Context: an optimization exercise on an open-source flow, tuned for small area, a short achievable clock period and few clock cycles per item. The choices shown serve that exercise and are no tape-out recipe. RTL that was checked went through simulation tests only; none was proved equivalent to the original. Not every run is shown, and edits may drop behaviour that the tests do not exercise. Function not checked in runs 2 to 7: the RTL went through the layout flow alone.

==> design.v <==
module k_constants (Addr, K);    
    input [5:0] Addr;
    output [31:0] K;
    reg [31:0] current_k;
    assign K = current_k;
    always @ (Addr) begin : addr_mux
        case(Addr)
          00: current_k = 32'h428a2f98;    01: current_k = 32'h71374491;
          02: current_k = 32'hb5c0fbcf;    03: current_k = 32'he9b5dba5;
          04: current_k = 32'h3956c25b;    05: current_k = 32'h59f111f1;
          06: current_k = 32'h923f82a4;    07: current_k = 32'hab1c5ed5;
          08: current_k = 32'hd807aa98;    09: current_k = 32'h12835b01;
          10: current_k = 32'h243185be;    11: current_k = 32'h550c7dc3;
          12: current_k = 32'h72be5d74;    13: current_k = 32'h80deb1fe;
          14: current_k = 32'h9bdc06a7;    15: current_k = 32'hc19bf174;
          16: current_k = 32'he49b69c1;    17: current_k = 32'hefbe4786;
          18: current_k = 32'h0fc19dc6;    19: current_k = 32'h240ca1cc;
          20: current_k = 32'h2de92c6f;    21: current_k = 32'h4a7484aa;
          22: current_k = 32'h5cb0a9dc;    23: current_k = 32'h76f988da;
          24: current_k = 32'h983e5152;    25: current_k = 32'ha831c66d;
          26: current_k = 32'hb00327c8;    27: current_k = 32'hbf597fc7;
          28: current_k = 32'hc6e00bf3;    29: current_k = 32'hd5a79147;
          30: current_k = 32'h06ca6351;    31: current_k = 32'h14292967;
          32: current_k = 32'h27b70a85;    33: current_k = 32'h2e1b2138;
          34: current_k = 32'h4d2c6dfc;    35: current_k = 32'h53380d13;
          36: current_k = 32'h650a7354;    37: current_k = 32'h766a0abb;
          38: current_k = 32'h81c2c92e;    39: current_k = 32'h92722c85;
          40: current_k = 32'ha2bfe8a1;    41: current_k = 32'ha81a664b;
          42: current_k = 32'hc24b8b70;    43: current_k = 32'hc76c51a3;
          44: current_k = 32'hd192e819;    45: current_k = 32'hd6990624;
          46: current_k = 32'hf40e3585;    47: current_k = 32'h106aa070;
          48: current_k = 32'h19a4c116;    49: current_k = 32'h1e376c08;
          50: current_k = 32'h2748774c;    51: current_k = 32'h34b0bcb5;
          52: current_k = 32'h391c0cb3;    53: current_k = 32'h4ed8aa4a;
          54: current_k = 32'h5b9cca4f;    55: current_k = 32'h682e6ff3;
          56: current_k = 32'h748f82ee;    57: current_k = 32'h78a5636f;
          58: current_k = 32'h84c87814;    59: current_k = 32'h8cc70208;
          60: current_k = 32'h90befffa;    61: current_k = 32'ha4506ceb;
          62: current_k = 32'hbef9a3f7;    63: current_k = 32'hc67178f2;
        endcase
    end
endmodule
module calc_w (Round, WArray, WOut);
    input       [ 5:0]        Round;
    input       [15:0] [31:0] WArray;
    output reg  [31:0]        WOut;
    wire [31:0]  I, J, K, P, Q, R, S0, S1;
    assign I  = {WArray[ 1][ 6:0], WArray[ 1][31: 7]};  
    assign J  = {WArray[ 1][17:0], WArray[ 1][31:18]};  
    assign K  =  WArray[ 1] >> 3;                       
    assign P  = {WArray[14][16:0], WArray[14][31:17]};  
    assign Q  = {WArray[14][18:0], WArray[14][31:19]};  
    assign R  =  WArray[14] >> 10;                      
    assign S0 = (I ^ J ^ K);
    assign S1 = (P ^ Q ^ R);
    always @(*) begin
        if (Round < 16) begin                           
            WOut <= WArray[Round];                      
        end else begin
            WOut <= (WArray[0] + S0) + (WArray[9] + S1);
        end
    end
endmodule
module hash_algorithm (Clk, Reset, Win, Kin, Ain, Bin, Cin, Din, Ein, Fin, Gin, Hin, Aout, Bout, Cout, Dout, Eout, Fout, Gout, Hout);
    input             Clk, Reset;
    input      [31:0] Win, Kin, Ain, Bin, Cin, Din, Ein, Fin, Gin, Hin;
    output reg [31:0] Aout, Bout, Cout, Dout, Eout, Fout, Gout, Hout;
    wire [31:0] ch_out;
    wire [31:0] E1_out;
    wire [31:0] ma_out;
    wire [31:0] E0_out;
    wire [31:0] add_d;
    wire [31:0] add_step_0;
    wire [31:0] add_step_1;
    wire [31:0] add_step_2;
    wire [31:0] add_step_3;
    wire [31:0] add_step_4;
    wire [31:0] add_step_5;
    assign add_step_0 = Hin        + Win;
    assign add_step_1 = E1_out     + ch_out;
    assign add_step_2 = add_step_0 + add_step_1;
    assign add_step_3 = add_step_2 + Kin;
    assign add_d      = add_step_3 + Din;
    assign add_step_4 = ma_out     + E0_out;
    assign add_step_5 = add_step_3 + add_step_4;
    choose_function   ch (Ein, Fin, Gin, ch_out);
    E1_function       E1 (Ein, E1_out);
    majority_function ma (Ain, Bin, Cin, ma_out);
    E0_function       E0 (Ain, E0_out);
    always @ (posedge Clk ,negedge Reset) begin
        if (!Reset) begin
            {Aout, Bout, Cout, Dout, Eout, Fout, Gout, Hout} <= {8{32'b0}};
        end else begin
            Aout <= add_step_5;  
            Bout <= Ain;         
            Cout <= Bin;         
            Dout <= Cin;         
            Eout <= add_d;       
            Fout <= Ein;         
            Gout <= Fin;         
            Hout <= Gin;         
        end
    end
endmodule
module majority_function (A, B, C, MaOut);
    input [31:0] A, B, C;
    output [31:0] MaOut;
    genvar i;
    generate
        for (i = 0; i < 32; i = i + 1) begin : Bitwise_Majority
            ma_1_bit ma (A[i], B[i], C[i], MaOut[i]);
        end
    endgenerate
endmodule
module ma_1_bit (A, B, C, MaOut);
    input A, B, C;
    output MaOut;
    assign MaOut = (A & B) ^ (A & C) ^ (B & C);
endmodule
module E0_function (A, E0Out);
    input [31:0] A;
    output [31:0] E0Out;
    wire [31:0] rr_2;
    wire [31:0] rr_13;
    wire [31:0] rr_22;
    assign rr_2  = {A[ 1:0], A[31: 2]};  
    assign rr_13 = {A[12:0], A[31:13]};  
    assign rr_22 = {A[21:0], A[31:22]};  
    assign E0Out = (rr_2 ^ rr_13 ^ rr_22);
endmodule
module E1_function (E, E1Out);
    input  [31:0] E;
    output [31:0] E1Out;
    wire [31:0] rr_6;
    wire [31:0] rr_11;
    wire [31:0] rr_25;
    assign rr_6  = {E[ 5:0], E[31: 6]};  
    assign rr_11 = {E[10:0], E[31:11]};  
    assign rr_25 = {E[24:0], E[31:25]};  
    assign E1Out = (rr_6 ^ rr_11 ^ rr_25);
endmodule
module choose_function (E, F, G, ChOut);
    input [31:0] E, F, G;
    output [31:0] ChOut;
    genvar i;
    generate
        for (i = 0; i < 32; i = i + 1) begin : Bitwise_Mux
            mux_1_bit m (E[i], {F[i], G[i]}, ChOut[i]);
        end
    endgenerate
endmodule
module mux_1_bit (s, in, out);
    input s;
    input [1:0] in;
    output out;
    assign out = in[s];
endmodule
module sha256 (Clk, Reset, Start, Chunk, Digest, DigestReady
    );
    parameter   SHA256_A0       =   32'h6a09e667;
    parameter   SHA256_B0       =   32'hbb67ae85;
    parameter   SHA256_C0       =   32'h3c6ef372;
    parameter   SHA256_D0       =   32'ha54ff53a;
    parameter   SHA256_E0       =   32'h510e527f;
    parameter   SHA256_F0       =   32'h9b05688c;
    parameter   SHA256_G0       =   32'h1f83d9ab;
    parameter   SHA256_H0       =   32'h5be0cd19;
    parameter   READY           =   3'b001,
                HASHING         =   3'b010,
                DIGEST_READY    =   3'b100;
    input              Clk;                      
    input              Reset;                    
    input              Start;                    
    input      [511:0] Chunk;                    
    output reg         DigestReady;              
    output reg [255:0] Digest;                   
    reg [2:0] Q_present, Q_next;
    reg  [31:0] a_in, b_in, c_in, d_in, e_in, f_in, g_in, h_in;
    wire [31:0] a_out, b_out, c_out, d_out, e_out, f_out, g_out, h_out;
    reg [5:0] round;                             
    reg [15:0] [31:0] w_array;                   
    wire [31:0] k, w;                            
    reg update_en;                               
    k_constants    kc (round, k);
    calc_w         cw (round, w_array, w);
    hash_algorithm ha (Clk, Reset, w, k, a_in, b_in, c_in, d_in, e_in, f_in, g_in, h_in,
                       a_out, b_out, c_out, d_out, e_out, f_out, g_out, h_out);
    always @ (posedge Clk, negedge Reset) begin
        if (!Reset) begin
            Q_present <= READY;
        end else begin
            Q_present <= Q_next;
        end
    end
    always @(*) begin
        case (Q_present)
            READY        : if (Start)          Q_next <= HASHING;      else Q_next <= READY;
            HASHING      : if (round == 6'd63) Q_next <= DIGEST_READY; else Q_next <= HASHING;
            DIGEST_READY : Q_next <= READY;
            default      : Q_next <= READY;
        endcase
    end
    always @(*) begin
        if (update_en) begin
            {a_in, b_in, c_in, d_in, e_in, f_in, g_in, h_in}
            <= {a_out, b_out, c_out, d_out, e_out, f_out, g_out, h_out};
        end else begin
            {a_in, b_in, c_in, d_in, e_in, f_in, g_in, h_in}
            <= {SHA256_A0, SHA256_B0, SHA256_C0, SHA256_D0, SHA256_E0, SHA256_F0, SHA256_G0, SHA256_H0};
        end
    end
    always @ (posedge Clk, negedge Reset) begin
        if (!Reset) begin
            {w_array, round, Digest, DigestReady, update_en} <= 0;
        end else begin
            case (Q_present)
                READY : begin
                    round <= 6'd0;
                    if (Start) begin
                        DigestReady <= 1'b0;             
                        w_array[00] <= Chunk[511:480];    w_array[01] <= Chunk[479:448];
                        w_array[02] <= Chunk[447:416];    w_array[03] <= Chunk[415:384];
                        w_array[04] <= Chunk[383:352];    w_array[05] <= Chunk[351:320];
                        w_array[06] <= Chunk[319:288];    w_array[07] <= Chunk[287:256];
                        w_array[08] <= Chunk[255:224];    w_array[09] <= Chunk[223:192];
                        w_array[10] <= Chunk[191:160];    w_array[11] <= Chunk[159:128];
                        w_array[12] <= Chunk[127:096];    w_array[13] <= Chunk[095:064];
                        w_array[14] <= Chunk[063:032];    w_array[15] <= Chunk[031:000];
                    end
                end
                HASHING : begin
                    update_en <= (round != 63);          
                    round     <= round + 6'd1;           
                    if (round > 15)                      
                        w_array[15:0] <= {w, w_array[15:1]};
                end
                DIGEST_READY : begin                     
                    Digest <= {(a_out + SHA256_A0), (b_out + SHA256_B0), (c_out + SHA256_C0), (d_out + SHA256_D0),
                               (e_out + SHA256_E0), (f_out + SHA256_F0), (g_out + SHA256_G0), (h_out + SHA256_H0)};
                    DigestReady <= 1'b1;                 
                end
            endcase
        end
    end
endmodule
==> run.sh <==
#!/bin/bash
# synth_recipe.tcl (not shown) runs the flow's synth.tcl, then flattens the netlist and writes it again
# the make line also repeats each setting of config.mk as NAME=value (left out here)
make -C /OpenROAD-flow-scripts/flow DESIGN_CONFIG=/design/flow/config.mk WORK_HOME=/design/flow/orfs CLKGATE_MAP_FILE= SYNTH_SCRIPT=/design/flow/synth_recipe.tcl finish
==> config.mk <==
export PLATFORM = sky130hd
export DESIGN_NAME = sha256
export DESIGN_NICKNAME = sha256
export VERILOG_FILES = /design/flow/design.v
export SDC_FILE = /design/flow/constraint.sdc
export NUM_CORES = 4
export LEC_CHECK = 0
export CAP_MARGIN = 20
export CORE_MARGIN = 2
export CORE_UTILIZATION = 40
export SLEW_MARGIN = 20
==> constraint.sdc <==
create_clock -name core_clock -period 10.0 [get_ports {Clk}]
set_input_delay 2.0000 -clock core_clock [delete_from_list [all_inputs] [get_ports {Clk}]]
set_output_delay 2.0000 -clock core_clock [all_outputs]
set_load 0.01 [all_outputs]
Fig. 1: run 1, clock distribution
The bar under the picture is 100 um long.
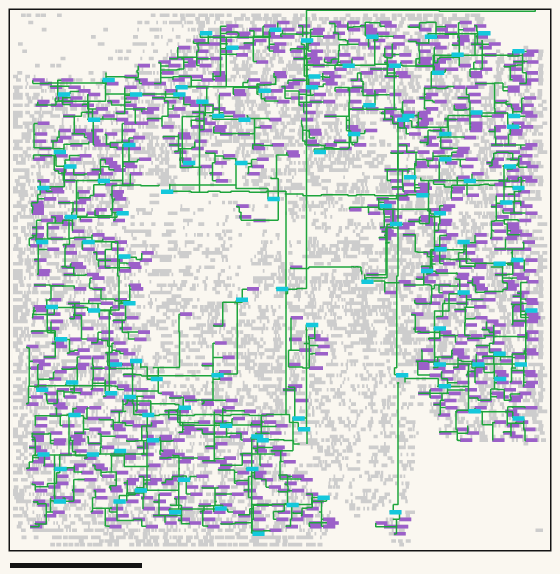
[cyan] clock drivers | count: 114
[purple] flip-flops | count: 1035
[green] clock wires | length: 14600 um
routed clock nets: 115

Fig. 2: run 1, metal 3
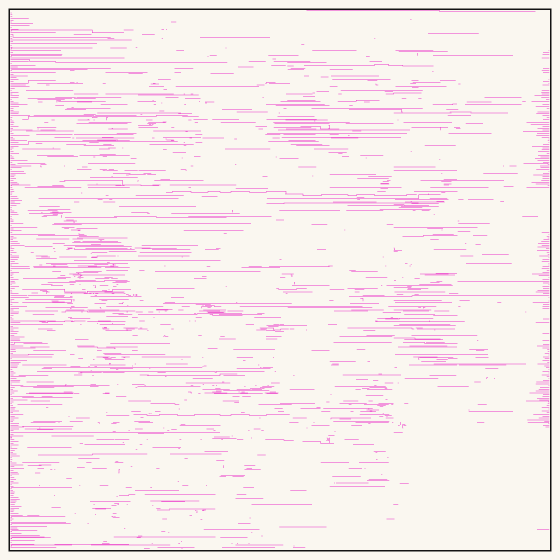
longest straight run: 158 um
wire length on this layer: 21.3 mm

==> impl_metrics.env, run 1 <==
export IMPL_grt_overflow_total=0
export IMPL_syn_inst=7449
export IMPL_maxCapViolCount=0
export IMPL_utilization_pct=48.3
export IMPL_r2r_start="w_array[468]"
export IMPL_grt_max_degree=258
export IMPL_ys_ff_latch=1035
export IMPL_met2_usage_pct=52.7
export IMPL_std_cell_rows=148
export IMPL_crit_type="reg -> reg"
export IMPL_start_util_pct=40.2
export IMPL_slew_violations=0
export IMPL_finClkSkew_ps=107
export IMPL_cp_max_fo=7
export IMPL_cts_tree="done"
export IMPL_dp_hpwl_mm=224
export IMPL_synthMuxAreaShare_pct=5.32
export IMPL_status="no timing/DRC/antenna violations"
export IMPL_synth_area_um2=65200
export IMPL_seq_area_frac_synth_pct=39.7
export IMPL_portBuffers=771
export IMPL_cp_startpoint="w_array[468]"
export IMPL_relSlewSlack_pct=24.1
export IMPL_critPathCapture="ha.Eout[31]"
export IMPL_pin_count=772
export IMPL_synth_edf_count=0
export IMPL_viasPerCell=5.64
export IMPL_antenna_found_initial=31
export IMPL_hold_path_class="reg -> reg"
export IMPL_clock_latency_ps=810
export IMPL_max_stage_delay_ps=590
export IMPL_place_ws_ps=591
export IMPL_rsz0062_at_grt="false"
export IMPL_cts_hold_repair_buffers=0
export IMPL_final_setup_worst_slack_ps=503
export IMPL_drive_gt1_share_pct=5.62
export IMPL_wire_per_inst_um=27.8
export IMPL_final_nets=8762
export IMPL_grt_pass1_vias=55300
export IMPL_core_area_um2=162000
export IMPL_grt_busiest_layer="met2"
export IMPL_synth_adder_area_share_pct=9.13
export IMPL_period_needed_ps=9500
export IMPL_dieWidth_um=408
Testbench counts for the RTL of run 1, summed over its fixed seeds: cycles 16,896, hashes 256.
Fig. 3: run 1, where the registers sit
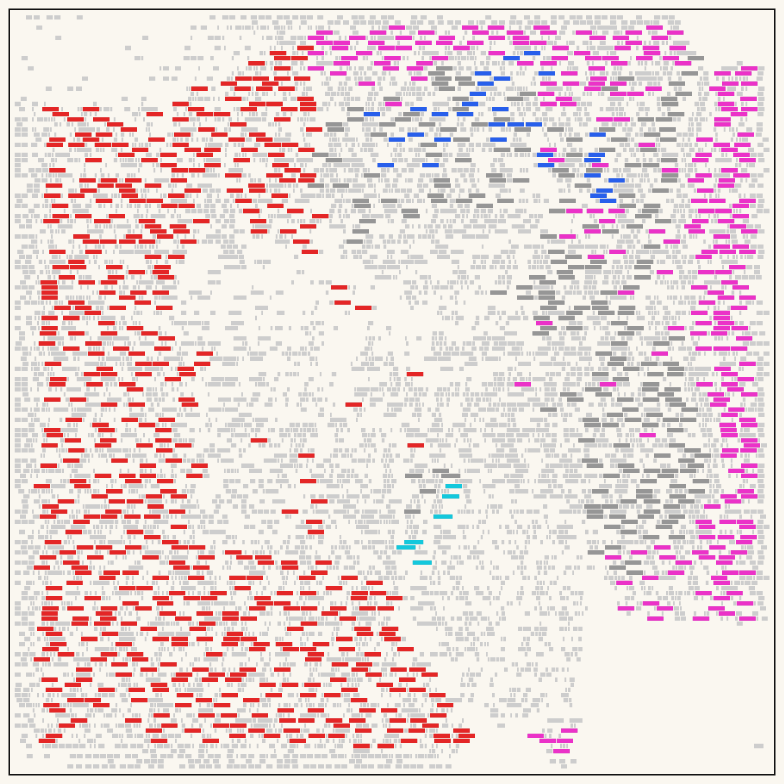
[red] w_array | placed flops: 512
[cyan] round | placed flops: 6
[blue] ha.Cout | placed flops: 32
[magenta] Digest | placed flops: 256

run 1: how the worst min path moves through the flow:
stage	start	endpoint	slack [ps]	cells past startpoint
6_report	Digest[86]	Digest[86]	480	2
5_1_grt	ha.Dout[0]	Digest[128]	490	2
4_1_cts	Digest[193]	Digest[193]	480	2
3_5_place_dp	Digest[193]	Digest[193]	460	2
3_3_place_gp	Digest[152]	Digest[152]	460	2
2_1_floorplan	ha.Dout[0]	Digest[128]	430	2
run 1: kinds of logic after synthesis:
| family | count (synthesis) |
|---|---|
| AOI/OAI and AO/OA | 1593 |
| xor gates and xnor gates | 571 |
| adders and majority gates | 364 |
| buffers and inverters | 873 |
| DFF | 1035 |
| muxes | 219 |
| and+or+nand+nor | 2794 |
run 1: metrics by stage:
| step | hold slack (ps) | std cells |
|---|---|---|
| final | 476 | 10200 |
| after global routing | 495 | 10200 |
| after CTS | 478 | 10200 |
| after detailed placement | 462 | 9948 |
| after global placement | 458 | 9948 |
| after floorplan | 431 | 7449 |
run 1: sequential cells by signal, indices dropped and copies added (netlist names):
name,flops
ha.Aout,32
ha.Bout,32
Q_present,3
Digest,256
round,6
ha.Dout,32
ha.Hout,32
update_en,1
ha.Cout,32
ha.Eout,32
w_array,512
DigestReady,1
ha.Gout,32
ha.Fout,32
run 1: final cells by class:
| type | instances | area, um2 |
|---|---|---|
| clock inverters | 58 | 651 |
| flip-flops and latches | 1035 | 25900 |
| clock buffers | 154 | 3210 |
| well taps | 2175 | 2720 |
| diodes | 12 | 30.0 |
| inverters | 320 | 1200 |
| multi-input cells | 5541 | 36100 |
| repair buffers | 877 | 8680 |
| fillers | 15600 | 83900 |
run 1: critical path, delay by kind of cell, from the launching register on:
| kind | cells | cell delay (ps) |
|---|---|---|
| flops | 1 | 490 |
| fa+ha+maj | 7 | 3080 |
| buf+inv | 2 | 90 |
| compound gates | 17 | 3600 |
| xor+xnor | 5 | 1250 |
| simple gates | 4 | 870 |
run 1: synth_stat cells, types with 140 or more instances:
cell / instances
a31oi_1: 521
nand2_1: 1491
nand2b_1: 140
a21oi_1: 259
fa_1: 189
nor2_1: 725
and2_1: 163
o21ai_0: 325
clkbuf_1: 494
dfrtp_1: 1034
xnor2_1: 379
ha_1: 169
inv_1: 315
xor2_1: 191
run 1: layer usage:
layer,wire length [um],vias up
met5,200,-
met4,16500,32
met3,21300,497
met2,129000,2480
met1,116000,28400
li1,-,26000
Fig. 4: run 1, clock wiring as the flow saved it
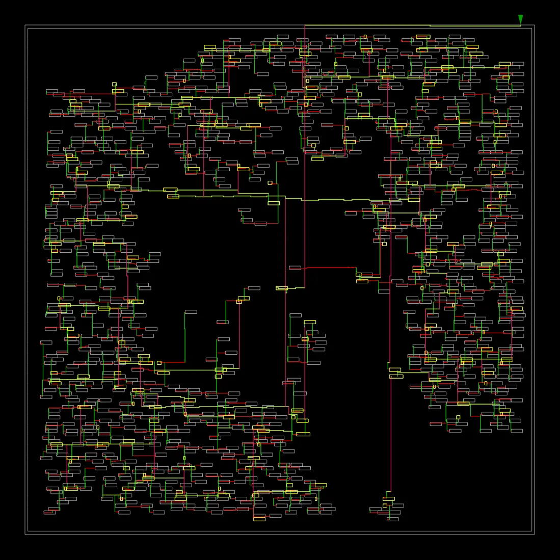

==> run 2: a larger rewrite; changed files in full <==
==> design.v <==
module k_constants (Addr, K);    
    input [5:0] Addr;
    output [31:0] K;
    reg [31:0] current_k;
    assign K = current_k;
    always @ (Addr) begin : addr_mux
        case(Addr)
          00: current_k = 32'h428a2f98;    01: current_k = 32'h71374491;
          02: current_k = 32'hb5c0fbcf;    03: current_k = 32'he9b5dba5;
          04: current_k = 32'h3956c25b;    05: current_k = 32'h59f111f1;
          06: current_k = 32'h923f82a4;    07: current_k = 32'hab1c5ed5;
          08: current_k = 32'hd807aa98;    09: current_k = 32'h12835b01;
          10: current_k = 32'h243185be;    11: current_k = 32'h550c7dc3;
          12: current_k = 32'h72be5d74;    13: current_k = 32'h80deb1fe;
          14: current_k = 32'h9bdc06a7;    15: current_k = 32'hc19bf174;
          16: current_k = 32'he49b69c1;    17: current_k = 32'hefbe4786;
          18: current_k = 32'h0fc19dc6;    19: current_k = 32'h240ca1cc;
          20: current_k = 32'h2de92c6f;    21: current_k = 32'h4a7484aa;
          22: current_k = 32'h5cb0a9dc;    23: current_k = 32'h76f988da;
          24: current_k = 32'h983e5152;    25: current_k = 32'ha831c66d;
          26: current_k = 32'hb00327c8;    27: current_k = 32'hbf597fc7;
          28: current_k = 32'hc6e00bf3;    29: current_k = 32'hd5a79147;
          30: current_k = 32'h06ca6351;    31: current_k = 32'h14292967;
          32: current_k = 32'h27b70a85;    33: current_k = 32'h2e1b2138;
          34: current_k = 32'h4d2c6dfc;    35: current_k = 32'h53380d13;
          36: current_k = 32'h650a7354;    37: current_k = 32'h766a0abb;
          38: current_k = 32'h81c2c92e;    39: current_k = 32'h92722c85;
          40: current_k = 32'ha2bfe8a1;    41: current_k = 32'ha81a664b;
          42: current_k = 32'hc24b8b70;    43: current_k = 32'hc76c51a3;
          44: current_k = 32'hd192e819;    45: current_k = 32'hd6990624;
          46: current_k = 32'hf40e3585;    47: current_k = 32'h106aa070;
          48: current_k = 32'h19a4c116;    49: current_k = 32'h1e376c08;
          50: current_k = 32'h2748774c;    51: current_k = 32'h34b0bcb5;
          52: current_k = 32'h391c0cb3;    53: current_k = 32'h4ed8aa4a;
          54: current_k = 32'h5b9cca4f;    55: current_k = 32'h682e6ff3;
          56: current_k = 32'h748f82ee;    57: current_k = 32'h78a5636f;
          58: current_k = 32'h84c87814;    59: current_k = 32'h8cc70208;
          60: current_k = 32'h90befffa;    61: current_k = 32'ha4506ceb;
          62: current_k = 32'hbef9a3f7;    63: current_k = 32'hc67178f2;
        endcase
    end
endmodule
module calc_w (W0, W1, W9, W14, WOut);
    input  [31:0] W0, W1, W9, W14;
    output [31:0] WOut;
    wire [31:0] s0 = {W1[6:0], W1[31:7]} ^ {W1[17:0], W1[31:18]} ^ (W1 >> 3);
    wire [31:0] s1 = {W14[16:0], W14[31:17]} ^ {W14[18:0], W14[31:19]} ^ (W14 >> 10);
    assign WOut = W0 + s0 + W9 + s1;
endmodule
module hash_algorithm (HKW, DHKW, A, B, C, E, F, G, AOut, EOut);
    input  [31:0] HKW, DHKW, A, B, C, E, F, G;
    output [31:0] AOut, EOut;
    wire [31:0] s1  = {E[5:0], E[31:6]} ^ {E[10:0], E[31:11]} ^ {E[24:0], E[31:25]};
    wire [31:0] ch  = (E & F) ^ (~E & G);
    wire [31:0] s0  = {A[1:0], A[31:2]} ^ {A[12:0], A[31:13]} ^ {A[21:0], A[31:22]};
    wire [31:0] maj = (A & B) | (C & (A | B));
    assign EOut = DHKW + s1 + ch;
    assign AOut = HKW + s1 + ch + s0 + maj;
endmodule
module sha256 (Clk, Reset, Start, Chunk, Digest, DigestReady);
    input          Clk;
    input          Reset;
    input          Start;
    input  [511:0] Chunk;
    output [255:0] Digest;
    output reg     DigestReady;
    localparam [31:0] H0A = 32'h6a09e667, H0B = 32'hbb67ae85,
                      H0C = 32'h3c6ef372, H0D = 32'ha54ff53a,
                      H0E = 32'h510e527f, H0F = 32'h9b05688c,
                      H0G = 32'h1f83d9ab, H0H = 32'h5be0cd19;
    reg         busy;                  
    reg  [5:0]  kidx;                  
    reg  [31:0] a, b, c, d, e, f, g, h;
    reg  [31:0] hkw, dhkw;             
    reg  [31:0] w [0:15];              
    wire [31:0] k, w_new, a_new, e_new;
    wire        last = busy && (kidx == 6'd0);    
    k_constants    kc (kidx, k);
    calc_w         cw (w[0], w[1], w[9], w[14], w_new);
    hash_algorithm ha (hkw, dhkw, a, b, c, e, f, g, a_new, e_new);
    wire [31:0] pre_w = busy ? w[1] : Chunk[511:480];
    wire [31:0] pre_h = busy ? g    : H0H;
    wire [31:0] pre_d = busy ? c    : H0D;
    wire [31:0] pre_hkw = pre_h + k + pre_w;
    always @(posedge Clk, negedge Reset) begin
        if (!Reset) begin
            busy        <= 1'b0;
            kidx        <= 6'd0;
            DigestReady <= 1'b0;
        end else begin
            if (busy) begin
                kidx <= kidx + 6'd1;           
                if (last) begin
                    kidx        <= 6'd0;
                    busy        <= 1'b0;
                    DigestReady <= 1'b1;
                end
            end else if (Start) begin
                busy        <= 1'b1;
                kidx        <= 6'd1;
                DigestReady <= 1'b0;
            end
        end
    end
    integer i;
    always @(posedge Clk) begin
        hkw  <= pre_hkw;
        dhkw <= pre_h + k + pre_w + pre_d;
        if (busy) begin
            for (i = 0; i < 15; i = i + 1) w[i] <= w[i + 1];
            w[15] <= w_new;
            {a, b, c, d} <= {a_new, a, b, c};
            {e, f, g, h} <= {e_new, e, f, g};
        end else begin
            for (i = 0; i < 16; i = i + 1) w[i] <= Chunk[511 - 32*i -: 32];
            if (Start) begin
                {a, b, c, d} <= {H0A, H0B, H0C, H0D};
                {e, f, g, h} <= {H0E, H0F, H0G, H0H};
            end
        end
    end
    assign Digest = {a + H0A, b + H0B, c + H0C, d + H0D,
                     e + H0E, f + H0F, g + H0G, h + H0H};
endmodule
==> config.mk <==
export PLATFORM = sky130hd
export DESIGN_NAME = sha256
export DESIGN_NICKNAME = sha256
export VERILOG_FILES = /design/flow/design.v
export SDC_FILE = /design/flow/constraint.sdc
export NUM_CORES = 4
export LEC_CHECK = 0
export ABC_CLOCK_PERIOD_IN_PS = 3000
export CAP_MARGIN = 20
export CORE_MARGIN = 2
export CORE_UTILIZATION = 40
export SETUP_SLACK_MARGIN = 5
export SLEW_MARGIN = 20
Fig. 5: run 2, clock wiring as the flow saved it
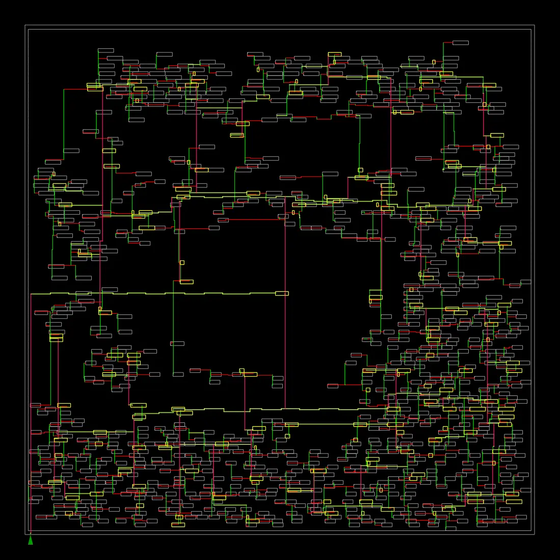
Fin Clk Skew: 72.3 ps
FFs & Latches: 840
worst-skew pair later-pin latency: 740 ps

Fig. 6: run 2, clock distribution
The bar under the picture is 100 um long.
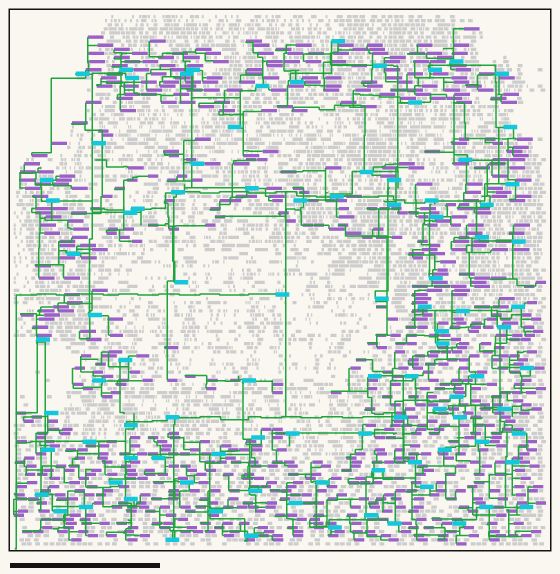
[purple] flip-flops | count: 840
[cyan] clock drivers | count: 96
[green] clock wires | length: 12100 um
flops lie: all over the die
routed clock nets: 97

==> run 2 against run 1 <==
Net effect:
- global-route usage fell by 1.2 points
- setup slack improved by 3100 ps
- register-to-register slack improved by 3100 ps
- synthesized cell count fell by 35%
- non-clock buffer count rose by 396
- die area fell by 22%
- via count fell by 28%
==> impl_metrics.env, run 2 <==
export IMPL_status="no timing/DRC/antenna violations"
export IMPL_grt_overflow_total=0
export IMPL_syn_inst=4816
export IMPL_yosys_area_top_type_share_pct=22.8
export IMPL_place_congestion=0.956
export IMPL_cp_top_family="compound AO/OA/AOI/OAI gates"
export IMPL_slew_violations=0
export IMPL_yosysWarningCount=4
export IMPL_rsz0062_at_grt="true"
export IMPL_yosysMostFrequentCell="dfxtp_1"
export IMPL_grt_pass1_wl_mm=298
export IMPL_numClockSinks=840
export IMPL_dieWidth_um=359
export IMPL_avgSynthCellArea_um2=10.5
export IMPL_maxCapViolCount=0
export IMPL_place_area_um2=60100
export IMPL_antenna_found_initial=42
export IMPL_worstPathRequired_ps=10630
export IMPL_synth_fp_nets=5732
export IMPL_cts_root_buf="clkbuf_16"
export IMPL_drtIter0Drc=3878
export IMPL_core_area_um2=125000
export IMPL_most_common_layout_cells="clkdlybuf4s50_1 (588), dfxtp_1 (569), mux2_2 (514)"
export IMPL_synth_flop_cell="dfxtp_1"
export IMPL_endpoint_kind="flop"
export IMPL_area_growth_pct=40.6
export IMPL_hold_path_class="reg -> reg"
export IMPL_whs_ps=425
export IMPL_cpMostUsedCell="buf_6"
export IMPL_viasPerCell=5.38
export IMPL_pin_count=772
export IMPL_cts_hold_repair_buffers=0
export IMPL_drive_gt1_share_pct=32.2
export IMPL_start_util_pct=40.3
export IMPL_seq_area_frac_synth_pct=38.4
export IMPL_regMostFlops="w"
export IMPL_ys_ff_latch=840
export IMPL_die_y_um=359
export IMPL_final_nets=6879
export IMPL_dp_cells=7058
export IMPL_timing_final_crit_share_pct=64.4
export IMPL_grt_max_degree=142
export IMPL_final_common_cell="clkdlybuf4s50_1"
export IMPL_period_needed_ps=6440
export IMPL_multiInputGateArea_um2=32600
export IMPL_path_buf_inv=6
export IMPL_seqCellArea_um2=19400
export IMPL_grt_pass1_vias=40900
export IMPL_relSlewSlack_pct=21.0
export IMPL_yosys_cell_types_count=114
export IMPL_r2r_slack_ps=3560
export IMPL_cts_reportedPaths_clkPinSlew_ps=60
export IMPL_clock_fmax_mhz=155
export IMPL_firstDrtPassIters=6
export IMPL_synth_edf_count=256
export IMPL_synth_area_um2=50500
export IMPL_final_setup_viol_count=0
export IMPL_max_stage_delay_ps=450
export IMPL_postSynth_asyncResetShare_pct=0.952
export IMPL_cts_tree="done"
export IMPL_cts_buffers=96
export IMPL_crit_path_start_kind="flop"
export IMPL_final_cell_area_um2=71000
export IMPL_dieArea_um2=129000
export IMPL_largest_reg_flops=512
export IMPL_portBuffers=771
export IMPL_cts_htree_levels=3
export IMPL_grtUsageTotal_pct=32.1
export IMPL_cp_data_arrival_time_ps=7070
export IMPL_ant_nets=0
export IMPL_critPathSlowestCell="fa_1"
export IMPL_setup_tns_ps=0
export IMPL_synth_area_leader_cell="dfxtp_1"
export IMPL_crit_type="reg -> reg"
export IMPL_netlist_top_cells_area="dfxtp_1 (23%), edfxtp_1 (15%), mux2_2 (12%)"
export IMPL_dp_hpwl_mm=164
export IMPL_cp_max_fo=5
export IMPL_hold_viol=0
export IMPL_tightest_slew_ps=1180
export IMPL_wire_per_inst_um=27.8
export IMPL_std_cell_rows=130
export IMPL_synthTopCellsByCount="dfxtp_1 (576), mux2_2 (520), inv_1 (417)"
export IMPL_n_fill_cell=10900
export IMPL_fin_cells=7711
export IMPL_cts_buffer_depth=3
export IMPL_drc=0
Fig. 7: run 2, metal 3
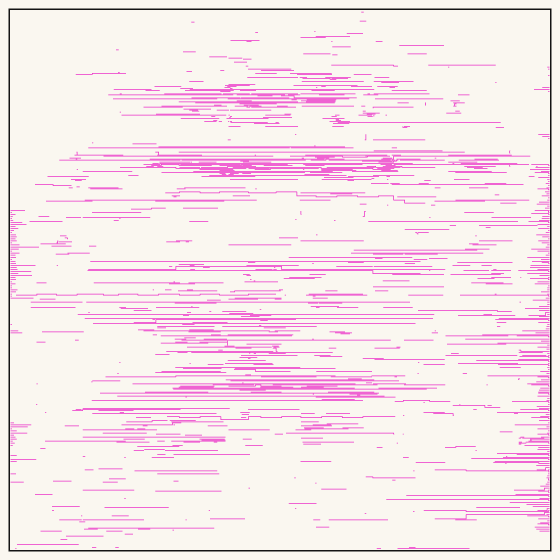
WL final: 215 mm
DR vias: 41500
met3 Use GR: 8.33%

run 2: cell types whose count changed after synthesis, moves of 93 or more:
| cell | delta |
|---|---|
| dfxtp_1 | +576 |
| mux2_2 | +509 |
| o21ai_0 | -158 |
| nand2_1 | -1245 |
| o21ai_1 | -102 |
| inv_1 | +102 |
| a31oi_1 | -489 |
| mux4_2 | -93 |
| clkbuf_1 | -298 |
| dfrtp_1 | -1026 |
| edfxtp_1 | +256 |
| nor2_1 | -500 |
run 2: routing by layer:
layer	GRT usage (%)	part of all wire, %	up-vias
li1	-	-	18800
met1	45.4	44	20800
met2	49.3	45	1628
met3	8.33	9.4	225
met4	6.30	2.0	18
met5	0	0.060	-
run 2: kinds of logic (layout without fill, tap and decap cells):
family	Yosys count	after routing	share of synthesized area, %
flops	840	840	38.4
other cells	0	18	0
xor+xnor	595	595	10.5
fa+ha+maj	432	432	13.8
mux	554	554	12.5
compound gates	779	779	10.3
buf+inv	643	1870	4.84
simple gates	973	973	9.67
run 2: worst paths after layout:
path	startpoint	end	cells past startpoint
setup / recovery	kidx[1]	dhkw[30]	27
hold / removal	w[13][5]	w[12][5]	1
setup reg to reg	kidx[1]	dhkw[30]	27
hold reg to reg	w[13][5]	w[12][5]	1
max in group asynchronous	Reset	kidx[4]	1
min in group asynchronous	Reset	DigestReady	1
run 2: layout make-up:
| type | count | share of cell area (%) |
|---|---|---|
| multi-input cells | 3333 | 45.9 |
| flip-flops and latches | 840 | 27.4 |
| repair buffers | 1273 | 16.7 |
| clock buffers | 129 | 3.86 |
| well taps | 1650 | 2.91 |
| inverters | 418 | 2.25 |
| clock inverters | 49 | 0.948 |
| diodes | 18 | 0.0634 |
| repair inverters | 1 | 0.00705 |
run 2: per-stage QoR:
step / setup slack (ps) / util [%]
2_1_floorplan: 3640 / -
3_5_place_dp: 2600 / 47.9
4_1_cts: 3660 / 54.2
6_report: 3560 / 56.6
3_3_place_gp: 2620 / 47.9
5_1_grt: 3360 / 56.6
run 2: worst register-to-register path, stage by stage (launching register included):
cell and delay (ps):
dfrtp_1 370, buf_12 120, clkinvlp_4 190, ha_4 400, buf_12 130, nor2b_4 160, buf_6 140, nor3_4 40
nor4b_2 330, a221o_1 240, fa_1 450, ha_4 200, fa_2 420, a211oi_4 280, o21bai_4 130, a21oi_2 210
xnor2_2 140, ha_1 280, buf_6 140, a31oi_4 260, o211ai_2 150, a32o_2 310, a221o_2 410, buf_6 150
nand4b_4 100, a2111oi_4 90, or4_1 420, nand3_1 100
run 2: what timing repair did:
item                                     CTS  global route
cloned                                     1             0
buffers inserted                         317           139
resized for setup                       1178           448
pin swaps                                230           250
endpoints found under the hold margin      0             0
endpoints found under the setup margin   255           236
Fig. 8: run 2, where the registers sit
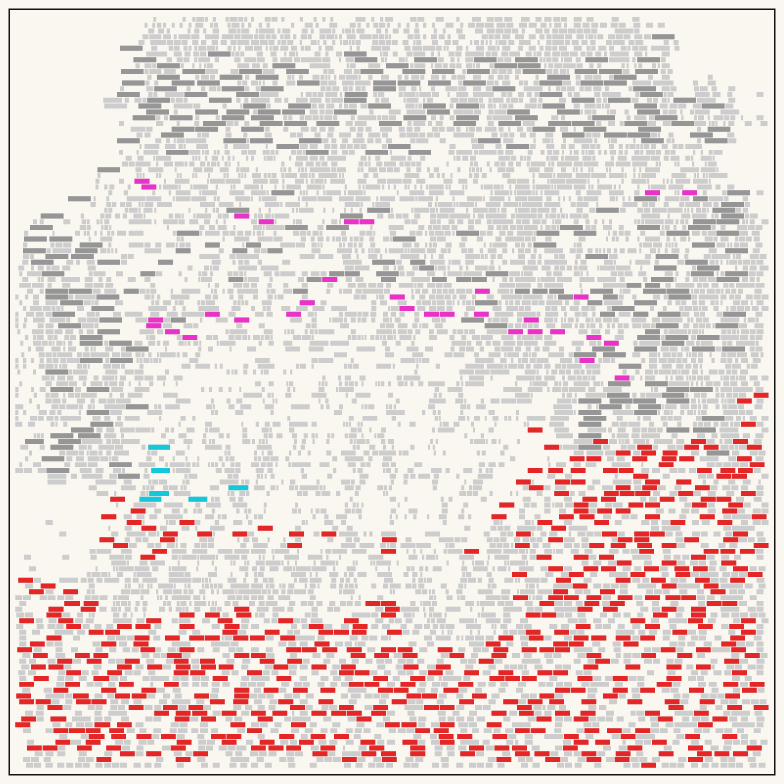

## Run 3: what changed since run 2
--- a/design.v
+++ b/design.v
@@ -45,7 +45,10 @@
     output [31:0] WOut;
     wire [31:0] s0 = {W1[6:0], W1[31:7]} ^ {W1[17:0], W1[31:18]} ^ (W1 >> 3);
     wire [31:0] s1 = {W14[16:0], W14[31:17]} ^ {W14[18:0], W14[31:19]} ^ (W14 >> 10);
-    assign WOut = W0 + s0 + W9 + s1;
+    wire [31:0] x1s, x1c, x2s, x2c;
+    csa32 c1 (W0, W9, s0, x1s, x1c);
+    csa32 c2 (x1s, x1c, s1, x2s, x2c);
+    assign WOut = x2s + x2c;
 endmodule
 module hash_algorithm (HKW, DHKW, A, B, C, E, F, G, AOut, EOut);
     input  [31:0] HKW, DHKW, A, B, C, E, F, G;
@@ -54,8 +57,21 @@
     wire [31:0] ch  = (E & F) ^ (~E & G);
     wire [31:0] s0  = {A[1:0], A[31:2]} ^ {A[12:0], A[31:13]} ^ {A[21:0], A[31:22]};
     wire [31:0] maj = (A & B) | (C & (A | B));
-    assign EOut = DHKW + s1 + ch;
-    assign AOut = HKW + s1 + ch + s0 + maj;
+    wire [31:0] es, ec;
+    csa32 ce (DHKW, s1, ch, es, ec);
+    assign EOut = es + ec;
+    wire [31:0] x1s, x1c, x2s, x2c, x3s, x3c;
+    csa32 c1 (HKW, ch, maj, x1s, x1c);
+    csa32 c2 (x1s, x1c, s1, x2s, x2c);
+    csa32 c3 (x2s, x2c, s0, x3s, x3c);
+    assign AOut = x3s + x3c;
+endmodule
+module csa32 (X, Y, Z, S, C);
+    input  [31:0] X, Y, Z;
+    output [31:0] S, C;
+    wire [31:0] m = (X & Y) | (Z & (X | Y));
+    assign S = X ^ Y ^ Z;
+    assign C = {m[30:0], 1'b0};
 endmodule
 module sha256 (Clk, Reset, Start, Chunk, Digest, DigestReady);
     input          Clk;
@@ -68,50 +84,54 @@
                       H0C = 32'h3c6ef372, H0D = 32'ha54ff53a,
                       H0E = 32'h510e527f, H0F = 32'h9b05688c,
                       H0G = 32'h1f83d9ab, H0H = 32'h5be0cd19;
+    localparam [31:0] K0  = 32'h428a2f98, K1  = 32'h71374491;
     reg         busy;                  
-    reg  [5:0]  kidx;                  
+    reg  [5:0]  cnt;                   
+    reg  [31:0] kreg;                  
     reg  [31:0] a, b, c, d, e, f, g, h;
     reg  [31:0] hkw, dhkw;             
     reg  [31:0] w [0:15];              
     wire [31:0] k, w_new, a_new, e_new;
-    wire        last = busy && (kidx == 6'd0);    
-    k_constants    kc (kidx, k);
+    wire        last = busy && (cnt == 6'd1);     
+    k_constants    kc (cnt, k);
     calc_w         cw (w[0], w[1], w[9], w[14], w_new);
     hash_algorithm ha (hkw, dhkw, a, b, c, e, f, g, a_new, e_new);
-    wire [31:0] pre_w = busy ? w[1] : Chunk[511:480];
-    wire [31:0] pre_h = busy ? g    : H0H;
-    wire [31:0] pre_d = busy ? c    : H0D;
-    wire [31:0] pre_hkw = pre_h + k + pre_w;
+    wire [31:0] p1s, p1c, p2s, p2c;
+    csa32 p1 (g, kreg, w[1], p1s, p1c);
+    csa32 p2 (p1s, p1c, c, p2s, p2c);
+    wire [31:0] w0 = Chunk[511:480];
     always @(posedge Clk, negedge Reset) begin
         if (!Reset) begin
             busy        <= 1'b0;
-            kidx        <= 6'd0;
+            cnt         <= 6'd2;
             DigestReady <= 1'b0;
         end else begin
+            cnt <= busy ? cnt + 6'd1 : 6'd2;
             if (busy) begin
-                kidx <= kidx + 6'd1;           
                 if (last) begin
-                    kidx        <= 6'd0;
                     busy        <= 1'b0;
                     DigestReady <= 1'b1;
                 end
             end else if (Start) begin
                 busy        <= 1'b1;
-                kidx        <= 6'd1;
                 DigestReady <= 1'b0;
             end
         end
     end
     integer i;
     always @(posedge Clk) begin
-        hkw  <= pre_hkw;
-        dhkw <= pre_h + k + pre_w + pre_d;
         if (busy) begin
+            kreg <= last ? K0 : k;
+            hkw  <= p1s + p1c;
+            dhkw <= p2s + p2c;
             for (i = 0; i < 15; i = i + 1) w[i] <= w[i + 1];
             w[15] <= w_new;
             {a, b, c, d} <= {a_new, a, b, c};
             {e, f, g, h} <= {e_new, e, f, g};
         end else begin
+            kreg <= Start ? K1 : K0;
+            hkw  <= w0 + (H0H + K0);
+            dhkw <= w0 + (H0D + H0H + K0);
             for (i = 0; i < 16; i = i + 1) w[i] <= Chunk[511 - 32*i -: 32];
             if (Start) begin
                 {a, b, c, d} <= {H0A, H0B, H0C, H0D};
--- a/config.mk
+++ b/config.mk
@@ -9,5 +9,5 @@
 export CAP_MARGIN = 20
 export CORE_MARGIN = 2
 export CORE_UTILIZATION = 40
-export SETUP_SLACK_MARGIN = 5
+export SETUP_SLACK_MARGIN = 0
 export SLEW_MARGIN = 20
Fig. 9: run 3, where the registers sit
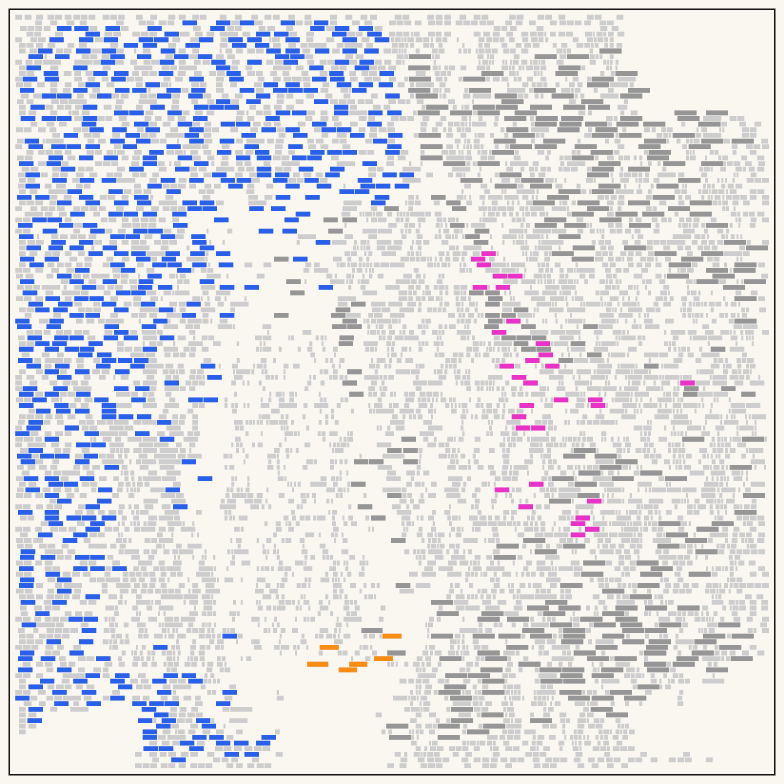
FF/Latch Area: 20100 um2
Layout Utilization: 49.8%

Fig. 10: run 3, clock distribution
The bar under the picture is 100 um long.
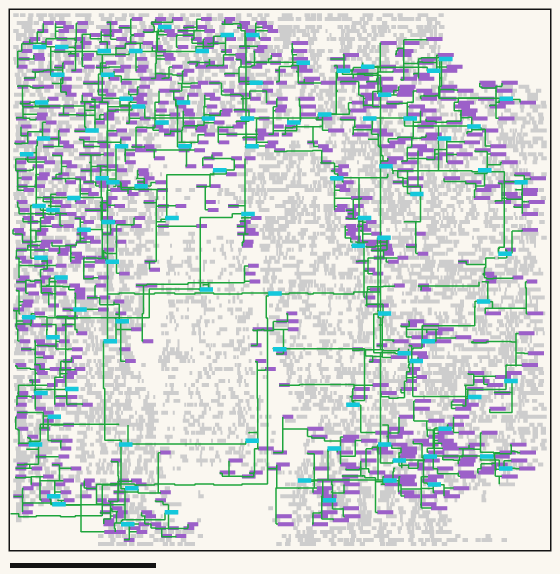
[cyan] clock drivers | count: 98
[purple] flip-flops | count: 872
[green] clock wires | length: 12700 um
routed clock nets: 99
flops lie: all over the die
Fin Clk Skew: 43.3 ps

==> run 3 against run 2 <==
Net effect:
- synthesized cell count increased by 7.8%
- largest cell class unchanged
- area after synthesis up 5.7%
- global-route usage down 0.29 points
- cell count about the same
- cell area shrank 6.7%
==> impl_metrics.env, run 3 <==
export IMPL_yosys_cell_types_count=103
export IMPL_final_setup_worst_slack_ps=3640
export IMPL_grt_max_degree=228
export IMPL_worstPathRequired_ps=8000
export IMPL_place_area_um2=62700
export IMPL_via_count=41900
export IMPL_syn_inst=5193
export IMPL_cp_data_arrival_time_ps=4360
export IMPL_period_needed_ps=6360
export IMPL_cts_root_buf="clkbuf_16"
export IMPL_path_buf_inv=2
export IMPL_area_growth_pct=24.1
export IMPL_regMostFlops="w"
export IMPL_cts_resized_gates=0
export IMPL_cts_buffer_depth=3
export IMPL_cts_tree="done"
export IMPL_cts_htree_levels=3
export IMPL_slew_violations=0
export IMPL_grt_overflow_total=0
export IMPL_yosysWarningCount=4
export IMPL_clock_fmax_mhz=157
export IMPL_final_setup_viol_count=0
export IMPL_grt_pass1_wl_mm=308
export IMPL_hold_path_class="reg -> reg"
export IMPL_antenna_found_initial=35
export IMPL_place_ws_ps=4190
export IMPL_cts_setup_buffers=0
export IMPL_status="no timing/DRC/antenna violations"
export IMPL_dieWidth_um=369
export IMPL_cp_startpoint="g[0]"
export IMPL_synth_fp_nets=6164
export IMPL_wire_per_inst_um=28.9
export IMPL_rsz0062_at_grt="false"
export IMPL_final_common_cell="clkdlybuf4s50_1"
export IMPL_most_common_layout_cells="clkdlybuf4s50_1 (771), dfxtp_1 (608), mux2_2 (504)"
export IMPL_crit_type="reg -> out"
export IMPL_drc=0
export IMPL_endpoint_kind="output pin"
export IMPL_critPathSlowestCell="clkdlybuf4s50_1"
export IMPL_relSlewSlack_pct=23.7
export IMPL_setup_tns_ps=0
export IMPL_portBuffers=771
export IMPL_postSynth_asyncResetShare_pct=0.917
export IMPL_synth_area_um2=53400
export IMPL_min_from="w[13][8]"
export IMPL_grt_pass1_vias=42100
export IMPL_dp_hpwl_mm=179
export IMPL_synthTopCellsByCount="dfxtp_1 (608), mux2_2 (504), xnor2_1 (428)"
export IMPL_largest_reg_flops=512
export IMPL_cts_reportedPaths_clkPinSlew_ps=60
export IMPL_clock_latency_ps=760
export IMPL_die_y_um=369
export IMPL_grtUsageTotal_pct=31.8
export IMPL_final_nets=6820
export IMPL_seq_area_frac_synth_pct=37.6
export IMPL_avgSynthCellArea_um2=10.3
export IMPL_hold_viol=0
export IMPL_drtIter0Drc=3678
export IMPL_cp_max_fo=4
export IMPL_synth_flop_cell="dfxtp_1"
Fig. 11: run 3, cell density map
The bar under the picture is 100 um long. The die is cut into 37 by 37 equal tiles; white is low, dark blue is high, 0 to 100% covered.
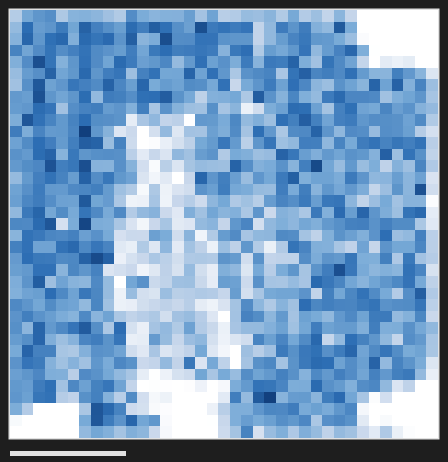
fullest tile: 94%
densest ninth of the die: top left
mean over tiles: 47%
emptiest ninth of the die: bottom middle
Initial Utilization: 40.2%
Core Box Area: 133000 um2

==> run 3: worst paths after layout <==
path                                    end  slack [ps]  cells after the start
worst min-delay path               w[12][8]         440                      1
worst max register to register        a[30]        4100                     16
max in group asynchronous              busy        8070                      1
worst min register to register     w[12][8]         440                      1
min in group asynchronous       DigestReady        1580                      1
worst max-delay path             Digest[62]        3640                     12
==> run 3: through the flow <==
stage / hold slack [ps] / cells
finish: 440 / 7713
CTS: 441 / 7700
global route: 453 / 7707
detailed placement: 438 / 7517
global placement: 435 / 7517
floorplan: 433 / 5193
==> run 3: cell families after synthesis <==
family	share of synthesized area [%]
and+or+nand+nor	10.6
DFF	37.6
AOI/OAI and AO/OA	10.5
buffers and inverters	4.63
xor gates and xnor gates	10.7
muxes	11.4
adders and majority gates	14.6
==> run 3: cell type report <==
| type | count | area [um2] | area share [%] |
|---|---|---|---|
| multi-input combinational | 3669 | 30900 | 46.6 |
| timing repair buffer | 808 | 8050 | 12.1 |
| clock buffer | 143 | 2980 | 4.49 |
| inverter | 400 | 1500 | 2.27 |
| sequential | 872 | 20100 | 30.3 |
| tap | 1768 | 2210 | 3.34 |
| antenna | 13 | 32.5 | 0.0491 |
| clock inverter | 40 | 557 | 0.840 |
==> run 3: layer usage <==
layer,routed length [um],vias to the layer above,GRT usage (%),part of all wire [%]
met2,112000,1716,55.9,50
met1,81000,20500,35.5,36
met3,15100,474,6.29,6.8
met5,161,-,0,0.072
li1,-,19100,-,-
met4,14600,26,18.7,6.5
Fig. 12: run 3, clock wiring as the flow saved it
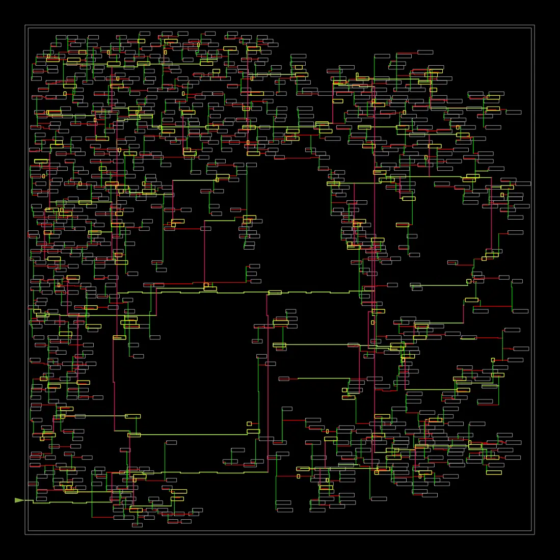

## Run 4: what changed since run 3
--- a/config.mk
+++ b/config.mk
@@ -9,5 +9,5 @@
 export CAP_MARGIN = 20
 export CORE_MARGIN = 2
 export CORE_UTILIZATION = 40
-export SETUP_SLACK_MARGIN = 0
+export SETUP_SLACK_MARGIN = 5
 export SLEW_MARGIN = 20
Fig. 13: run 4, clock wiring as the flow saved it
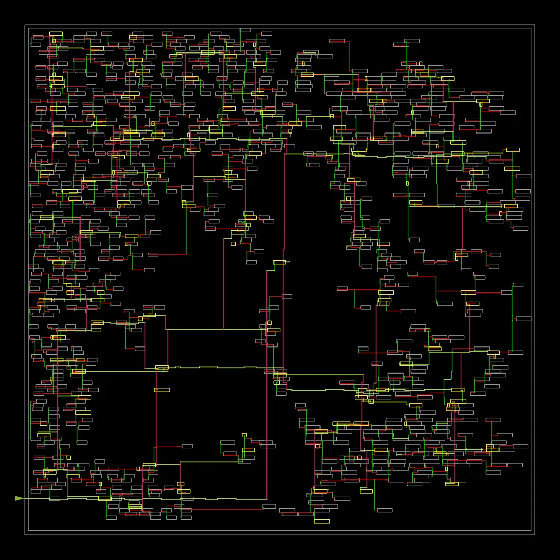
Fin Clk Skew: 59.2 ps
CTS buffer count: 98
clock sinks: 872
# clk buffers: 134

Fig. 14: run 4, cell density map
The bar under the picture is 100 um long. The die is cut into 37 by 37 equal tiles; white is low, dark blue is high, 0 to 100% covered.
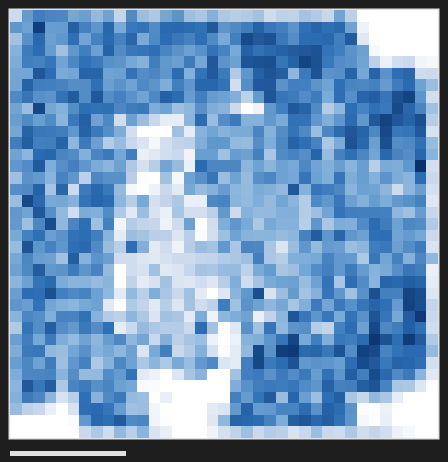
mean over tiles: 50%
tiles over 75% full: 14%
nearly empty tiles: 6.7%
fullest tile: 100%
Layout Utilization: 52.8%

Fig. 15: run 4, where the registers sit
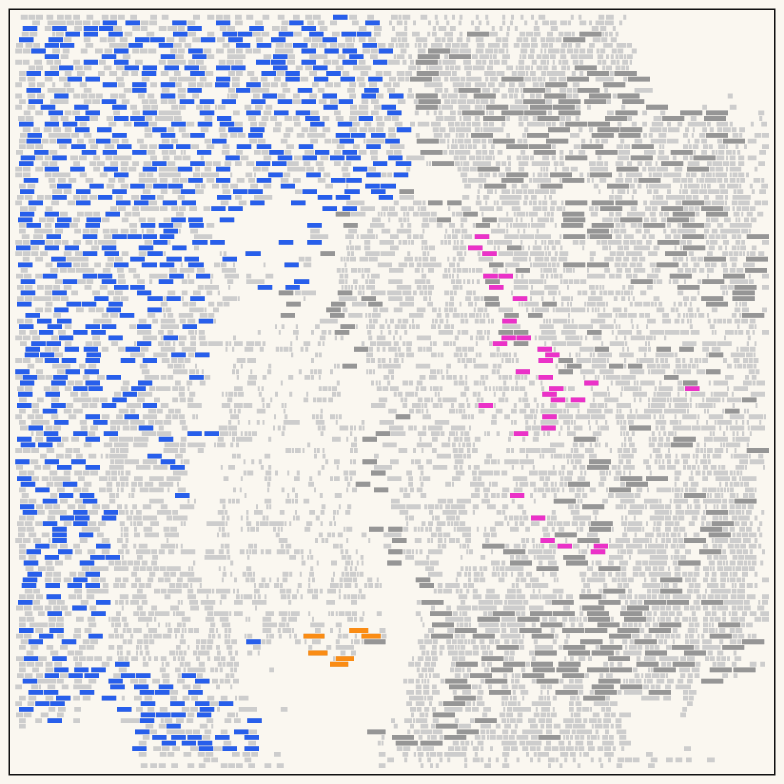
FF/Latch Area: 20100 um2
sequential share of cell area: 28.6%

==> run 4 against run 3 <==
Net effect:
- still clean
- wire length up 3.2%
- register-to-register slack improved by 550 ps
- hold slack improved by 13 ps
- sequential share of layout area fell by 1.7 points
- via count increased by 4.6%
- flip-flop and latch count stayed put
- die area is the same
- global-route usage rose by 0.50 points
==> impl_metrics.env, run 4 <==
export IMPL_status="no timing/DRC/antenna violations"
export IMPL_std_cell_rows=134
export IMPL_top_layer="met5"
export IMPL_avgSynthCellArea_um2=10.3
export IMPL_cts_tree="done"
export IMPL_crit_path_start_kind="flop"
export IMPL_relSlewSlack_pct=21.3
export IMPL_crit_type="reg -> out"
export IMPL_grt_overflow_total=0
export IMPL_largest_reg_flops=512
export IMPL_wl_met3_mm=15.7
export IMPL_hold_path_class="reg -> reg"
export IMPL_ys_ff_latch=872
export IMPL_synthTopCellsByCount="dfxtp_1 (608), mux2_2 (504), xnor2_1 (428)"
export IMPL_yosysMostFrequentCell="dfxtp_1"
export IMPL_firstDrtPassIters=6
export IMPL_yosys_area_top_type_share_pct=22.8
export IMPL_cts_reportedPaths_clkPinSlew_ps=70
export IMPL_synth_area_leader_cell="dfxtp_1"
export IMPL_endpoint_kind="output pin"
export IMPL_synth_flop_cell="dfxtp_1"
export IMPL_grtUsageTotal_pct=32.3
export IMPL_clock_fmax_mhz=182
export IMPL_rsz0062_at_grt="true"
export IMPL_worstPathRequired_ps=8000
export IMPL_dieArea_um2=136000
export IMPL_routed_wl_mm=230
export IMPL_antenna_found_initial=35
export IMPL_dieWidth_um=369
export IMPL_yosys_cell_types_count=103
export IMPL_postSynth_asyncResetShare_pct=0.917
export IMPL_wl_met2_mm=114
export IMPL_drtIter0Drc=4245
export IMPL_dp_hpwl_mm=178
export IMPL_final_common_cell="clkdlybuf4s50_1"
export IMPL_cts_root_buf="clkbuf_16"
export IMPL_drc=0
export IMPL_area_growth_pct=31.4
export IMPL_final_setup_viol_count=0
export IMPL_viasPerCell=5.43
export IMPL_grt_pass1_vias=43300
export IMPL_maxCapViolCount=0
export IMPL_yosysWarningCount=4
## run 4: changes by cell type in the layout (fill, tap and decap cells not counted), sizes merged, moves of 3 or more
| cell | delta |
|---|---|
| buf | +451 |
| clkbuf | +6 |
| clkdlybuf4s15 | +3 |
| clkdlybuf4s50 | -162 |
| clkinvlp | +6 |
| diode | +4 |
| dlygate4sd2 | +29 |
| dlymetal6s2s | +9 |
## run 4: through the flow
stage                     std cells  cell area [um2]  worst slack [ps]  utilization, %
final                          8060            70200              4510            52.8
after global routing           8053            70100              4360            52.8
after CTS                      7933            68400              4480            51.4
after detailed placement       7519            62700              4190            47.1
after global placement         7519            62700              4270            47.1
after floorplan                5193            53400              5210               -
## run 4: per-layer routing
layer	global-route usage (%)	vias up
met5	0	-
met4	19.1	20
met3	5.89	518
met2	56.0	2004
met1	37.0	21500
li1	-	19800
## run 4: cell families after synthesis
kind of cell / count (synthesis) / synth area share, %
simple gates: 1147 / 10.6
flops: 872 / 37.6
compound gates: 854 / 10.5
buf+inv: 652 / 4.63
xor+xnor: 650 / 10.7
mux: 544 / 11.4
fa+ha+maj: 474 / 14.6
## run 4: final cells by class
type	instances	area (um2)
fillers	12000	62800
multi-input cells	3669	32700
flip-flops and latches	872	20100
repair buffers	1153	10300
clock buffers	134	2740
well taps	1768	2210
inverters	400	1500
clock inverters	47	663
diodes	17	42.5
## run 4: worst paths after layout
path,from,end,slack [ps]
worst max-delay path,d[1],Digest[159],4510
worst min-delay path,w[13][13],w[12][13],450
worst max register to register,g[1],a[29],4650
worst min register to register,w[13][13],w[12][13],450
max in group asynchronous,Reset,busy,8110
min in group asynchronous,Reset,DigestReady,1550
## run 4: what timing repair did
item,CTS,global route
pin swaps,120,136
resized for setup,672,312
setup buffers,233,110
hold endpoints to repair,0,0
setup endpoints to repair,196,181
## run 4: worst max-delay path: stages, from the launching register on
cell	delay, ps
edfxtp_1	460
ha_2	220
or4_4	460
a311oi_4	320
o211ai_2	170
a31oi_4	190
nor2b_2	70
o21a_4	200
o211a_4	230
o21ai_2	120
xor2_1	160
buf_2	150
Fig. 16: run 4, clock distribution
The bar under the picture is 100 um long.
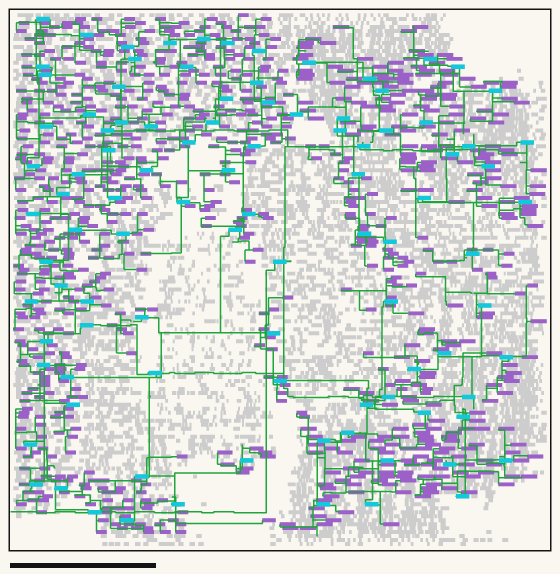

## Run 5: what changed since run 4
==> flow/run.sh (new file) <==
#!/bin/bash
# The standard layout (standard.sh), with the port buffers inserted
# before placement made from the smallest buffer instead of the resizer's
# default pick. Everything else is the standard ORFS flow.
set -euo pipefail
bash standard.sh "BUFFER_PORTS_ARGS=-buffer_cell sky130_fd_sc_hd__buf_1" finish > standard_flow.log 2>&1
==> standard.sh (new file) <==
#!/bin/bash
# synth_recipe.tcl (not shown) runs the flow's synth.tcl, then flattens the netlist and writes it again
# the make line also repeats each setting of config.mk as NAME=value (left out here)
make -C /OpenROAD-flow-scripts/flow DESIGN_CONFIG=/design/flow/config.mk WORK_HOME=/design/flow/orfs CLKGATE_MAP_FILE= SYNTH_SCRIPT=/design/flow/synth_recipe.tcl "${@:-finish}"
removed: run.sh
Fig. 17: run 5, clock distribution
The bar under the picture is 100 um long.
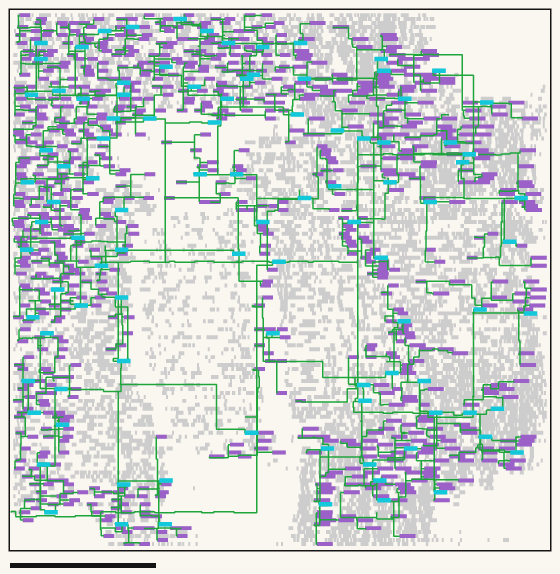
Fin Clk Skew: 110 ps
worst-skew pair later-pin latency: 790 ps

Fig. 18: run 5, clock wiring as the flow saved it
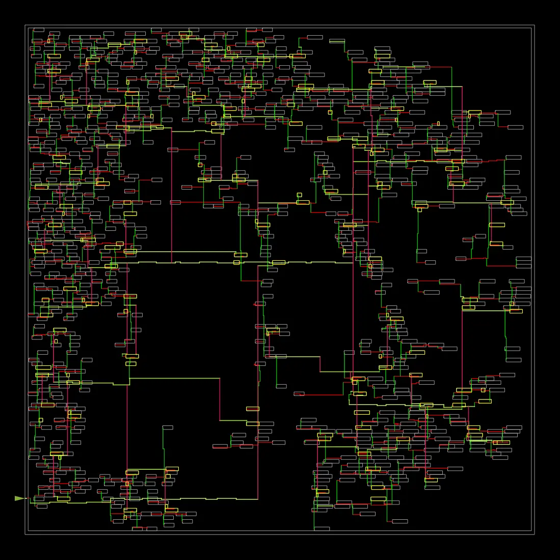
FFs & Latches: 872
# clk buffers: 122

Fig. 19: run 5, metal 3
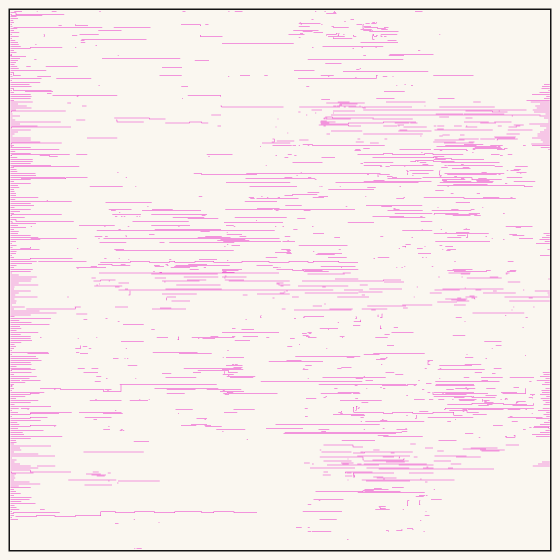
longest straight run: 147 um
share of all routed wire: 7.0%
nets with wire on the layer: 936
main direction: horizontal
wire length on this layer: 16000 um
DR vias: 44100
WL final: 230 mm
met3 Use GR: 5.52%

==> run 5 against run 4 <==
Net effect:
- first-iteration DRC count is 5.6% lower
- largest cell class unchanged
- die area stayed put
- still clean
- non-clock buffer count is 42 higher
- synthesized cell count stayed put
- sequential share of layout area is 1.8 points higher
- highest routed layer unchanged
- critical path depth stayed put
- area after synthesis stayed put
==> impl_metrics.env, run 5 <==
export IMPL_status="no timing/DRC/antenna violations"
export IMPL_yosysMostFrequentCell="dfxtp_1"
export IMPL_crit_chain="ha_2, or4_4, a311oi_4, o211ai_2, a31oi_4, nor2b_2, o21a_4, o211a_4, o21ai_2, xor2_1, buf_2"
export IMPL_drive_gt1_share_pct=23.4
export IMPL_most_common_layout_cells="buf_1 (680), dfxtp_1 (599), mux2_2 (504)"
export IMPL_wire_per_inst_um=28.4
export IMPL_area_growth_pct=23.7
export IMPL_final_setup_viol_count=0
export IMPL_syn_inst=5193
export IMPL_start_util_pct=40.2
export IMPL_grt_overflow_total=0
export IMPL_grt_max_degree=180
export IMPL_std_cell_rows=134
export IMPL_ys_ff_latch=872
export IMPL_grt_pass1_wl_mm=314
export IMPL_holdPathStages=1
export IMPL_maxCapViolCount=0
export IMPL_critPathSlowestCell="edfxtp_1"
export IMPL_slew_violations=0
export IMPL_antenna_found_initial=24
export IMPL_pin_count=772
export IMPL_drc=0
export IMPL_grt_pass1_vias=43400
export IMPL_synth_flop_cell="dfxtp_1"
export IMPL_seq_area_frac_synth_pct=37.6
export IMPL_cp_max_fo=4
export IMPL_hold_path_class="reg -> reg"
export IMPL_met2_usage_pct=56.9
export IMPL_core_area_um2=133000
export IMPL_cts_root_buf="clkbuf_16"
export IMPL_netlist_top_cells_area="dfxtp_1 (23%), edfxtp_1 (14%), mux2_2 (11%)"
export IMPL_postSynth_asyncResetShare_pct=0.917
export IMPL_grt_busiest_layer="met2"
export IMPL_cts_htree_levels=3
export IMPL_die_y_um=369
export IMPL_synthTopCellsByCount="dfxtp_1 (608), mux2_2 (504), xnor2_1 (428)"
export IMPL_hold_viol=0
export IMPL_cts_reportedPaths_clkPinSlew_ps=70
export IMPL_final_nets=7207
export IMPL_path_buf_inv=1
export IMPL_crit_type="reg -> out"
export IMPL_synth_fp_nets=6164
export IMPL_relSlewSlack_pct=13.7
export IMPL_regMostFlops="w"
-- run 5: cell counts after synthesis --
Identical to the previous run, type by type.
-- run 5: path summary, 6_finish.rpt --
kind,start,slack [ps],endpoint
worst max-delay path,d[1],4550,Digest[159]
worst min-delay path,w[11][7],410,w[10][7]
worst max register to register,g[1],4820,a[27]
worst min register to register,w[11][7],410,w[10][7]
max in group asynchronous,Reset,8460,busy
min in group asynchronous,Reset,1150,cnt[4]
-- run 5: final cells by class --
| type | instances | area share (%) |
|---|---|---|
| sequential | 872 | 30.4 |
| clock inverter | 54 | 1.07 |
| timing repair buffer | 1195 | 9.82 |
| inverter | 400 | 2.28 |
| antenna | 10 | 0.0379 |
| tap | 1768 | 3.35 |
| multi-input combinational | 3669 | 49.0 |
| clock buffer | 122 | 4.03 |
-- run 5: cell families after synthesis --
| logic type | count (synthesis) | synth area share, % |
|---|---|---|
| buffers and inverters | 652 | 4.63 |
| flip-flops | 872 | 37.6 |
| multiplexers | 544 | 11.4 |
| adder cells (fa/ha/maj) | 474 | 14.6 |
| AO/OA/AOI/OAI | 854 | 10.5 |
| XOR/XNOR | 650 | 10.7 |
| AND/OR/NAND/NOR | 1147 | 10.6 |
-- run 5: what timing repair did --
item / 4_1_cts / 5_1_grt
resized for setup: 297 / 230
pin swaps: 105 / 125
setup buffers: 240 / 129
endpoints found under the setup margin: 148 / 125
-- run 5: metal layers --
layer  up-vias  routed length (um)
li1      19900                   -
met3       555               16000
met5         -                  46
met1     21600               83700
met2      2107              114000
met4         8               16300
-- run 5: worst register-to-register path, cell delays in order (launching register included) --
cell and delay (ps):
edfxtp_1 410, buf_4 160, buf_6 110, buf_6 120
a21boi_4 290, fa_1 480, fa_1 510, fa_1 490
inv_1 40, ha_2 190, inv_2 60, fa_2 220
nor2b_4 50, o31a_1 330, o41a_1 420, o2111a_2 330
a31o_4 270, nand3_4 90, a31oi_4 90, nor3_2 190
o21ai_1 70
Fig. 20: run 5, cell density map
The bar under the picture is 100 um long. The die is cut into 37 by 37 equal tiles; white is low, dark blue is high, 0 to 100% covered.
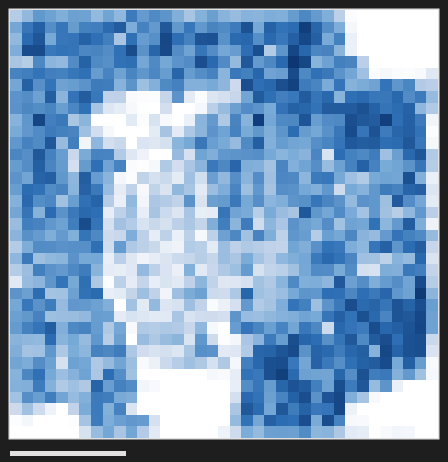

## Run 6: what changed since run 5
==> flow/run.sh (replaced) <==
#!/bin/bash
# The standard layout (standard.sh), with the port buffers inserted
# before placement made from the smallest buffer instead of the resizer's
# default pick. Everything else is the standard ORFS flow.
set -euo pipefail
bash standard.sh "BUFFER_PORTS_ARGS=-buffer_cell sky130_fd_sc_hd__buf_1" SETUP_SLACK_MARGIN=6.5 finish > standard_flow.log 2>&1
Fig. 21: run 6, cell density map
The bar under the picture is 100 um long. The die is cut into 37 by 37 equal tiles; white is low, dark blue is high, 0 to 100% covered.
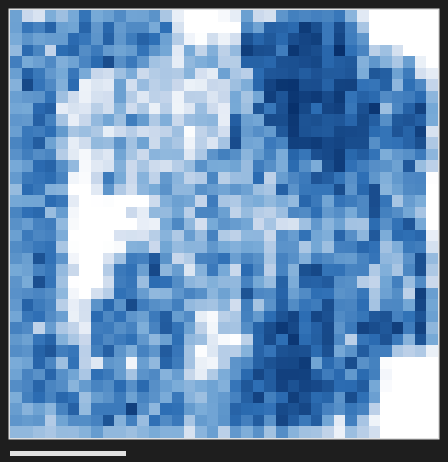
nearly empty tiles: 7.7%
fullest tile: 100%
mean over tiles: 52%
emptiest ninth of the die: left middle

Fig. 22: run 6, where the registers sit
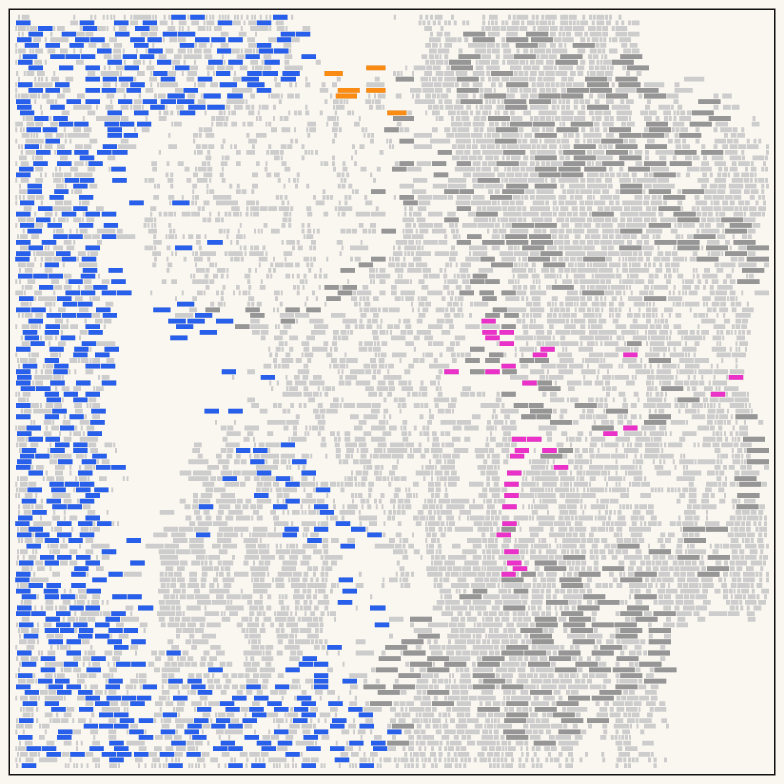
[magenta] hkw | placed flops: 32
[orange] cnt | placed flops: 6 | where: top middle
[blue] w | placed flops: 512
not coloured: 322
sequential share of cell area: 27.5%
FF/Latch Area: 20200 um2
Layout Utilization: 55.2%

Fig. 23: run 6, clock wiring as the flow saved it
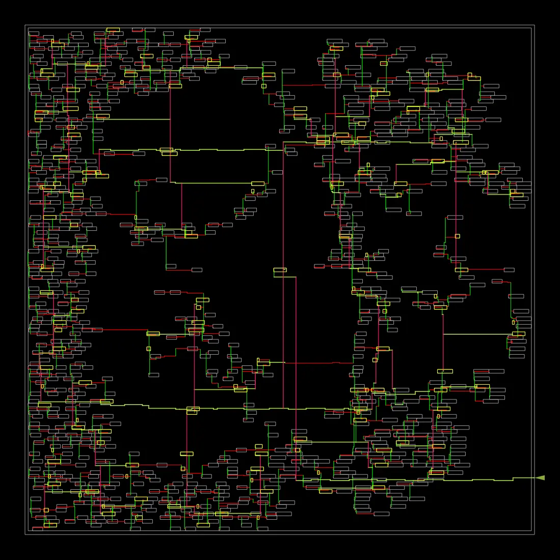
CTS buffer count: 96
worst-skew pair later-pin latency: 750 ps
# clk buffers: 132
Fin Clk Skew: 62.2 ps

==> run 6 against run 5 <==
Net effect:
- sequential share of layout area fell by 2.9 points
- hold slack improved by 37 ps
- cell count increased by 3.1%
- fmax shrank 2.9%
- register-to-register slack got worse by 40 ps
- first-iteration DRC count grew 1.0%
- utilization rose by 5.6 points
- wire length up 2.1%
- clock skew fell by 48 ps
- still clean
- area after synthesis unchanged
==> impl_metrics.env, run 6 <==
export IMPL_status="no timing/DRC/antenna violations"
export IMPL_largest_reg_flops=512
export IMPL_multiInputGateArea_um2=36700
export IMPL_cts_tree="done"
export IMPL_grt_overflow_total=0
export IMPL_cts_reportedPaths_clkPinSlew_ps=60
export IMPL_synth_fp_nets=6164
export IMPL_dieArea_um2=136000
export IMPL_crit_cells=11
export IMPL_yosys_area_top_type_share_pct=22.8
export IMPL_worstPathRequired_ps=8000
export IMPL_period_needed_ps=5610
export IMPL_slew_violations=0
export IMPL_reg2regPathDepth=23
export IMPL_netlist_top_cells_area="dfxtp_1 (23%), edfxtp_1 (14%), mux2_2 (11%)"
export IMPL_ys_ff_latch=872
export IMPL_yosysWarningCount=4
export IMPL_rsz0062_at_grt="true"
export IMPL_crit_type="reg -> out"
export IMPL_max_stage_delay_ps=460
export IMPL_grt_max_degree=202
export IMPL_dp_hpwl_mm=174
export IMPL_endpoint_kind="output pin"
export IMPL_grt_pass1_vias=45100
export IMPL_numClockSinks=872
export IMPL_viasPerCell=5.43
export IMPL_cts_htree_levels=3
export IMPL_place_congestion=0.992
export IMPL_std_cell_rows=134
export IMPL_area_growth_pct=37.6
export IMPL_syn_inst=5193
export IMPL_synth_edf_count=256
export IMPL_cp_max_fo=2
export IMPL_drive_gt1_share_pct=36.9
export IMPL_clock_fmax_mhz=178
export IMPL_final_nets=7441
export IMPL_cts_root_buf="clkbuf_16"
export IMPL_maxCapViolCount=0
export IMPL_drc=0
export IMPL_postSynth_asyncResetShare_pct=0.917
export IMPL_cp_data_arrival_time_ps=3610
export IMPL_wire_per_inst_um=28.2
export IMPL_yosysMostFrequentCell="dfxtp_1"
export IMPL_timing_final_crit_share_pct=56.1
export IMPL_grt_pass1_wl_mm=321
export IMPL_synth_area_um2=53400
export IMPL_avgSynthCellArea_um2=10.3
export IMPL_final_common_cell="dfxtp_1"
export IMPL_regMostFlops="w"
export IMPL_portBuffers=771
export IMPL_hold_viol=0
export IMPL_core_area_um2=133000
export IMPL_fin_cells=8337
export IMPL_holdPathStages=1
export IMPL_routed_wl_mm=235
export IMPL_path_buf_inv=1
export IMPL_seq_area_frac_synth_pct=37.6
export IMPL_final_setup_viol_count=0
export IMPL_n_fill_cell=11500
export IMPL_start_util_pct=40.2
export IMPL_grtUsageTotal_pct=32.9
export IMPL_die_y_um=369
export IMPL_most_common_layout_cells="dfxtp_1 (577), buf_1 (523), mux2_2 (492)"
export IMPL_cp_top_family="compound AO/OA/AOI/OAI gates"
export IMPL_r2r_slack_ps=4780
export IMPL_crit_path_start_kind="flop"
export IMPL_synth_flop_cell="dfxtp_1"
export IMPL_synthTopCellsByCount="dfxtp_1 (608), mux2_2 (504), xnor2_1 (428)"
export IMPL_via_count=45200
export IMPL_cts_buffer_depth=3
==> run 6: cell counts after synthesis <==
No cell type changed its count.
==> run 6: worst paths after layout <==
path                                 from     endpoint
worst max-delay path                 d[2]  Digest[159]
worst min-delay path            w[12][10]    w[11][10]
worst max register to register       a[1]        a[27]
worst min register to register  w[12][10]    w[11][10]
max in group asynchronous           Reset         busy
min in group asynchronous           Reset       cnt[4]
==> run 6: logic make-up after synthesis <==
| kind of cell | after synthesis | share of synthesized area, % |
|---|---|---|
| and+or+nand+nor | 1147 | 10.6 |
| DFF | 872 | 37.6 |
| AOI/OAI and AO/OA | 854 | 10.5 |
| buffers and inverters | 652 | 4.63 |
| xor gates and xnor gates | 650 | 10.7 |
| muxes | 544 | 11.4 |
| adders and majority gates | 474 | 14.6 |
==> run 6: what timing repair did <==
| item | CTS | global route |
|---|---|---|
| setup buffers | 429 | 188 |
| pin swaps | 372 | 255 |
| cloned | 4 | 0 |
| resized for setup | 1043 | 405 |
| endpoints found under the setup margin | 541 | 512 |
| hold buffers | 0 | 0 |
==> run 6: cell type report <==
class | count | share of cell area [%]
Clock buffer | 132 | 3.70
Inverter | 400 | 2.07
Tap cell | 1768 | 3.01
Timing Repair Buffer | 1429 | 13.0
Multi-Input combinational cell | 3671 | 50.0
Clock inverter | 43 | 0.646
Sequential cell | 872 | 27.5
Antenna cell | 22 | 0.0750
==> run 6: stage by stage <==
stage	instance area, um2	hold WS [ps]	setup WS (ps)
floorplan	55200	432	5500
global placement	59400	435	4780
detailed placement	59400	439	4720
CTS	70100	453	4370
global route	73400	459	4290
finish	73400	452	4390
==> run 6: worst register-to-register path, stage by stage, from the launching register on <==
cell and delay (ps):
edfxtp_1 450, buf_4 170, buf_6 100, buf_6 120
buf_6 120, nand2_4 60, nand2_4 50, o21ai_4 70
fa_1 480, fa_1 500, fa_1 490, inv_1 40
ha_2 190, inv_2 60, fa_2 230, nor2b_4 50
o31a_1 270, o41a_1 360, o2111a_2 350, a31o_4 290
nand3_4 100, a31oi_4 90, nor3_2 190, o21ai_1 90
==> run 6: routing by layer <==
metal	GRT usage [%]	routed length (um)	up-vias
met5	0	86	-
met4	20.2	16300	14
met3	6.61	17400	642
met2	56.1	116000	2153
met1	37.9	85400	22200
li1	-	-	20300
Fig. 24: run 6, metal 3
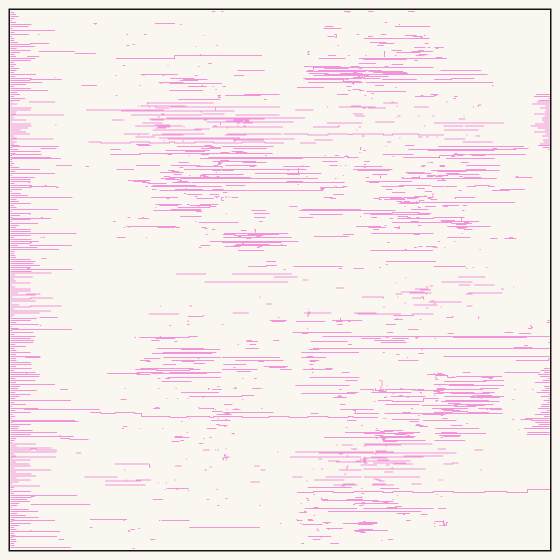

## Run 7: what changed since run 6
--- a/design.v
+++ b/design.v
@@ -59,12 +59,12 @@
     wire [31:0] maj = (A & B) | (C & (A | B));
     wire [31:0] es, ec;
     csa32 ce (DHKW, s1, ch, es, ec);
-    assign EOut = es + ec;
+    add32 ae (es, ec, EOut);
     wire [31:0] x1s, x1c, x2s, x2c, x3s, x3c;
     csa32 c1 (HKW, ch, maj, x1s, x1c);
     csa32 c2 (x1s, x1c, s1, x2s, x2c);
     csa32 c3 (x2s, x2c, s0, x3s, x3c);
-    assign AOut = x3s + x3c;
+    add32 aa (x3s, x3c, AOut);
 endmodule
 module csa32 (X, Y, Z, S, C);
     input  [31:0] X, Y, Z;
@@ -72,6 +72,35 @@
     wire [31:0] m = (X & Y) | (Z & (X | Y));
     assign S = X ^ Y ^ Z;
     assign C = {m[30:0], 1'b0};
+endmodule
+module add32 (A, B, S);
+    input  [31:0] A, B;
+    output [31:0] S;
+    wire [31:0] g [1:5];
+    wire [31:0] p [1:5];
+    wire [31:0] t = A | B;
+    wire [31:0] x = A ^ B;
+    assign g[1][0] = A[0] & B[0];
+    assign p[1][0] = t[0];
+    genvar l, i;
+    generate
+        for (i = 1; i < 32; i = i + 1) begin : first
+            assign g[1][i] = (A[i] & B[i]) | ((t[i] & A[i-1]) & B[i-1]);
+            assign p[1][i] = t[i] & t[i-1];
+        end
+        for (l = 1; l < 5; l = l + 1) begin : level
+            for (i = 0; i < 32; i = i + 1) begin : node
+                if (i >= (1 << l)) begin : merge
+                    assign g[l+1][i] = g[l][i] | (p[l][i] & g[l][i - (1 << l)]);
+                    assign p[l+1][i] = p[l][i] & p[l][i - (1 << l)];
+                end else begin : pass
+                    assign g[l+1][i] = g[l][i];
+                    assign p[l+1][i] = p[l][i];
+                end
+            end
+        end
+    endgenerate
+    assign S = x ^ {g[5][30:0], 1'b0};
 endmodule
 module sha256 (Clk, Reset, Start, Chunk, Digest, DigestReady);
     input          Clk;
==> flow/run.sh (replaced) <==
#!/bin/bash
# The standard layout (standard.sh), with the port buffers inserted
# before placement made from the smallest buffer instead of the resizer's
# default pick. Everything else is the standard ORFS flow.
set -euo pipefail
bash standard.sh "BUFFER_PORTS_ARGS=-buffer_cell sky130_fd_sc_hd__buf_1" finish > standard_flow.log 2>&1
Fig. 25: run 7, metal 3
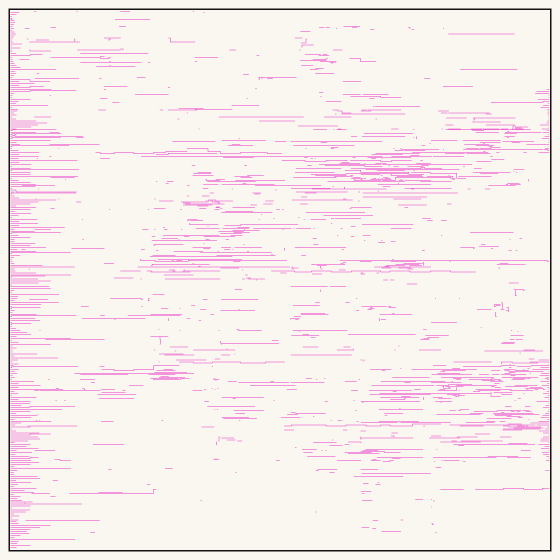
wire length on this layer: 15300 um
main direction: horizontal
WL final: 232 mm
DR vias: 44100

Fig. 26: run 7, clock wiring as the flow saved it
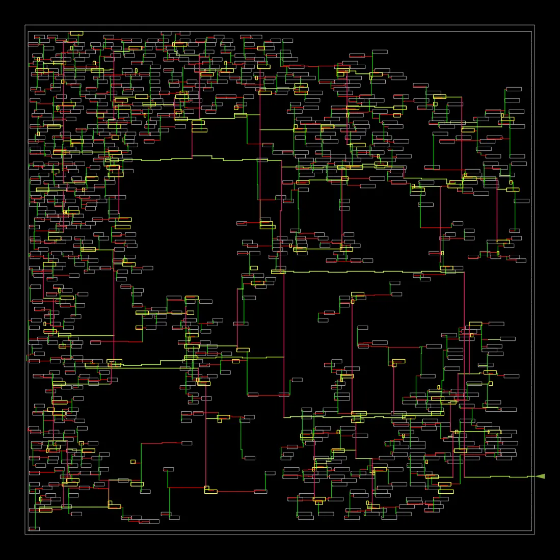
Fin Clk Skew: 98.6 ps
worst-skew pair later-pin latency: 790 ps

Fig. 27: run 7, cell density map
The bar under the picture is 100 um long. The die is cut into 37 by 37 equal tiles; white is low, dark blue is high, 0 to 100% covered.
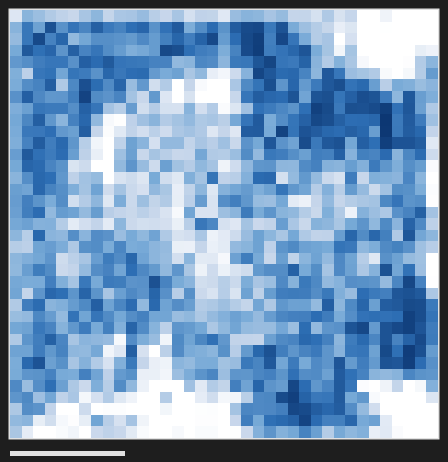
tiles over 75% full: 14%
nearly empty tiles: 7.8%
mean over tiles: 47%
fullest tile: 97%

==> run 7 against run 6 <==
Net effect:
- critical endpoint is now Digest[189]
- clock-buffer cell count rose by 14
- utilization fell by 4.6 points
- sequential share of layout area rose by 2.2 points
- still clean on timing, DRC and antenna
- register-to-register slack got worse by 160 ps
- critical path type unchanged
==> impl_metrics.env, run 7 <==
export IMPL_relSlewSlack_pct=21.5
export IMPL_core_area_um2=134000
export IMPL_tightest_slew_ps=1170
export IMPL_grt_max_degree=194
export IMPL_clock_fmax_mhz=183
export IMPL_firstDrtPassIters=6
export IMPL_cts_root_buf="clkbuf_16"
export IMPL_min_from="w[15][1]"
export IMPL_crit_path_start_kind="flop"
export IMPL_cts_hold_repair_buffers=0
export IMPL_fin_cells=8201
export IMPL_grtUsageTotal_pct=32.4
export IMPL_slew_violations=0
export IMPL_syn_inst=5305
export IMPL_cts_buffer_depth=3
export IMPL_max_stage_delay_ps=440
export IMPL_final_nets=7358
export IMPL_timing_final_crit_share_pct=54.8
export IMPL_drive_gt1_share_pct=24.2
export IMPL_largest_reg_flops=512
export IMPL_hold_path_class="reg -> reg"
export IMPL_endpoint_kind="output pin"
export IMPL_yosys_area_top_type_share_pct=22.5
export IMPL_critPathSlowestCell="edfxtp_1"
export IMPL_dp_hpwl_mm=182
export IMPL_maxCapViolCount=0
export IMPL_worstPathRequired_ps=8000
export IMPL_ant_nets=0
export IMPL_period_needed_ps=5480
export IMPL_cts_buffers=98
export IMPL_cpMostUsedCell="nor3b_4"
export IMPL_yosys_cell_types_count=98
export IMPL_regMostFlops="w"
export IMPL_place_congestion=1.01
export IMPL_rsz0062_at_grt="true"
export IMPL_synthTopCellsByCount="dfxtp_1 (608), mux2_2 (501), inv_1 (463)"
export IMPL_r2r_start="b[1]"
export IMPL_cp_data_arrival_time_ps=3480
export IMPL_synth_edf_count=256
export IMPL_path_buf_inv=1
export IMPL_drc=0
export IMPL_cts_tree="done"
export IMPL_cts_htree_levels=3
export IMPL_synth_flop_cell="dfxtp_1"
export IMPL_grt_pass1_vias=44100
export IMPL_cts_reportedPaths_clkPinSlew_ps=60
export IMPL_std_cell_rows=134
export IMPL_antenna_found_initial=36
export IMPL_dieWidth_um=372
export IMPL_avgSynthCellArea_um2=10.2
export IMPL_area_growth_pct=25.2
export IMPL_most_common_layout_cells="buf_1 (665), dfxtp_1 (593), mux2_2 (501)"
export IMPL_multiInputGateArea_um2=33700
export IMPL_n_fill_cell=12300
export IMPL_utilization_pct=50.6
export IMPL_portBuffers=771
export IMPL_yosysWarningCount=5
export IMPL_cp_startpoint="c[1]"
export IMPL_cp_max_fo=4
export IMPL_final_setup_viol_count=0
export IMPL_status="no timing/DRC/antenna violations"
export IMPL_die_y_um=372
export IMPL_grt_pass1_wl_mm=318
export IMPL_wire_per_inst_um=28.3
export IMPL_drtIter0Drc=3631
export IMPL_yosysMostFrequentCell="dfxtp_1"
export IMPL_seq_area_frac_synth_pct=37.1
export IMPL_crit_type="reg -> out"
==> run 7: cell count changes in the layout (fill, tap and decap cells not counted), sizes merged, moves of 13 or more <==
cell    previous run  this run
buf             1422      1181
and3              38        22
inv              399       467
nand4             23         9
a21o              84        54
nor2             271       308
nand3             72        53
clkbuf           137       150
ha               203       259
xor2             222       243
==> run 7: metal layers <==
metal  share of wire [%]  global-route usage, %  vias to the layer above
li1                    -                      -                    20000
met1                  37                   37.1                    21600
met2                  50                   56.2                     1908
met3                 6.6                   6.20                      527
met4                 6.4                   18.4                       14
met5               0.045                      0                        -
==> run 7: logic make-up (layout without fill, tap and decap cells) <==
group | after synthesis | count (layout) | share of synthesized area [%]
fa+ha+maj | 527 | 527 | 15.6
simple gates | 1132 | 1132 | 10.2
mux | 543 | 543 | 11.4
other cells | 0 | 16 | 0
compound gates | 849 | 849 | 10.0
xor+xnor | 660 | 660 | 10.7
buf+inv | 722 | 1834 | 5.09
flops | 872 | 872 | 37.1
==> run 7: cell type report <==
| cell class | count | area share (%) |
|---|---|---|
| inverter | 465 | 2.59 |
| sequential | 872 | 29.7 |
| multi-input combinational | 3711 | 49.8 |
| tap | 1768 | 3.26 |
| clock buffer | 146 | 4.15 |
| antenna | 16 | 0.0591 |
| timing repair buffer | 1185 | 9.65 |
| clock inverter | 38 | 0.838 |
==> run 7: final timing paths <==
kind,endpoint,slack (ps),cells past startpoint
setup / recovery,Digest[189],4520,12
hold / removal,w[14][1],400,1
setup reg to reg,a[26],4620,20
hold reg to reg,w[14][1],400,1
max in group asynchronous,busy,8050,1
min in group asynchronous,DigestReady,1350,1
==> run 7: what timing repair did <==
item,in CTS,in global routing
pin swaps,126,160
setup endpoints to repair,179,156
resized for setup,443,276
buffers inserted,241,128
==> run 7: through the flow <==
stage | instance area, um2 | worst slack, ps | hold slack (ps)
2_1_floorplan | 54100 | 5090 | 433
3_3_place_gp | 58600 | 4090 | 435
3_5_place_dp | 58600 | 3990 | 439
4_1_cts | 65500 | 4420 | 407
5_1_grt | 67800 | 4390 | 421
6_report | 67800 | 4520 | 395
Fig. 28: run 7, where the registers sit
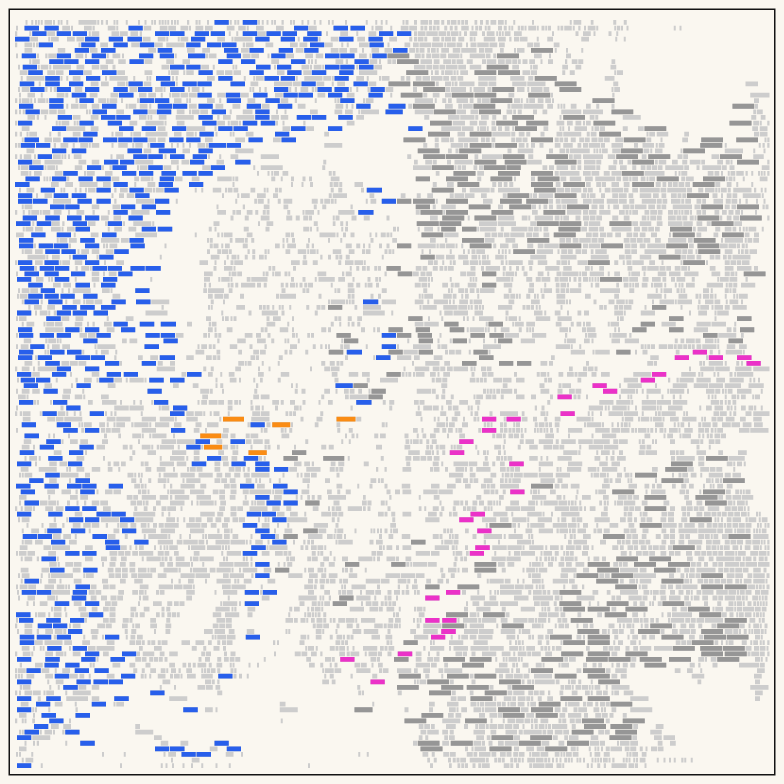

## Run 8: what changed since run 7
--- a/design.v
+++ b/design.v
@@ -59,12 +59,12 @@
     wire [31:0] maj = (A & B) | (C & (A | B));
     wire [31:0] es, ec;
     csa32 ce (DHKW, s1, ch, es, ec);
-    add32 ae (es, ec, EOut);
+    assign EOut = es + ec;
     wire [31:0] x1s, x1c, x2s, x2c, x3s, x3c;
     csa32 c1 (HKW, ch, maj, x1s, x1c);
     csa32 c2 (x1s, x1c, s1, x2s, x2c);
     csa32 c3 (x2s, x2c, s0, x3s, x3c);
-    add32 aa (x3s, x3c, AOut);
+    assign AOut = x3s + x3c;
 endmodule
 module csa32 (X, Y, Z, S, C);
     input  [31:0] X, Y, Z;
@@ -72,35 +72,6 @@
     wire [31:0] m = (X & Y) | (Z & (X | Y));
     assign S = X ^ Y ^ Z;
     assign C = {m[30:0], 1'b0};
-endmodule
-module add32 (A, B, S);
-    input  [31:0] A, B;
-    output [31:0] S;
-    wire [31:0] g [1:5];
-    wire [31:0] p [1:5];
-    wire [31:0] t = A | B;
-    wire [31:0] x = A ^ B;
-    assign g[1][0] = A[0] & B[0];
-    assign p[1][0] = t[0];
-    genvar l, i;
-    generate
-        for (i = 1; i < 32; i = i + 1) begin : first
-            assign g[1][i] = (A[i] & B[i]) | ((t[i] & A[i-1]) & B[i-1]);
-            assign p[1][i] = t[i] & t[i-1];
-        end
-        for (l = 1; l < 5; l = l + 1) begin : level
-            for (i = 0; i < 32; i = i + 1) begin : node
-                if (i >= (1 << l)) begin : merge
-                    assign g[l+1][i] = g[l][i] | (p[l][i] & g[l][i - (1 << l)]);
-                    assign p[l+1][i] = p[l][i] & p[l][i - (1 << l)];
-                end else begin : pass
-                    assign g[l+1][i] = g[l][i];
-                    assign p[l+1][i] = p[l][i];
-                end
-            end
-        end
-    endgenerate
-    assign S = x ^ {g[5][30:0], 1'b0};
 endmodule
 module sha256 (Clk, Reset, Start, Chunk, Digest, DigestReady);
     input          Clk;
@@ -113,7 +84,8 @@
                       H0C = 32'h3c6ef372, H0D = 32'ha54ff53a,
                       H0E = 32'h510e527f, H0F = 32'h9b05688c,
                       H0G = 32'h1f83d9ab, H0H = 32'h5be0cd19;
-    localparam [31:0] K0  = 32'h428a2f98, K1  = 32'h71374491;
+    localparam [31:0] K0  = 32'h428a2f98, K1  = 32'h71374491,
+                      K63 = 32'hc67178f2;
     reg         busy;                  
     reg  [5:0]  cnt;                   
     reg  [31:0] kreg;                  
@@ -125,9 +97,11 @@
     k_constants    kc (cnt, k);
     calc_w         cw (w[0], w[1], w[9], w[14], w_new);
     hash_algorithm ha (hkw, dhkw, a, b, c, e, f, g, a_new, e_new);
-    wire [31:0] p1s, p1c, p2s, p2c;
+    wire [31:0] p1s, p1c, p2s, p2c, p3s, p3c;
+    wire [31:0] dfix = (cnt == 6'd0) ? H0E - H0A : 32'd0;
     csa32 p1 (g, kreg, w[1], p1s, p1c);
     csa32 p2 (p1s, p1c, c, p2s, p2c);
+    csa32 p3 (p2s, p2c, dfix, p3s, p3c);
     wire [31:0] w0 = Chunk[511:480];
     always @(posedge Clk, negedge Reset) begin
         if (!Reset) begin
@@ -150,13 +124,18 @@
     integer i;
     always @(posedge Clk) begin
         if (busy) begin
-            kreg <= last ? K0 : k;
+            kreg <= last ? K0 : (cnt == 6'd63) ? K63 + H0A : k;
             hkw  <= p1s + p1c;
-            dhkw <= p2s + p2c;
+            dhkw <= p3s + p3c;
             for (i = 0; i < 15; i = i + 1) w[i] <= w[i + 1];
             w[15] <= w_new;
-            {a, b, c, d} <= {a_new, a, b, c};
-            {e, f, g, h} <= {e_new, e, f, g};
+            if (last) begin
+                {a, b, c, d} <= {a_new, a + H0B, b + H0C, c + H0D};
+                {e, f, g, h} <= {e_new, e + H0F, f + H0G, g + H0H};
+            end else begin
+                {a, b, c, d} <= {a_new, a, b, c};
+                {e, f, g, h} <= {e_new, e, f, g};
+            end
         end else begin
             kreg <= Start ? K1 : K0;
             hkw  <= w0 + (H0H + K0);
@@ -168,6 +147,5 @@
             end
         end
     end
-    assign Digest = {a + H0A, b + H0B, c + H0C, d + H0D,
-                     e + H0E, f + H0F, g + H0G, h + H0H};
+    assign Digest = {a, b, c, d, e, f, g, h};
 endmodule
--- a/config.mk
+++ b/config.mk
@@ -8,6 +8,8 @@
 export ABC_CLOCK_PERIOD_IN_PS = 3000
 export CAP_MARGIN = 20
 export CORE_MARGIN = 2
-export CORE_UTILIZATION = 40
+export CORE_UTILIZATION = 45
+export CTS_CLUSTER_DIAMETER = 80
+export CTS_CLUSTER_SIZE = 20
 export SETUP_SLACK_MARGIN = 5
 export SLEW_MARGIN = 20
Fig. 29: run 8, where the registers sit
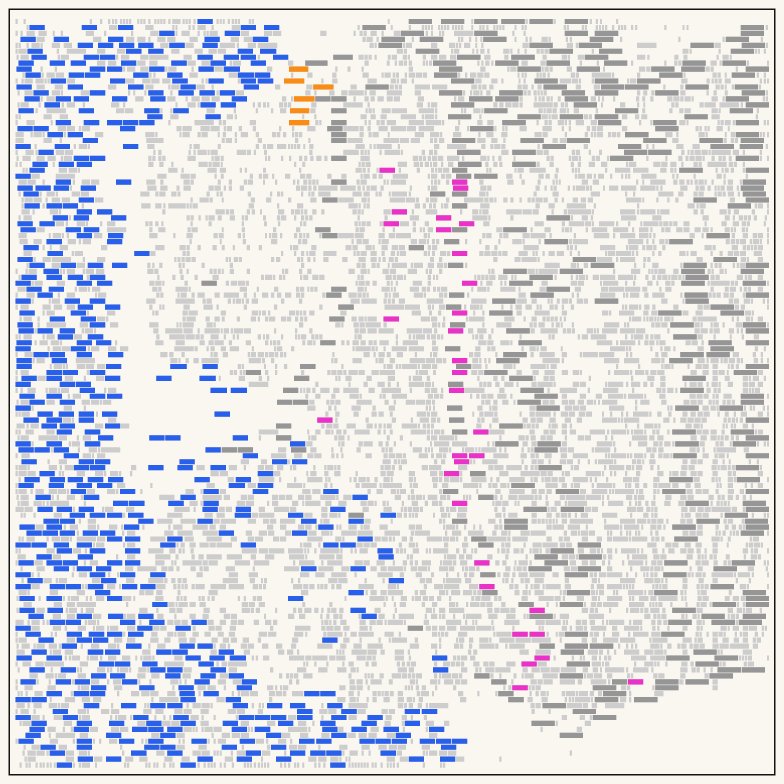
Layout Utilization: 51.7%
sequential share of cell area: 32.9%

Fig. 30: run 8, clock wiring as the flow saved it
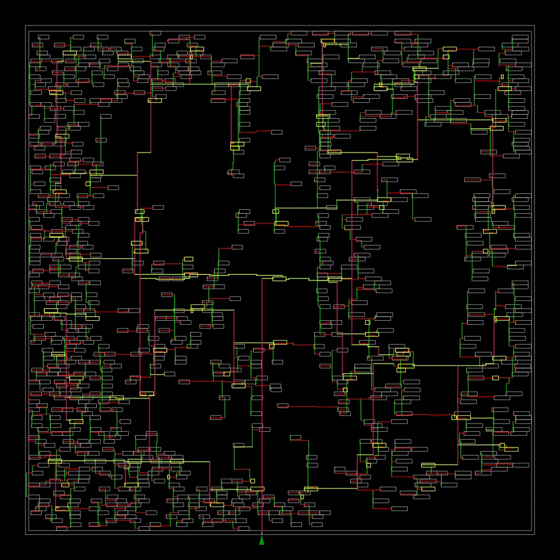
worst-skew pair later-pin latency: 730 ps
CTS buffer count: 59
Fin Clk Skew: 50.9 ps
# clk buffers: 69

==> run 8 against run 7 <==
Net effect:
- still clean
- register-to-register slack improved by 460 ps
- cell count fell by 6.1%
- setup slack improved by 560 ps
- fmax rose by 11%
- clock-buffer cell count fell by 77
==> impl_metrics.env, run 8 <==
export IMPL_yosys_cell_types_count=102
export IMPL_synth_flop_cell="dfxtp_1"
export IMPL_tightest_slew_ps=1110
export IMPL_seq_area_frac_synth_pct=37.4
export IMPL_grtUsageTotal_pct=35.3
export IMPL_yosysMostFrequentCell="dfxtp_1"
export IMPL_place_congestion=1.00
export IMPL_area_growth_pct=13.8
export IMPL_wire_per_inst_um=28.9
export IMPL_routed_wl_mm=223
export IMPL_worstPathRequired_ps=10460
export IMPL_n_fill_cell=11100
export IMPL_cts_htree_levels=2
export IMPL_multiInputGateArea_um2=31000
export IMPL_cts_tree="done"
export IMPL_portBuffers=771
export IMPL_cp_data_arrival_time_ps=5380
export IMPL_cts_buffer_depth=3
export IMPL_synth_area_leader_cell="dfxtp_1"
export IMPL_netlist_top_cells_area="dfxtp_1 (23%), edfxtp_1 (14%), mux2_2 (11%)"
export IMPL_postSynth_asyncResetShare_pct=0.917
export IMPL_drtIter0Drc=4286
export IMPL_regMostFlops="w"
export IMPL_ant_nets=0
export IMPL_dieWidth_um=349
export IMPL_core_area_um2=118000
export IMPL_largest_reg_flops=512
export IMPL_firstDrtPassIters=6
export IMPL_antenna_found_initial=31
export IMPL_crit_path_start_kind="flop"
export IMPL_std_cell_rows=126
export IMPL_dp_cells=7438
export IMPL_cts_reportedPaths_clkPinSlew_ps=90
export IMPL_via_count=43700
export IMPL_synth_area_um2=53700
export IMPL_dieArea_um2=122000
export IMPL_final_nets=7098
export IMPL_final_setup_viol_count=0
export IMPL_relSlewSlack_pct=26.1
export IMPL_whs_ps=443
export IMPL_synth_edf_count=256
export IMPL_fin_cells=7704
export IMPL_grt_pass1_wl_mm=309
export IMPL_status="no timing/DRC/antenna violations"
export IMPL_cts_root_buf="clkbuf_16"
export IMPL_ys_ff_latch=872
export IMPL_most_common_layout_cells="buf_1 (771), dfxtp_1 (598), mux2_2 (508)"
export IMPL_avgSynthCellArea_um2=10.0
export IMPL_drc=0
export IMPL_yosysWarningCount=4
export IMPL_rsz0062_at_grt="true"
export IMPL_grt_pass1_vias=42600
export IMPL_cts_hold_repair_buffers=0
export IMPL_start_util_pct=45.4
export IMPL_period_needed_ps=4920
export IMPL_grt_overflow_total=0
export IMPL_pin_count=772
export IMPL_synth_fp_nets=6353
export IMPL_crit_type="reg -> reg"
export IMPL_drive_gt1_share_pct=14.7
export IMPL_final_common_cell="buf_1"
Testbench counts for the RTL of run 8, summed over its fixed seeds: cycles 16,640, hashes 256.
Fig. 31: run 8, clock distribution
The bar under the picture is 100 um long.
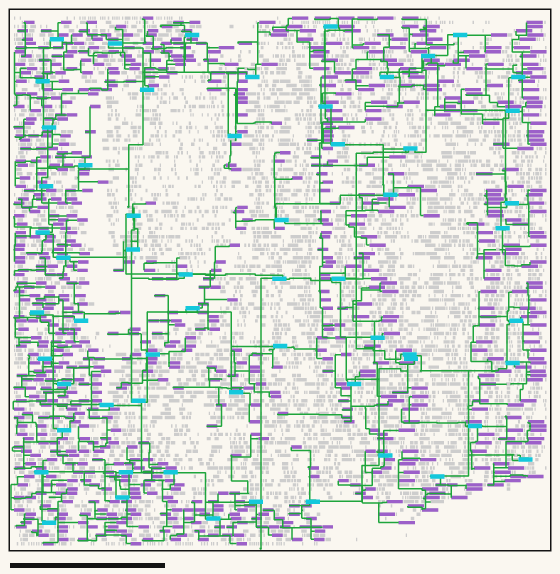

==> run 8: per-stage QoR <==
step                setup slack, ps  instance area [um2]  util [%]
floorplan                      5200                53700         -
global placement               4750                57800      48.9
detailed placement             4730                57800      48.9
CTS                            4980                60000      50.7
global route                   4990                61100      51.7
finish                         5080                61100      51.7
==> run 8: path summary, 6_finish.rpt <==
path | end | slack, ps | cells past startpoint | from
max | e[30] | 5080 | 14 | e[30]
min | w[6][6] | 440 | 1 | w[7][6]
max reg2reg | e[30] | 5080 | 14 | e[30]
min reg2reg | w[6][6] | 440 | 1 | w[7][6]
max in group asynchronous | cnt[1] | 8480 | 1 | Reset
min in group asynchronous | busy | 1180 | 1 | Reset
==> run 8: final cells by class <==
type	instances	share of cell area, %
timing repair buffer	968	7.22
inverter	469	2.91
antenna	24	0.0983
multi-input combinational	3740	50.7
sequential	872	32.9
tap	1536	3.15
clock buffer	69	2.57
clock inverter	26	0.520
==> run 8: critical path, cell delays in order, from the launching register on <==
cell       delay (ps)
edfxtp_1          650
xnor2_1           240
xnor2_1           520
fa_1              530
ha_1              370
nand3_1           110
a2bb2oi_1         370
a2111oi_0         180
buf_4             190
nor4_1            510
o21ai_0           170
nor2_1            350
o21ai_0           200
xnor2_1           170
nand2_1            60
==> run 8: timing repair <==
item | in CTS | in global routing
gates resized for setup | 14 | 54
pin swaps | 1 | 6
setup endpoints to repair | 23 | 30
hold endpoints to repair | 0 | 0
setup buffers | 27 | 120
==> run 8: logic make-up after synthesis <==
kind of cell | count (synthesis) | share of synthesized area (%)
AO/OA/AOI/OAI | 1014 | 11.9
adder cells (fa/ha/maj) | 489 | 15.0
XOR/XNOR | 556 | 9.07
AND/OR/NAND/NOR | 1126 | 9.76
multiplexers | 555 | 11.6
buffers and inverters | 753 | 5.31
flip-flops | 872 | 37.4
==> run 8: per-layer routing <==
layer	global-route usage [%]	vias up	routed length, um
met5	0	-	67
met3	6.79	503	17000
met4	21.1	10	15700
li1	-	19900	-
met1	40.9	21200	82500
met2	60.7	2050	107000
Fig. 32: run 8, cell density map
The bar under the picture is 100 um long. The die is cut into 35 by 35 equal tiles; white is low, dark blue is high, 0 to 100% covered.
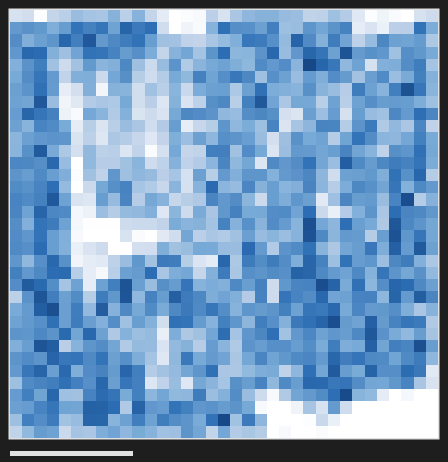

## Run 9: what changed since run 8
--- a/config.mk
+++ b/config.mk
@@ -8,8 +8,6 @@
 export ABC_CLOCK_PERIOD_IN_PS = 3000
 export CAP_MARGIN = 20
 export CORE_MARGIN = 2
-export CORE_UTILIZATION = 45
-export CTS_CLUSTER_DIAMETER = 80
-export CTS_CLUSTER_SIZE = 20
+export CORE_UTILIZATION = 40
 export SETUP_SLACK_MARGIN = 5
 export SLEW_MARGIN = 20
Fig. 33: run 9, cell density map
The bar under the picture is 100 um long. The die is cut into 37 by 37 equal tiles; white is low, dark blue is high, 0 to 100% covered.
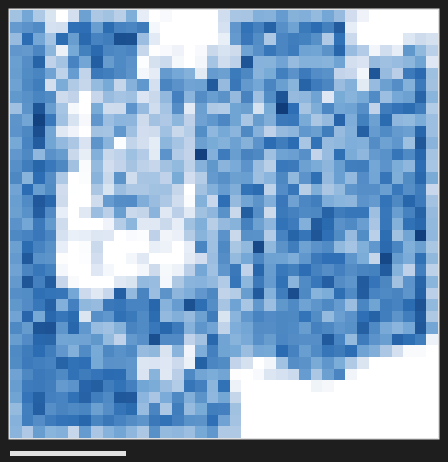
tiles over 75% full: 8.3%
mean over tiles: 44%
emptiest ninth of the die: bottom right
nearly empty tiles: 13%
fullest tile: 95%

Fig. 34: run 9, clock distribution
The bar under the picture is 100 um long.
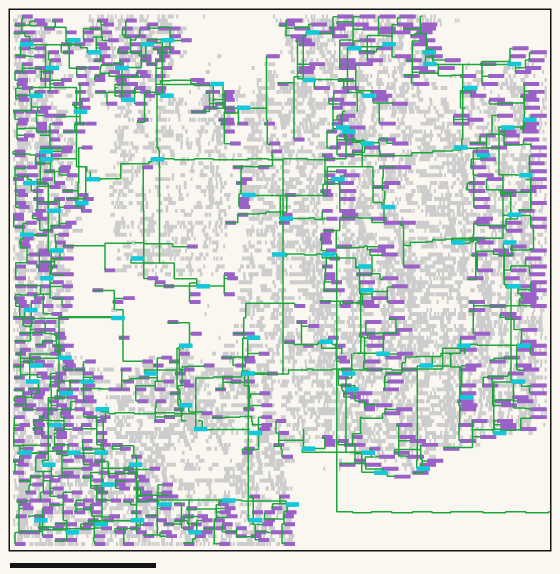
[purple] flip-flops | count: 872
[cyan] clock drivers | count: 99
[green] clock wires | length: 12500 um
flops lie: all over the die
routed clock nets: 100

==> run 9 against run 8 <==
Net effect:
- critical path depth unchanged
- critical endpoint unchanged
- still clean
- wire length down 0.24%
- synthesized cell count unchanged
==> impl_metrics.env, run 9 <==
export IMPL_viasPerCell=5.49
export IMPL_dp_hpwl_mm=174
export IMPL_place_ws_ps=4580
export IMPL_maxCapViolCount=0
export IMPL_cts_reportedPaths_clkPinSlew_ps=70
export IMPL_seqCellArea_um2=20100
export IMPL_ant_nets=0
export IMPL_final_setup_worst_slack_ps=5080
export IMPL_yosys_cell_types_count=102
export IMPL_cts_tree="done"
export IMPL_crit_path_start_kind="flop"
export IMPL_grt_overflow_total=0
export IMPL_grt_max_degree=161
export IMPL_cts_htree_levels=3
export IMPL_clock_fmax_mhz=203
export IMPL_numClockSinks=872
export IMPL_antenna_found_initial=30
export IMPL_portBuffers=771
export IMPL_cp_data_arrival_time_ps=5380
export IMPL_die_y_um=370
export IMPL_start_util_pct=40.3
export IMPL_synth_fp_nets=6353
export IMPL_endpoint_kind="flop"
export IMPL_reg2regPathDepth=14
export IMPL_final_setup_viol_count=0
export IMPL_period_needed_ps=4920
export IMPL_r2r_slack_ps=5080
export IMPL_setup_tns_ps=0
export IMPL_final_nets=7127
export IMPL_drive_gt1_share_pct=15.6
export IMPL_cts_buffer_depth=3
export IMPL_yosys_area_top_type_share_pct=22.7
export IMPL_drc=0
export IMPL_holdPathStages=1
export IMPL_yosysWarningCount=4
export IMPL_synthTopCellsByCount="dfxtp_1 (608), mux2_2 (508), inv_1 (467)"
export IMPL_rsz0062_at_grt="true"
export IMPL_via_count=44000
export IMPL_synth_top_family_by_area="adder cells"
export IMPL_multiInputGateArea_um2=31000
export IMPL_yosysMostFrequentCell="dfxtp_1"
export IMPL_largest_reg_flops=512
export IMPL_hold_viol=0
export IMPL_hold_path_class="reg -> reg"
export IMPL_seq_area_frac_synth_pct=37.4
export IMPL_place_area_um2=58100
export IMPL_synth_edf_count=256
export IMPL_cp_max_fo=8
export IMPL_netlist_top_cells_area="dfxtp_1 (23%), edfxtp_1 (14%), mux2_2 (11%)"
export IMPL_std_cell_rows=134
export IMPL_place_congestion=1.03
export IMPL_synth_compound_area_share_pct=11.9
export IMPL_relSlewSlack_pct=28.1
export IMPL_dieArea_um2=137000
export IMPL_synth_xor_area_share_pct=9.07
export IMPL_final_cell_area_um2=63000
export IMPL_wire_per_inst_um=27.7
export IMPL_synthMuxAreaShare_pct=11.6
export IMPL_synth_area_leader_cell="dfxtp_1"
export IMPL_status="no timing/DRC/antenna violations"
export IMPL_clock_latency_ps=780
export IMPL_ys_ff_latch=872
export IMPL_synth_adder_area_share_pct=15.0
export IMPL_cts_buffers=99
export IMPL_final_common_cell="buf_1"
export IMPL_regMostFlops="w"
export IMPL_grt_pass1_vias=43200
export IMPL_core_area_um2=133000
export IMPL_worstPathRequired_ps=10460
export IMPL_crit_type="reg -> reg"
export IMPL_tightest_slew_ps=1080
Fig. 35: run 9, metal 3
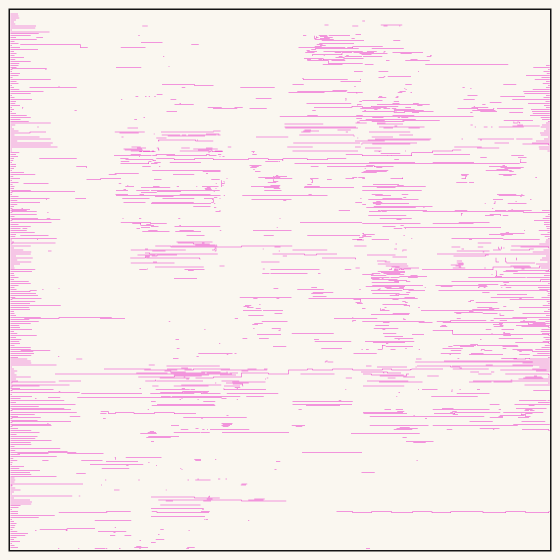
wire length on this layer: 17500 um
main direction: horizontal
longest straight run: 154 um
nets with wire on the layer: 1002

-- run 9: cell counts after synthesis --
Identical to the previous run, type by type.
-- run 9: cell type report --
cell class                 count  area share, %
antenna                       22         0.0874
clock buffer                 127           4.34
timing repair buffer         957           6.85
multi-input combinational   3740           49.2
clock inverter                59           1.31
inverter                     469           2.83
tap                         1768           3.51
sequential                   872           31.9
-- run 9: repair_timing --
item                                    CTS  global route
hold buffers                              0             0
pin swaps                                 3             3
gates resized for setup                  18            53
setup buffers                            43            96
endpoints found under the setup margin   29            36
-- run 9: critical path, cell delays in order (launching register included) --
cell and delay, ps:
edfxtp_1 750, xnor2_1 220, xnor2_2 350, fa_1 490, ha_1 360, nand3_1 100
a2bb2oi_1 350, a2111oi_0 190, buf_4 190, nor4_1 540, o21ai_0 210, nor2_1 390
o21ai_0 240, xnor2_1 180, nand2_1 70
-- run 9: how the worst max path moves through the flow --
stage                     cells past startpoint  slack (ps)  endpoint  start
after floorplan                              18        5200     a[27]  e[18]
after CTS                                    18        4950     a[28]  g[11]
final                                        14        5080     e[30]  e[30]
after global placement                       17        4680     a[28]  g[13]
after global routing                         18        4960     a[27]   b[1]
after detailed placement                     17        4580     a[28]  g[13]
-- run 9: cells by family after synthesis --
kind of cell | count (synthesis)
simple gates | 1126
xor+xnor | 556
compound gates | 1014
fa+ha+maj | 489
mux | 555
buf+inv | 753
flops | 872
-- run 9: per-layer routing --
| metal | GRT usage, % | vias to the layer above | wire, um |
|---|---|---|---|
| li1 | - | 20000 | - |
| met1 | 37.0 | 21300 | 83200 |
| met2 | 52.3 | 2210 | 106000 |
| met3 | 6.30 | 504 | 17500 |
| met4 | 19.3 | 6 | 15500 |
| met5 | 0 | - | 44 |
-- run 9: stage by stage --
stage	util [%]	instances	hold slack [ps]
2_1_floorplan	-	5365	433
4_1_cts	46.6	7896	427
3_5_place_dp	43.6	7667	440
5_1_grt	47.3	8012	437
3_3_place_gp	43.6	7667	434
6_report	47.3	8014	434

## Gallery

Metal 3.
(a)
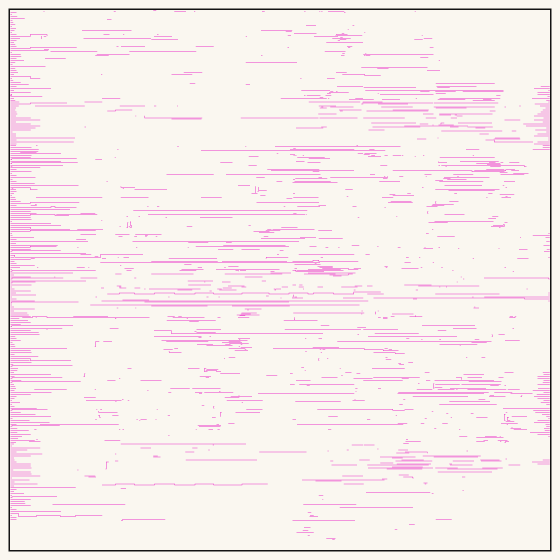
(b)
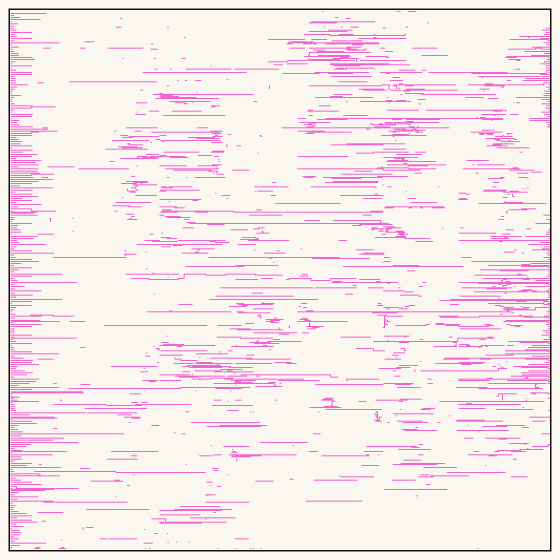
(a) comes from run 3.
(b) comes from run 8.

-- port drivers added, routing unchanged --
In the flow no input, the clock included, has a driving cell. The finished layouts below were timed again as built, in two steps.
Step 1, drivers: a clkbuf_16 drives Clk and a buf_2 each remaining input, both assumed.
Step 2 moves the port delays by t, midway between the first and last clock arrival at a register: inputs arrive t later, outputs are due t later. That takes back most of the time a late clock gives input paths.
Slacks: ideal / step 1 / step 2; pairs: ideal / step 1.
| run | t, ns | setup WS [ns] | clock arrival spread, ns | slew at the worst register clock pin (ns) |
|---|---|---|---|---|
| run 1 | 0.840 | 0.503 / 0.503 / 0.503 | 0.107 / 0.107 | 0.07 / 0.07 |
| run 2 | 0.787 | 3.564 / 3.564 / 2.924 | 0.078 / 0.078 | 0.07 / 0.07 |
| run 3 | 0.811 | 3.642 / 3.570 / 4.099 | 0.046 / 0.047 | 0.07 / 0.07 |
| run 4 | 0.800 | 4.513 / 4.437 / 4.446 | 0.070 / 0.070 | 0.07 / 0.07 |
| run 5 | 0.818 | 4.552 / 4.474 / 4.817 | 0.111 / 0.111 | 0.07 / 0.07 |
| run 6 | 0.797 | 4.389 / 4.306 / 4.775 | 0.066 / 0.065 | 0.07 / 0.07 |
| run 7 | 0.828 | 4.524 / 4.438 / 4.476 | 0.101 / 0.101 | 0.07 / 0.07 |
| run 8 | 0.766 | 5.081 / 5.081 / 5.072 | 0.059 / 0.059 | 0.09 / 0.09 |
| run 9 | 0.818 | 5.083 / 5.083 / 5.083 | 0.089 / 0.089 | 0.07 / 0.07 |
After both steps every run listed still meets setup and hold. For run 2, which loses most, drivers alone change the setup slack by 0.000 ns; drivers and shift together by -0.640 ns.
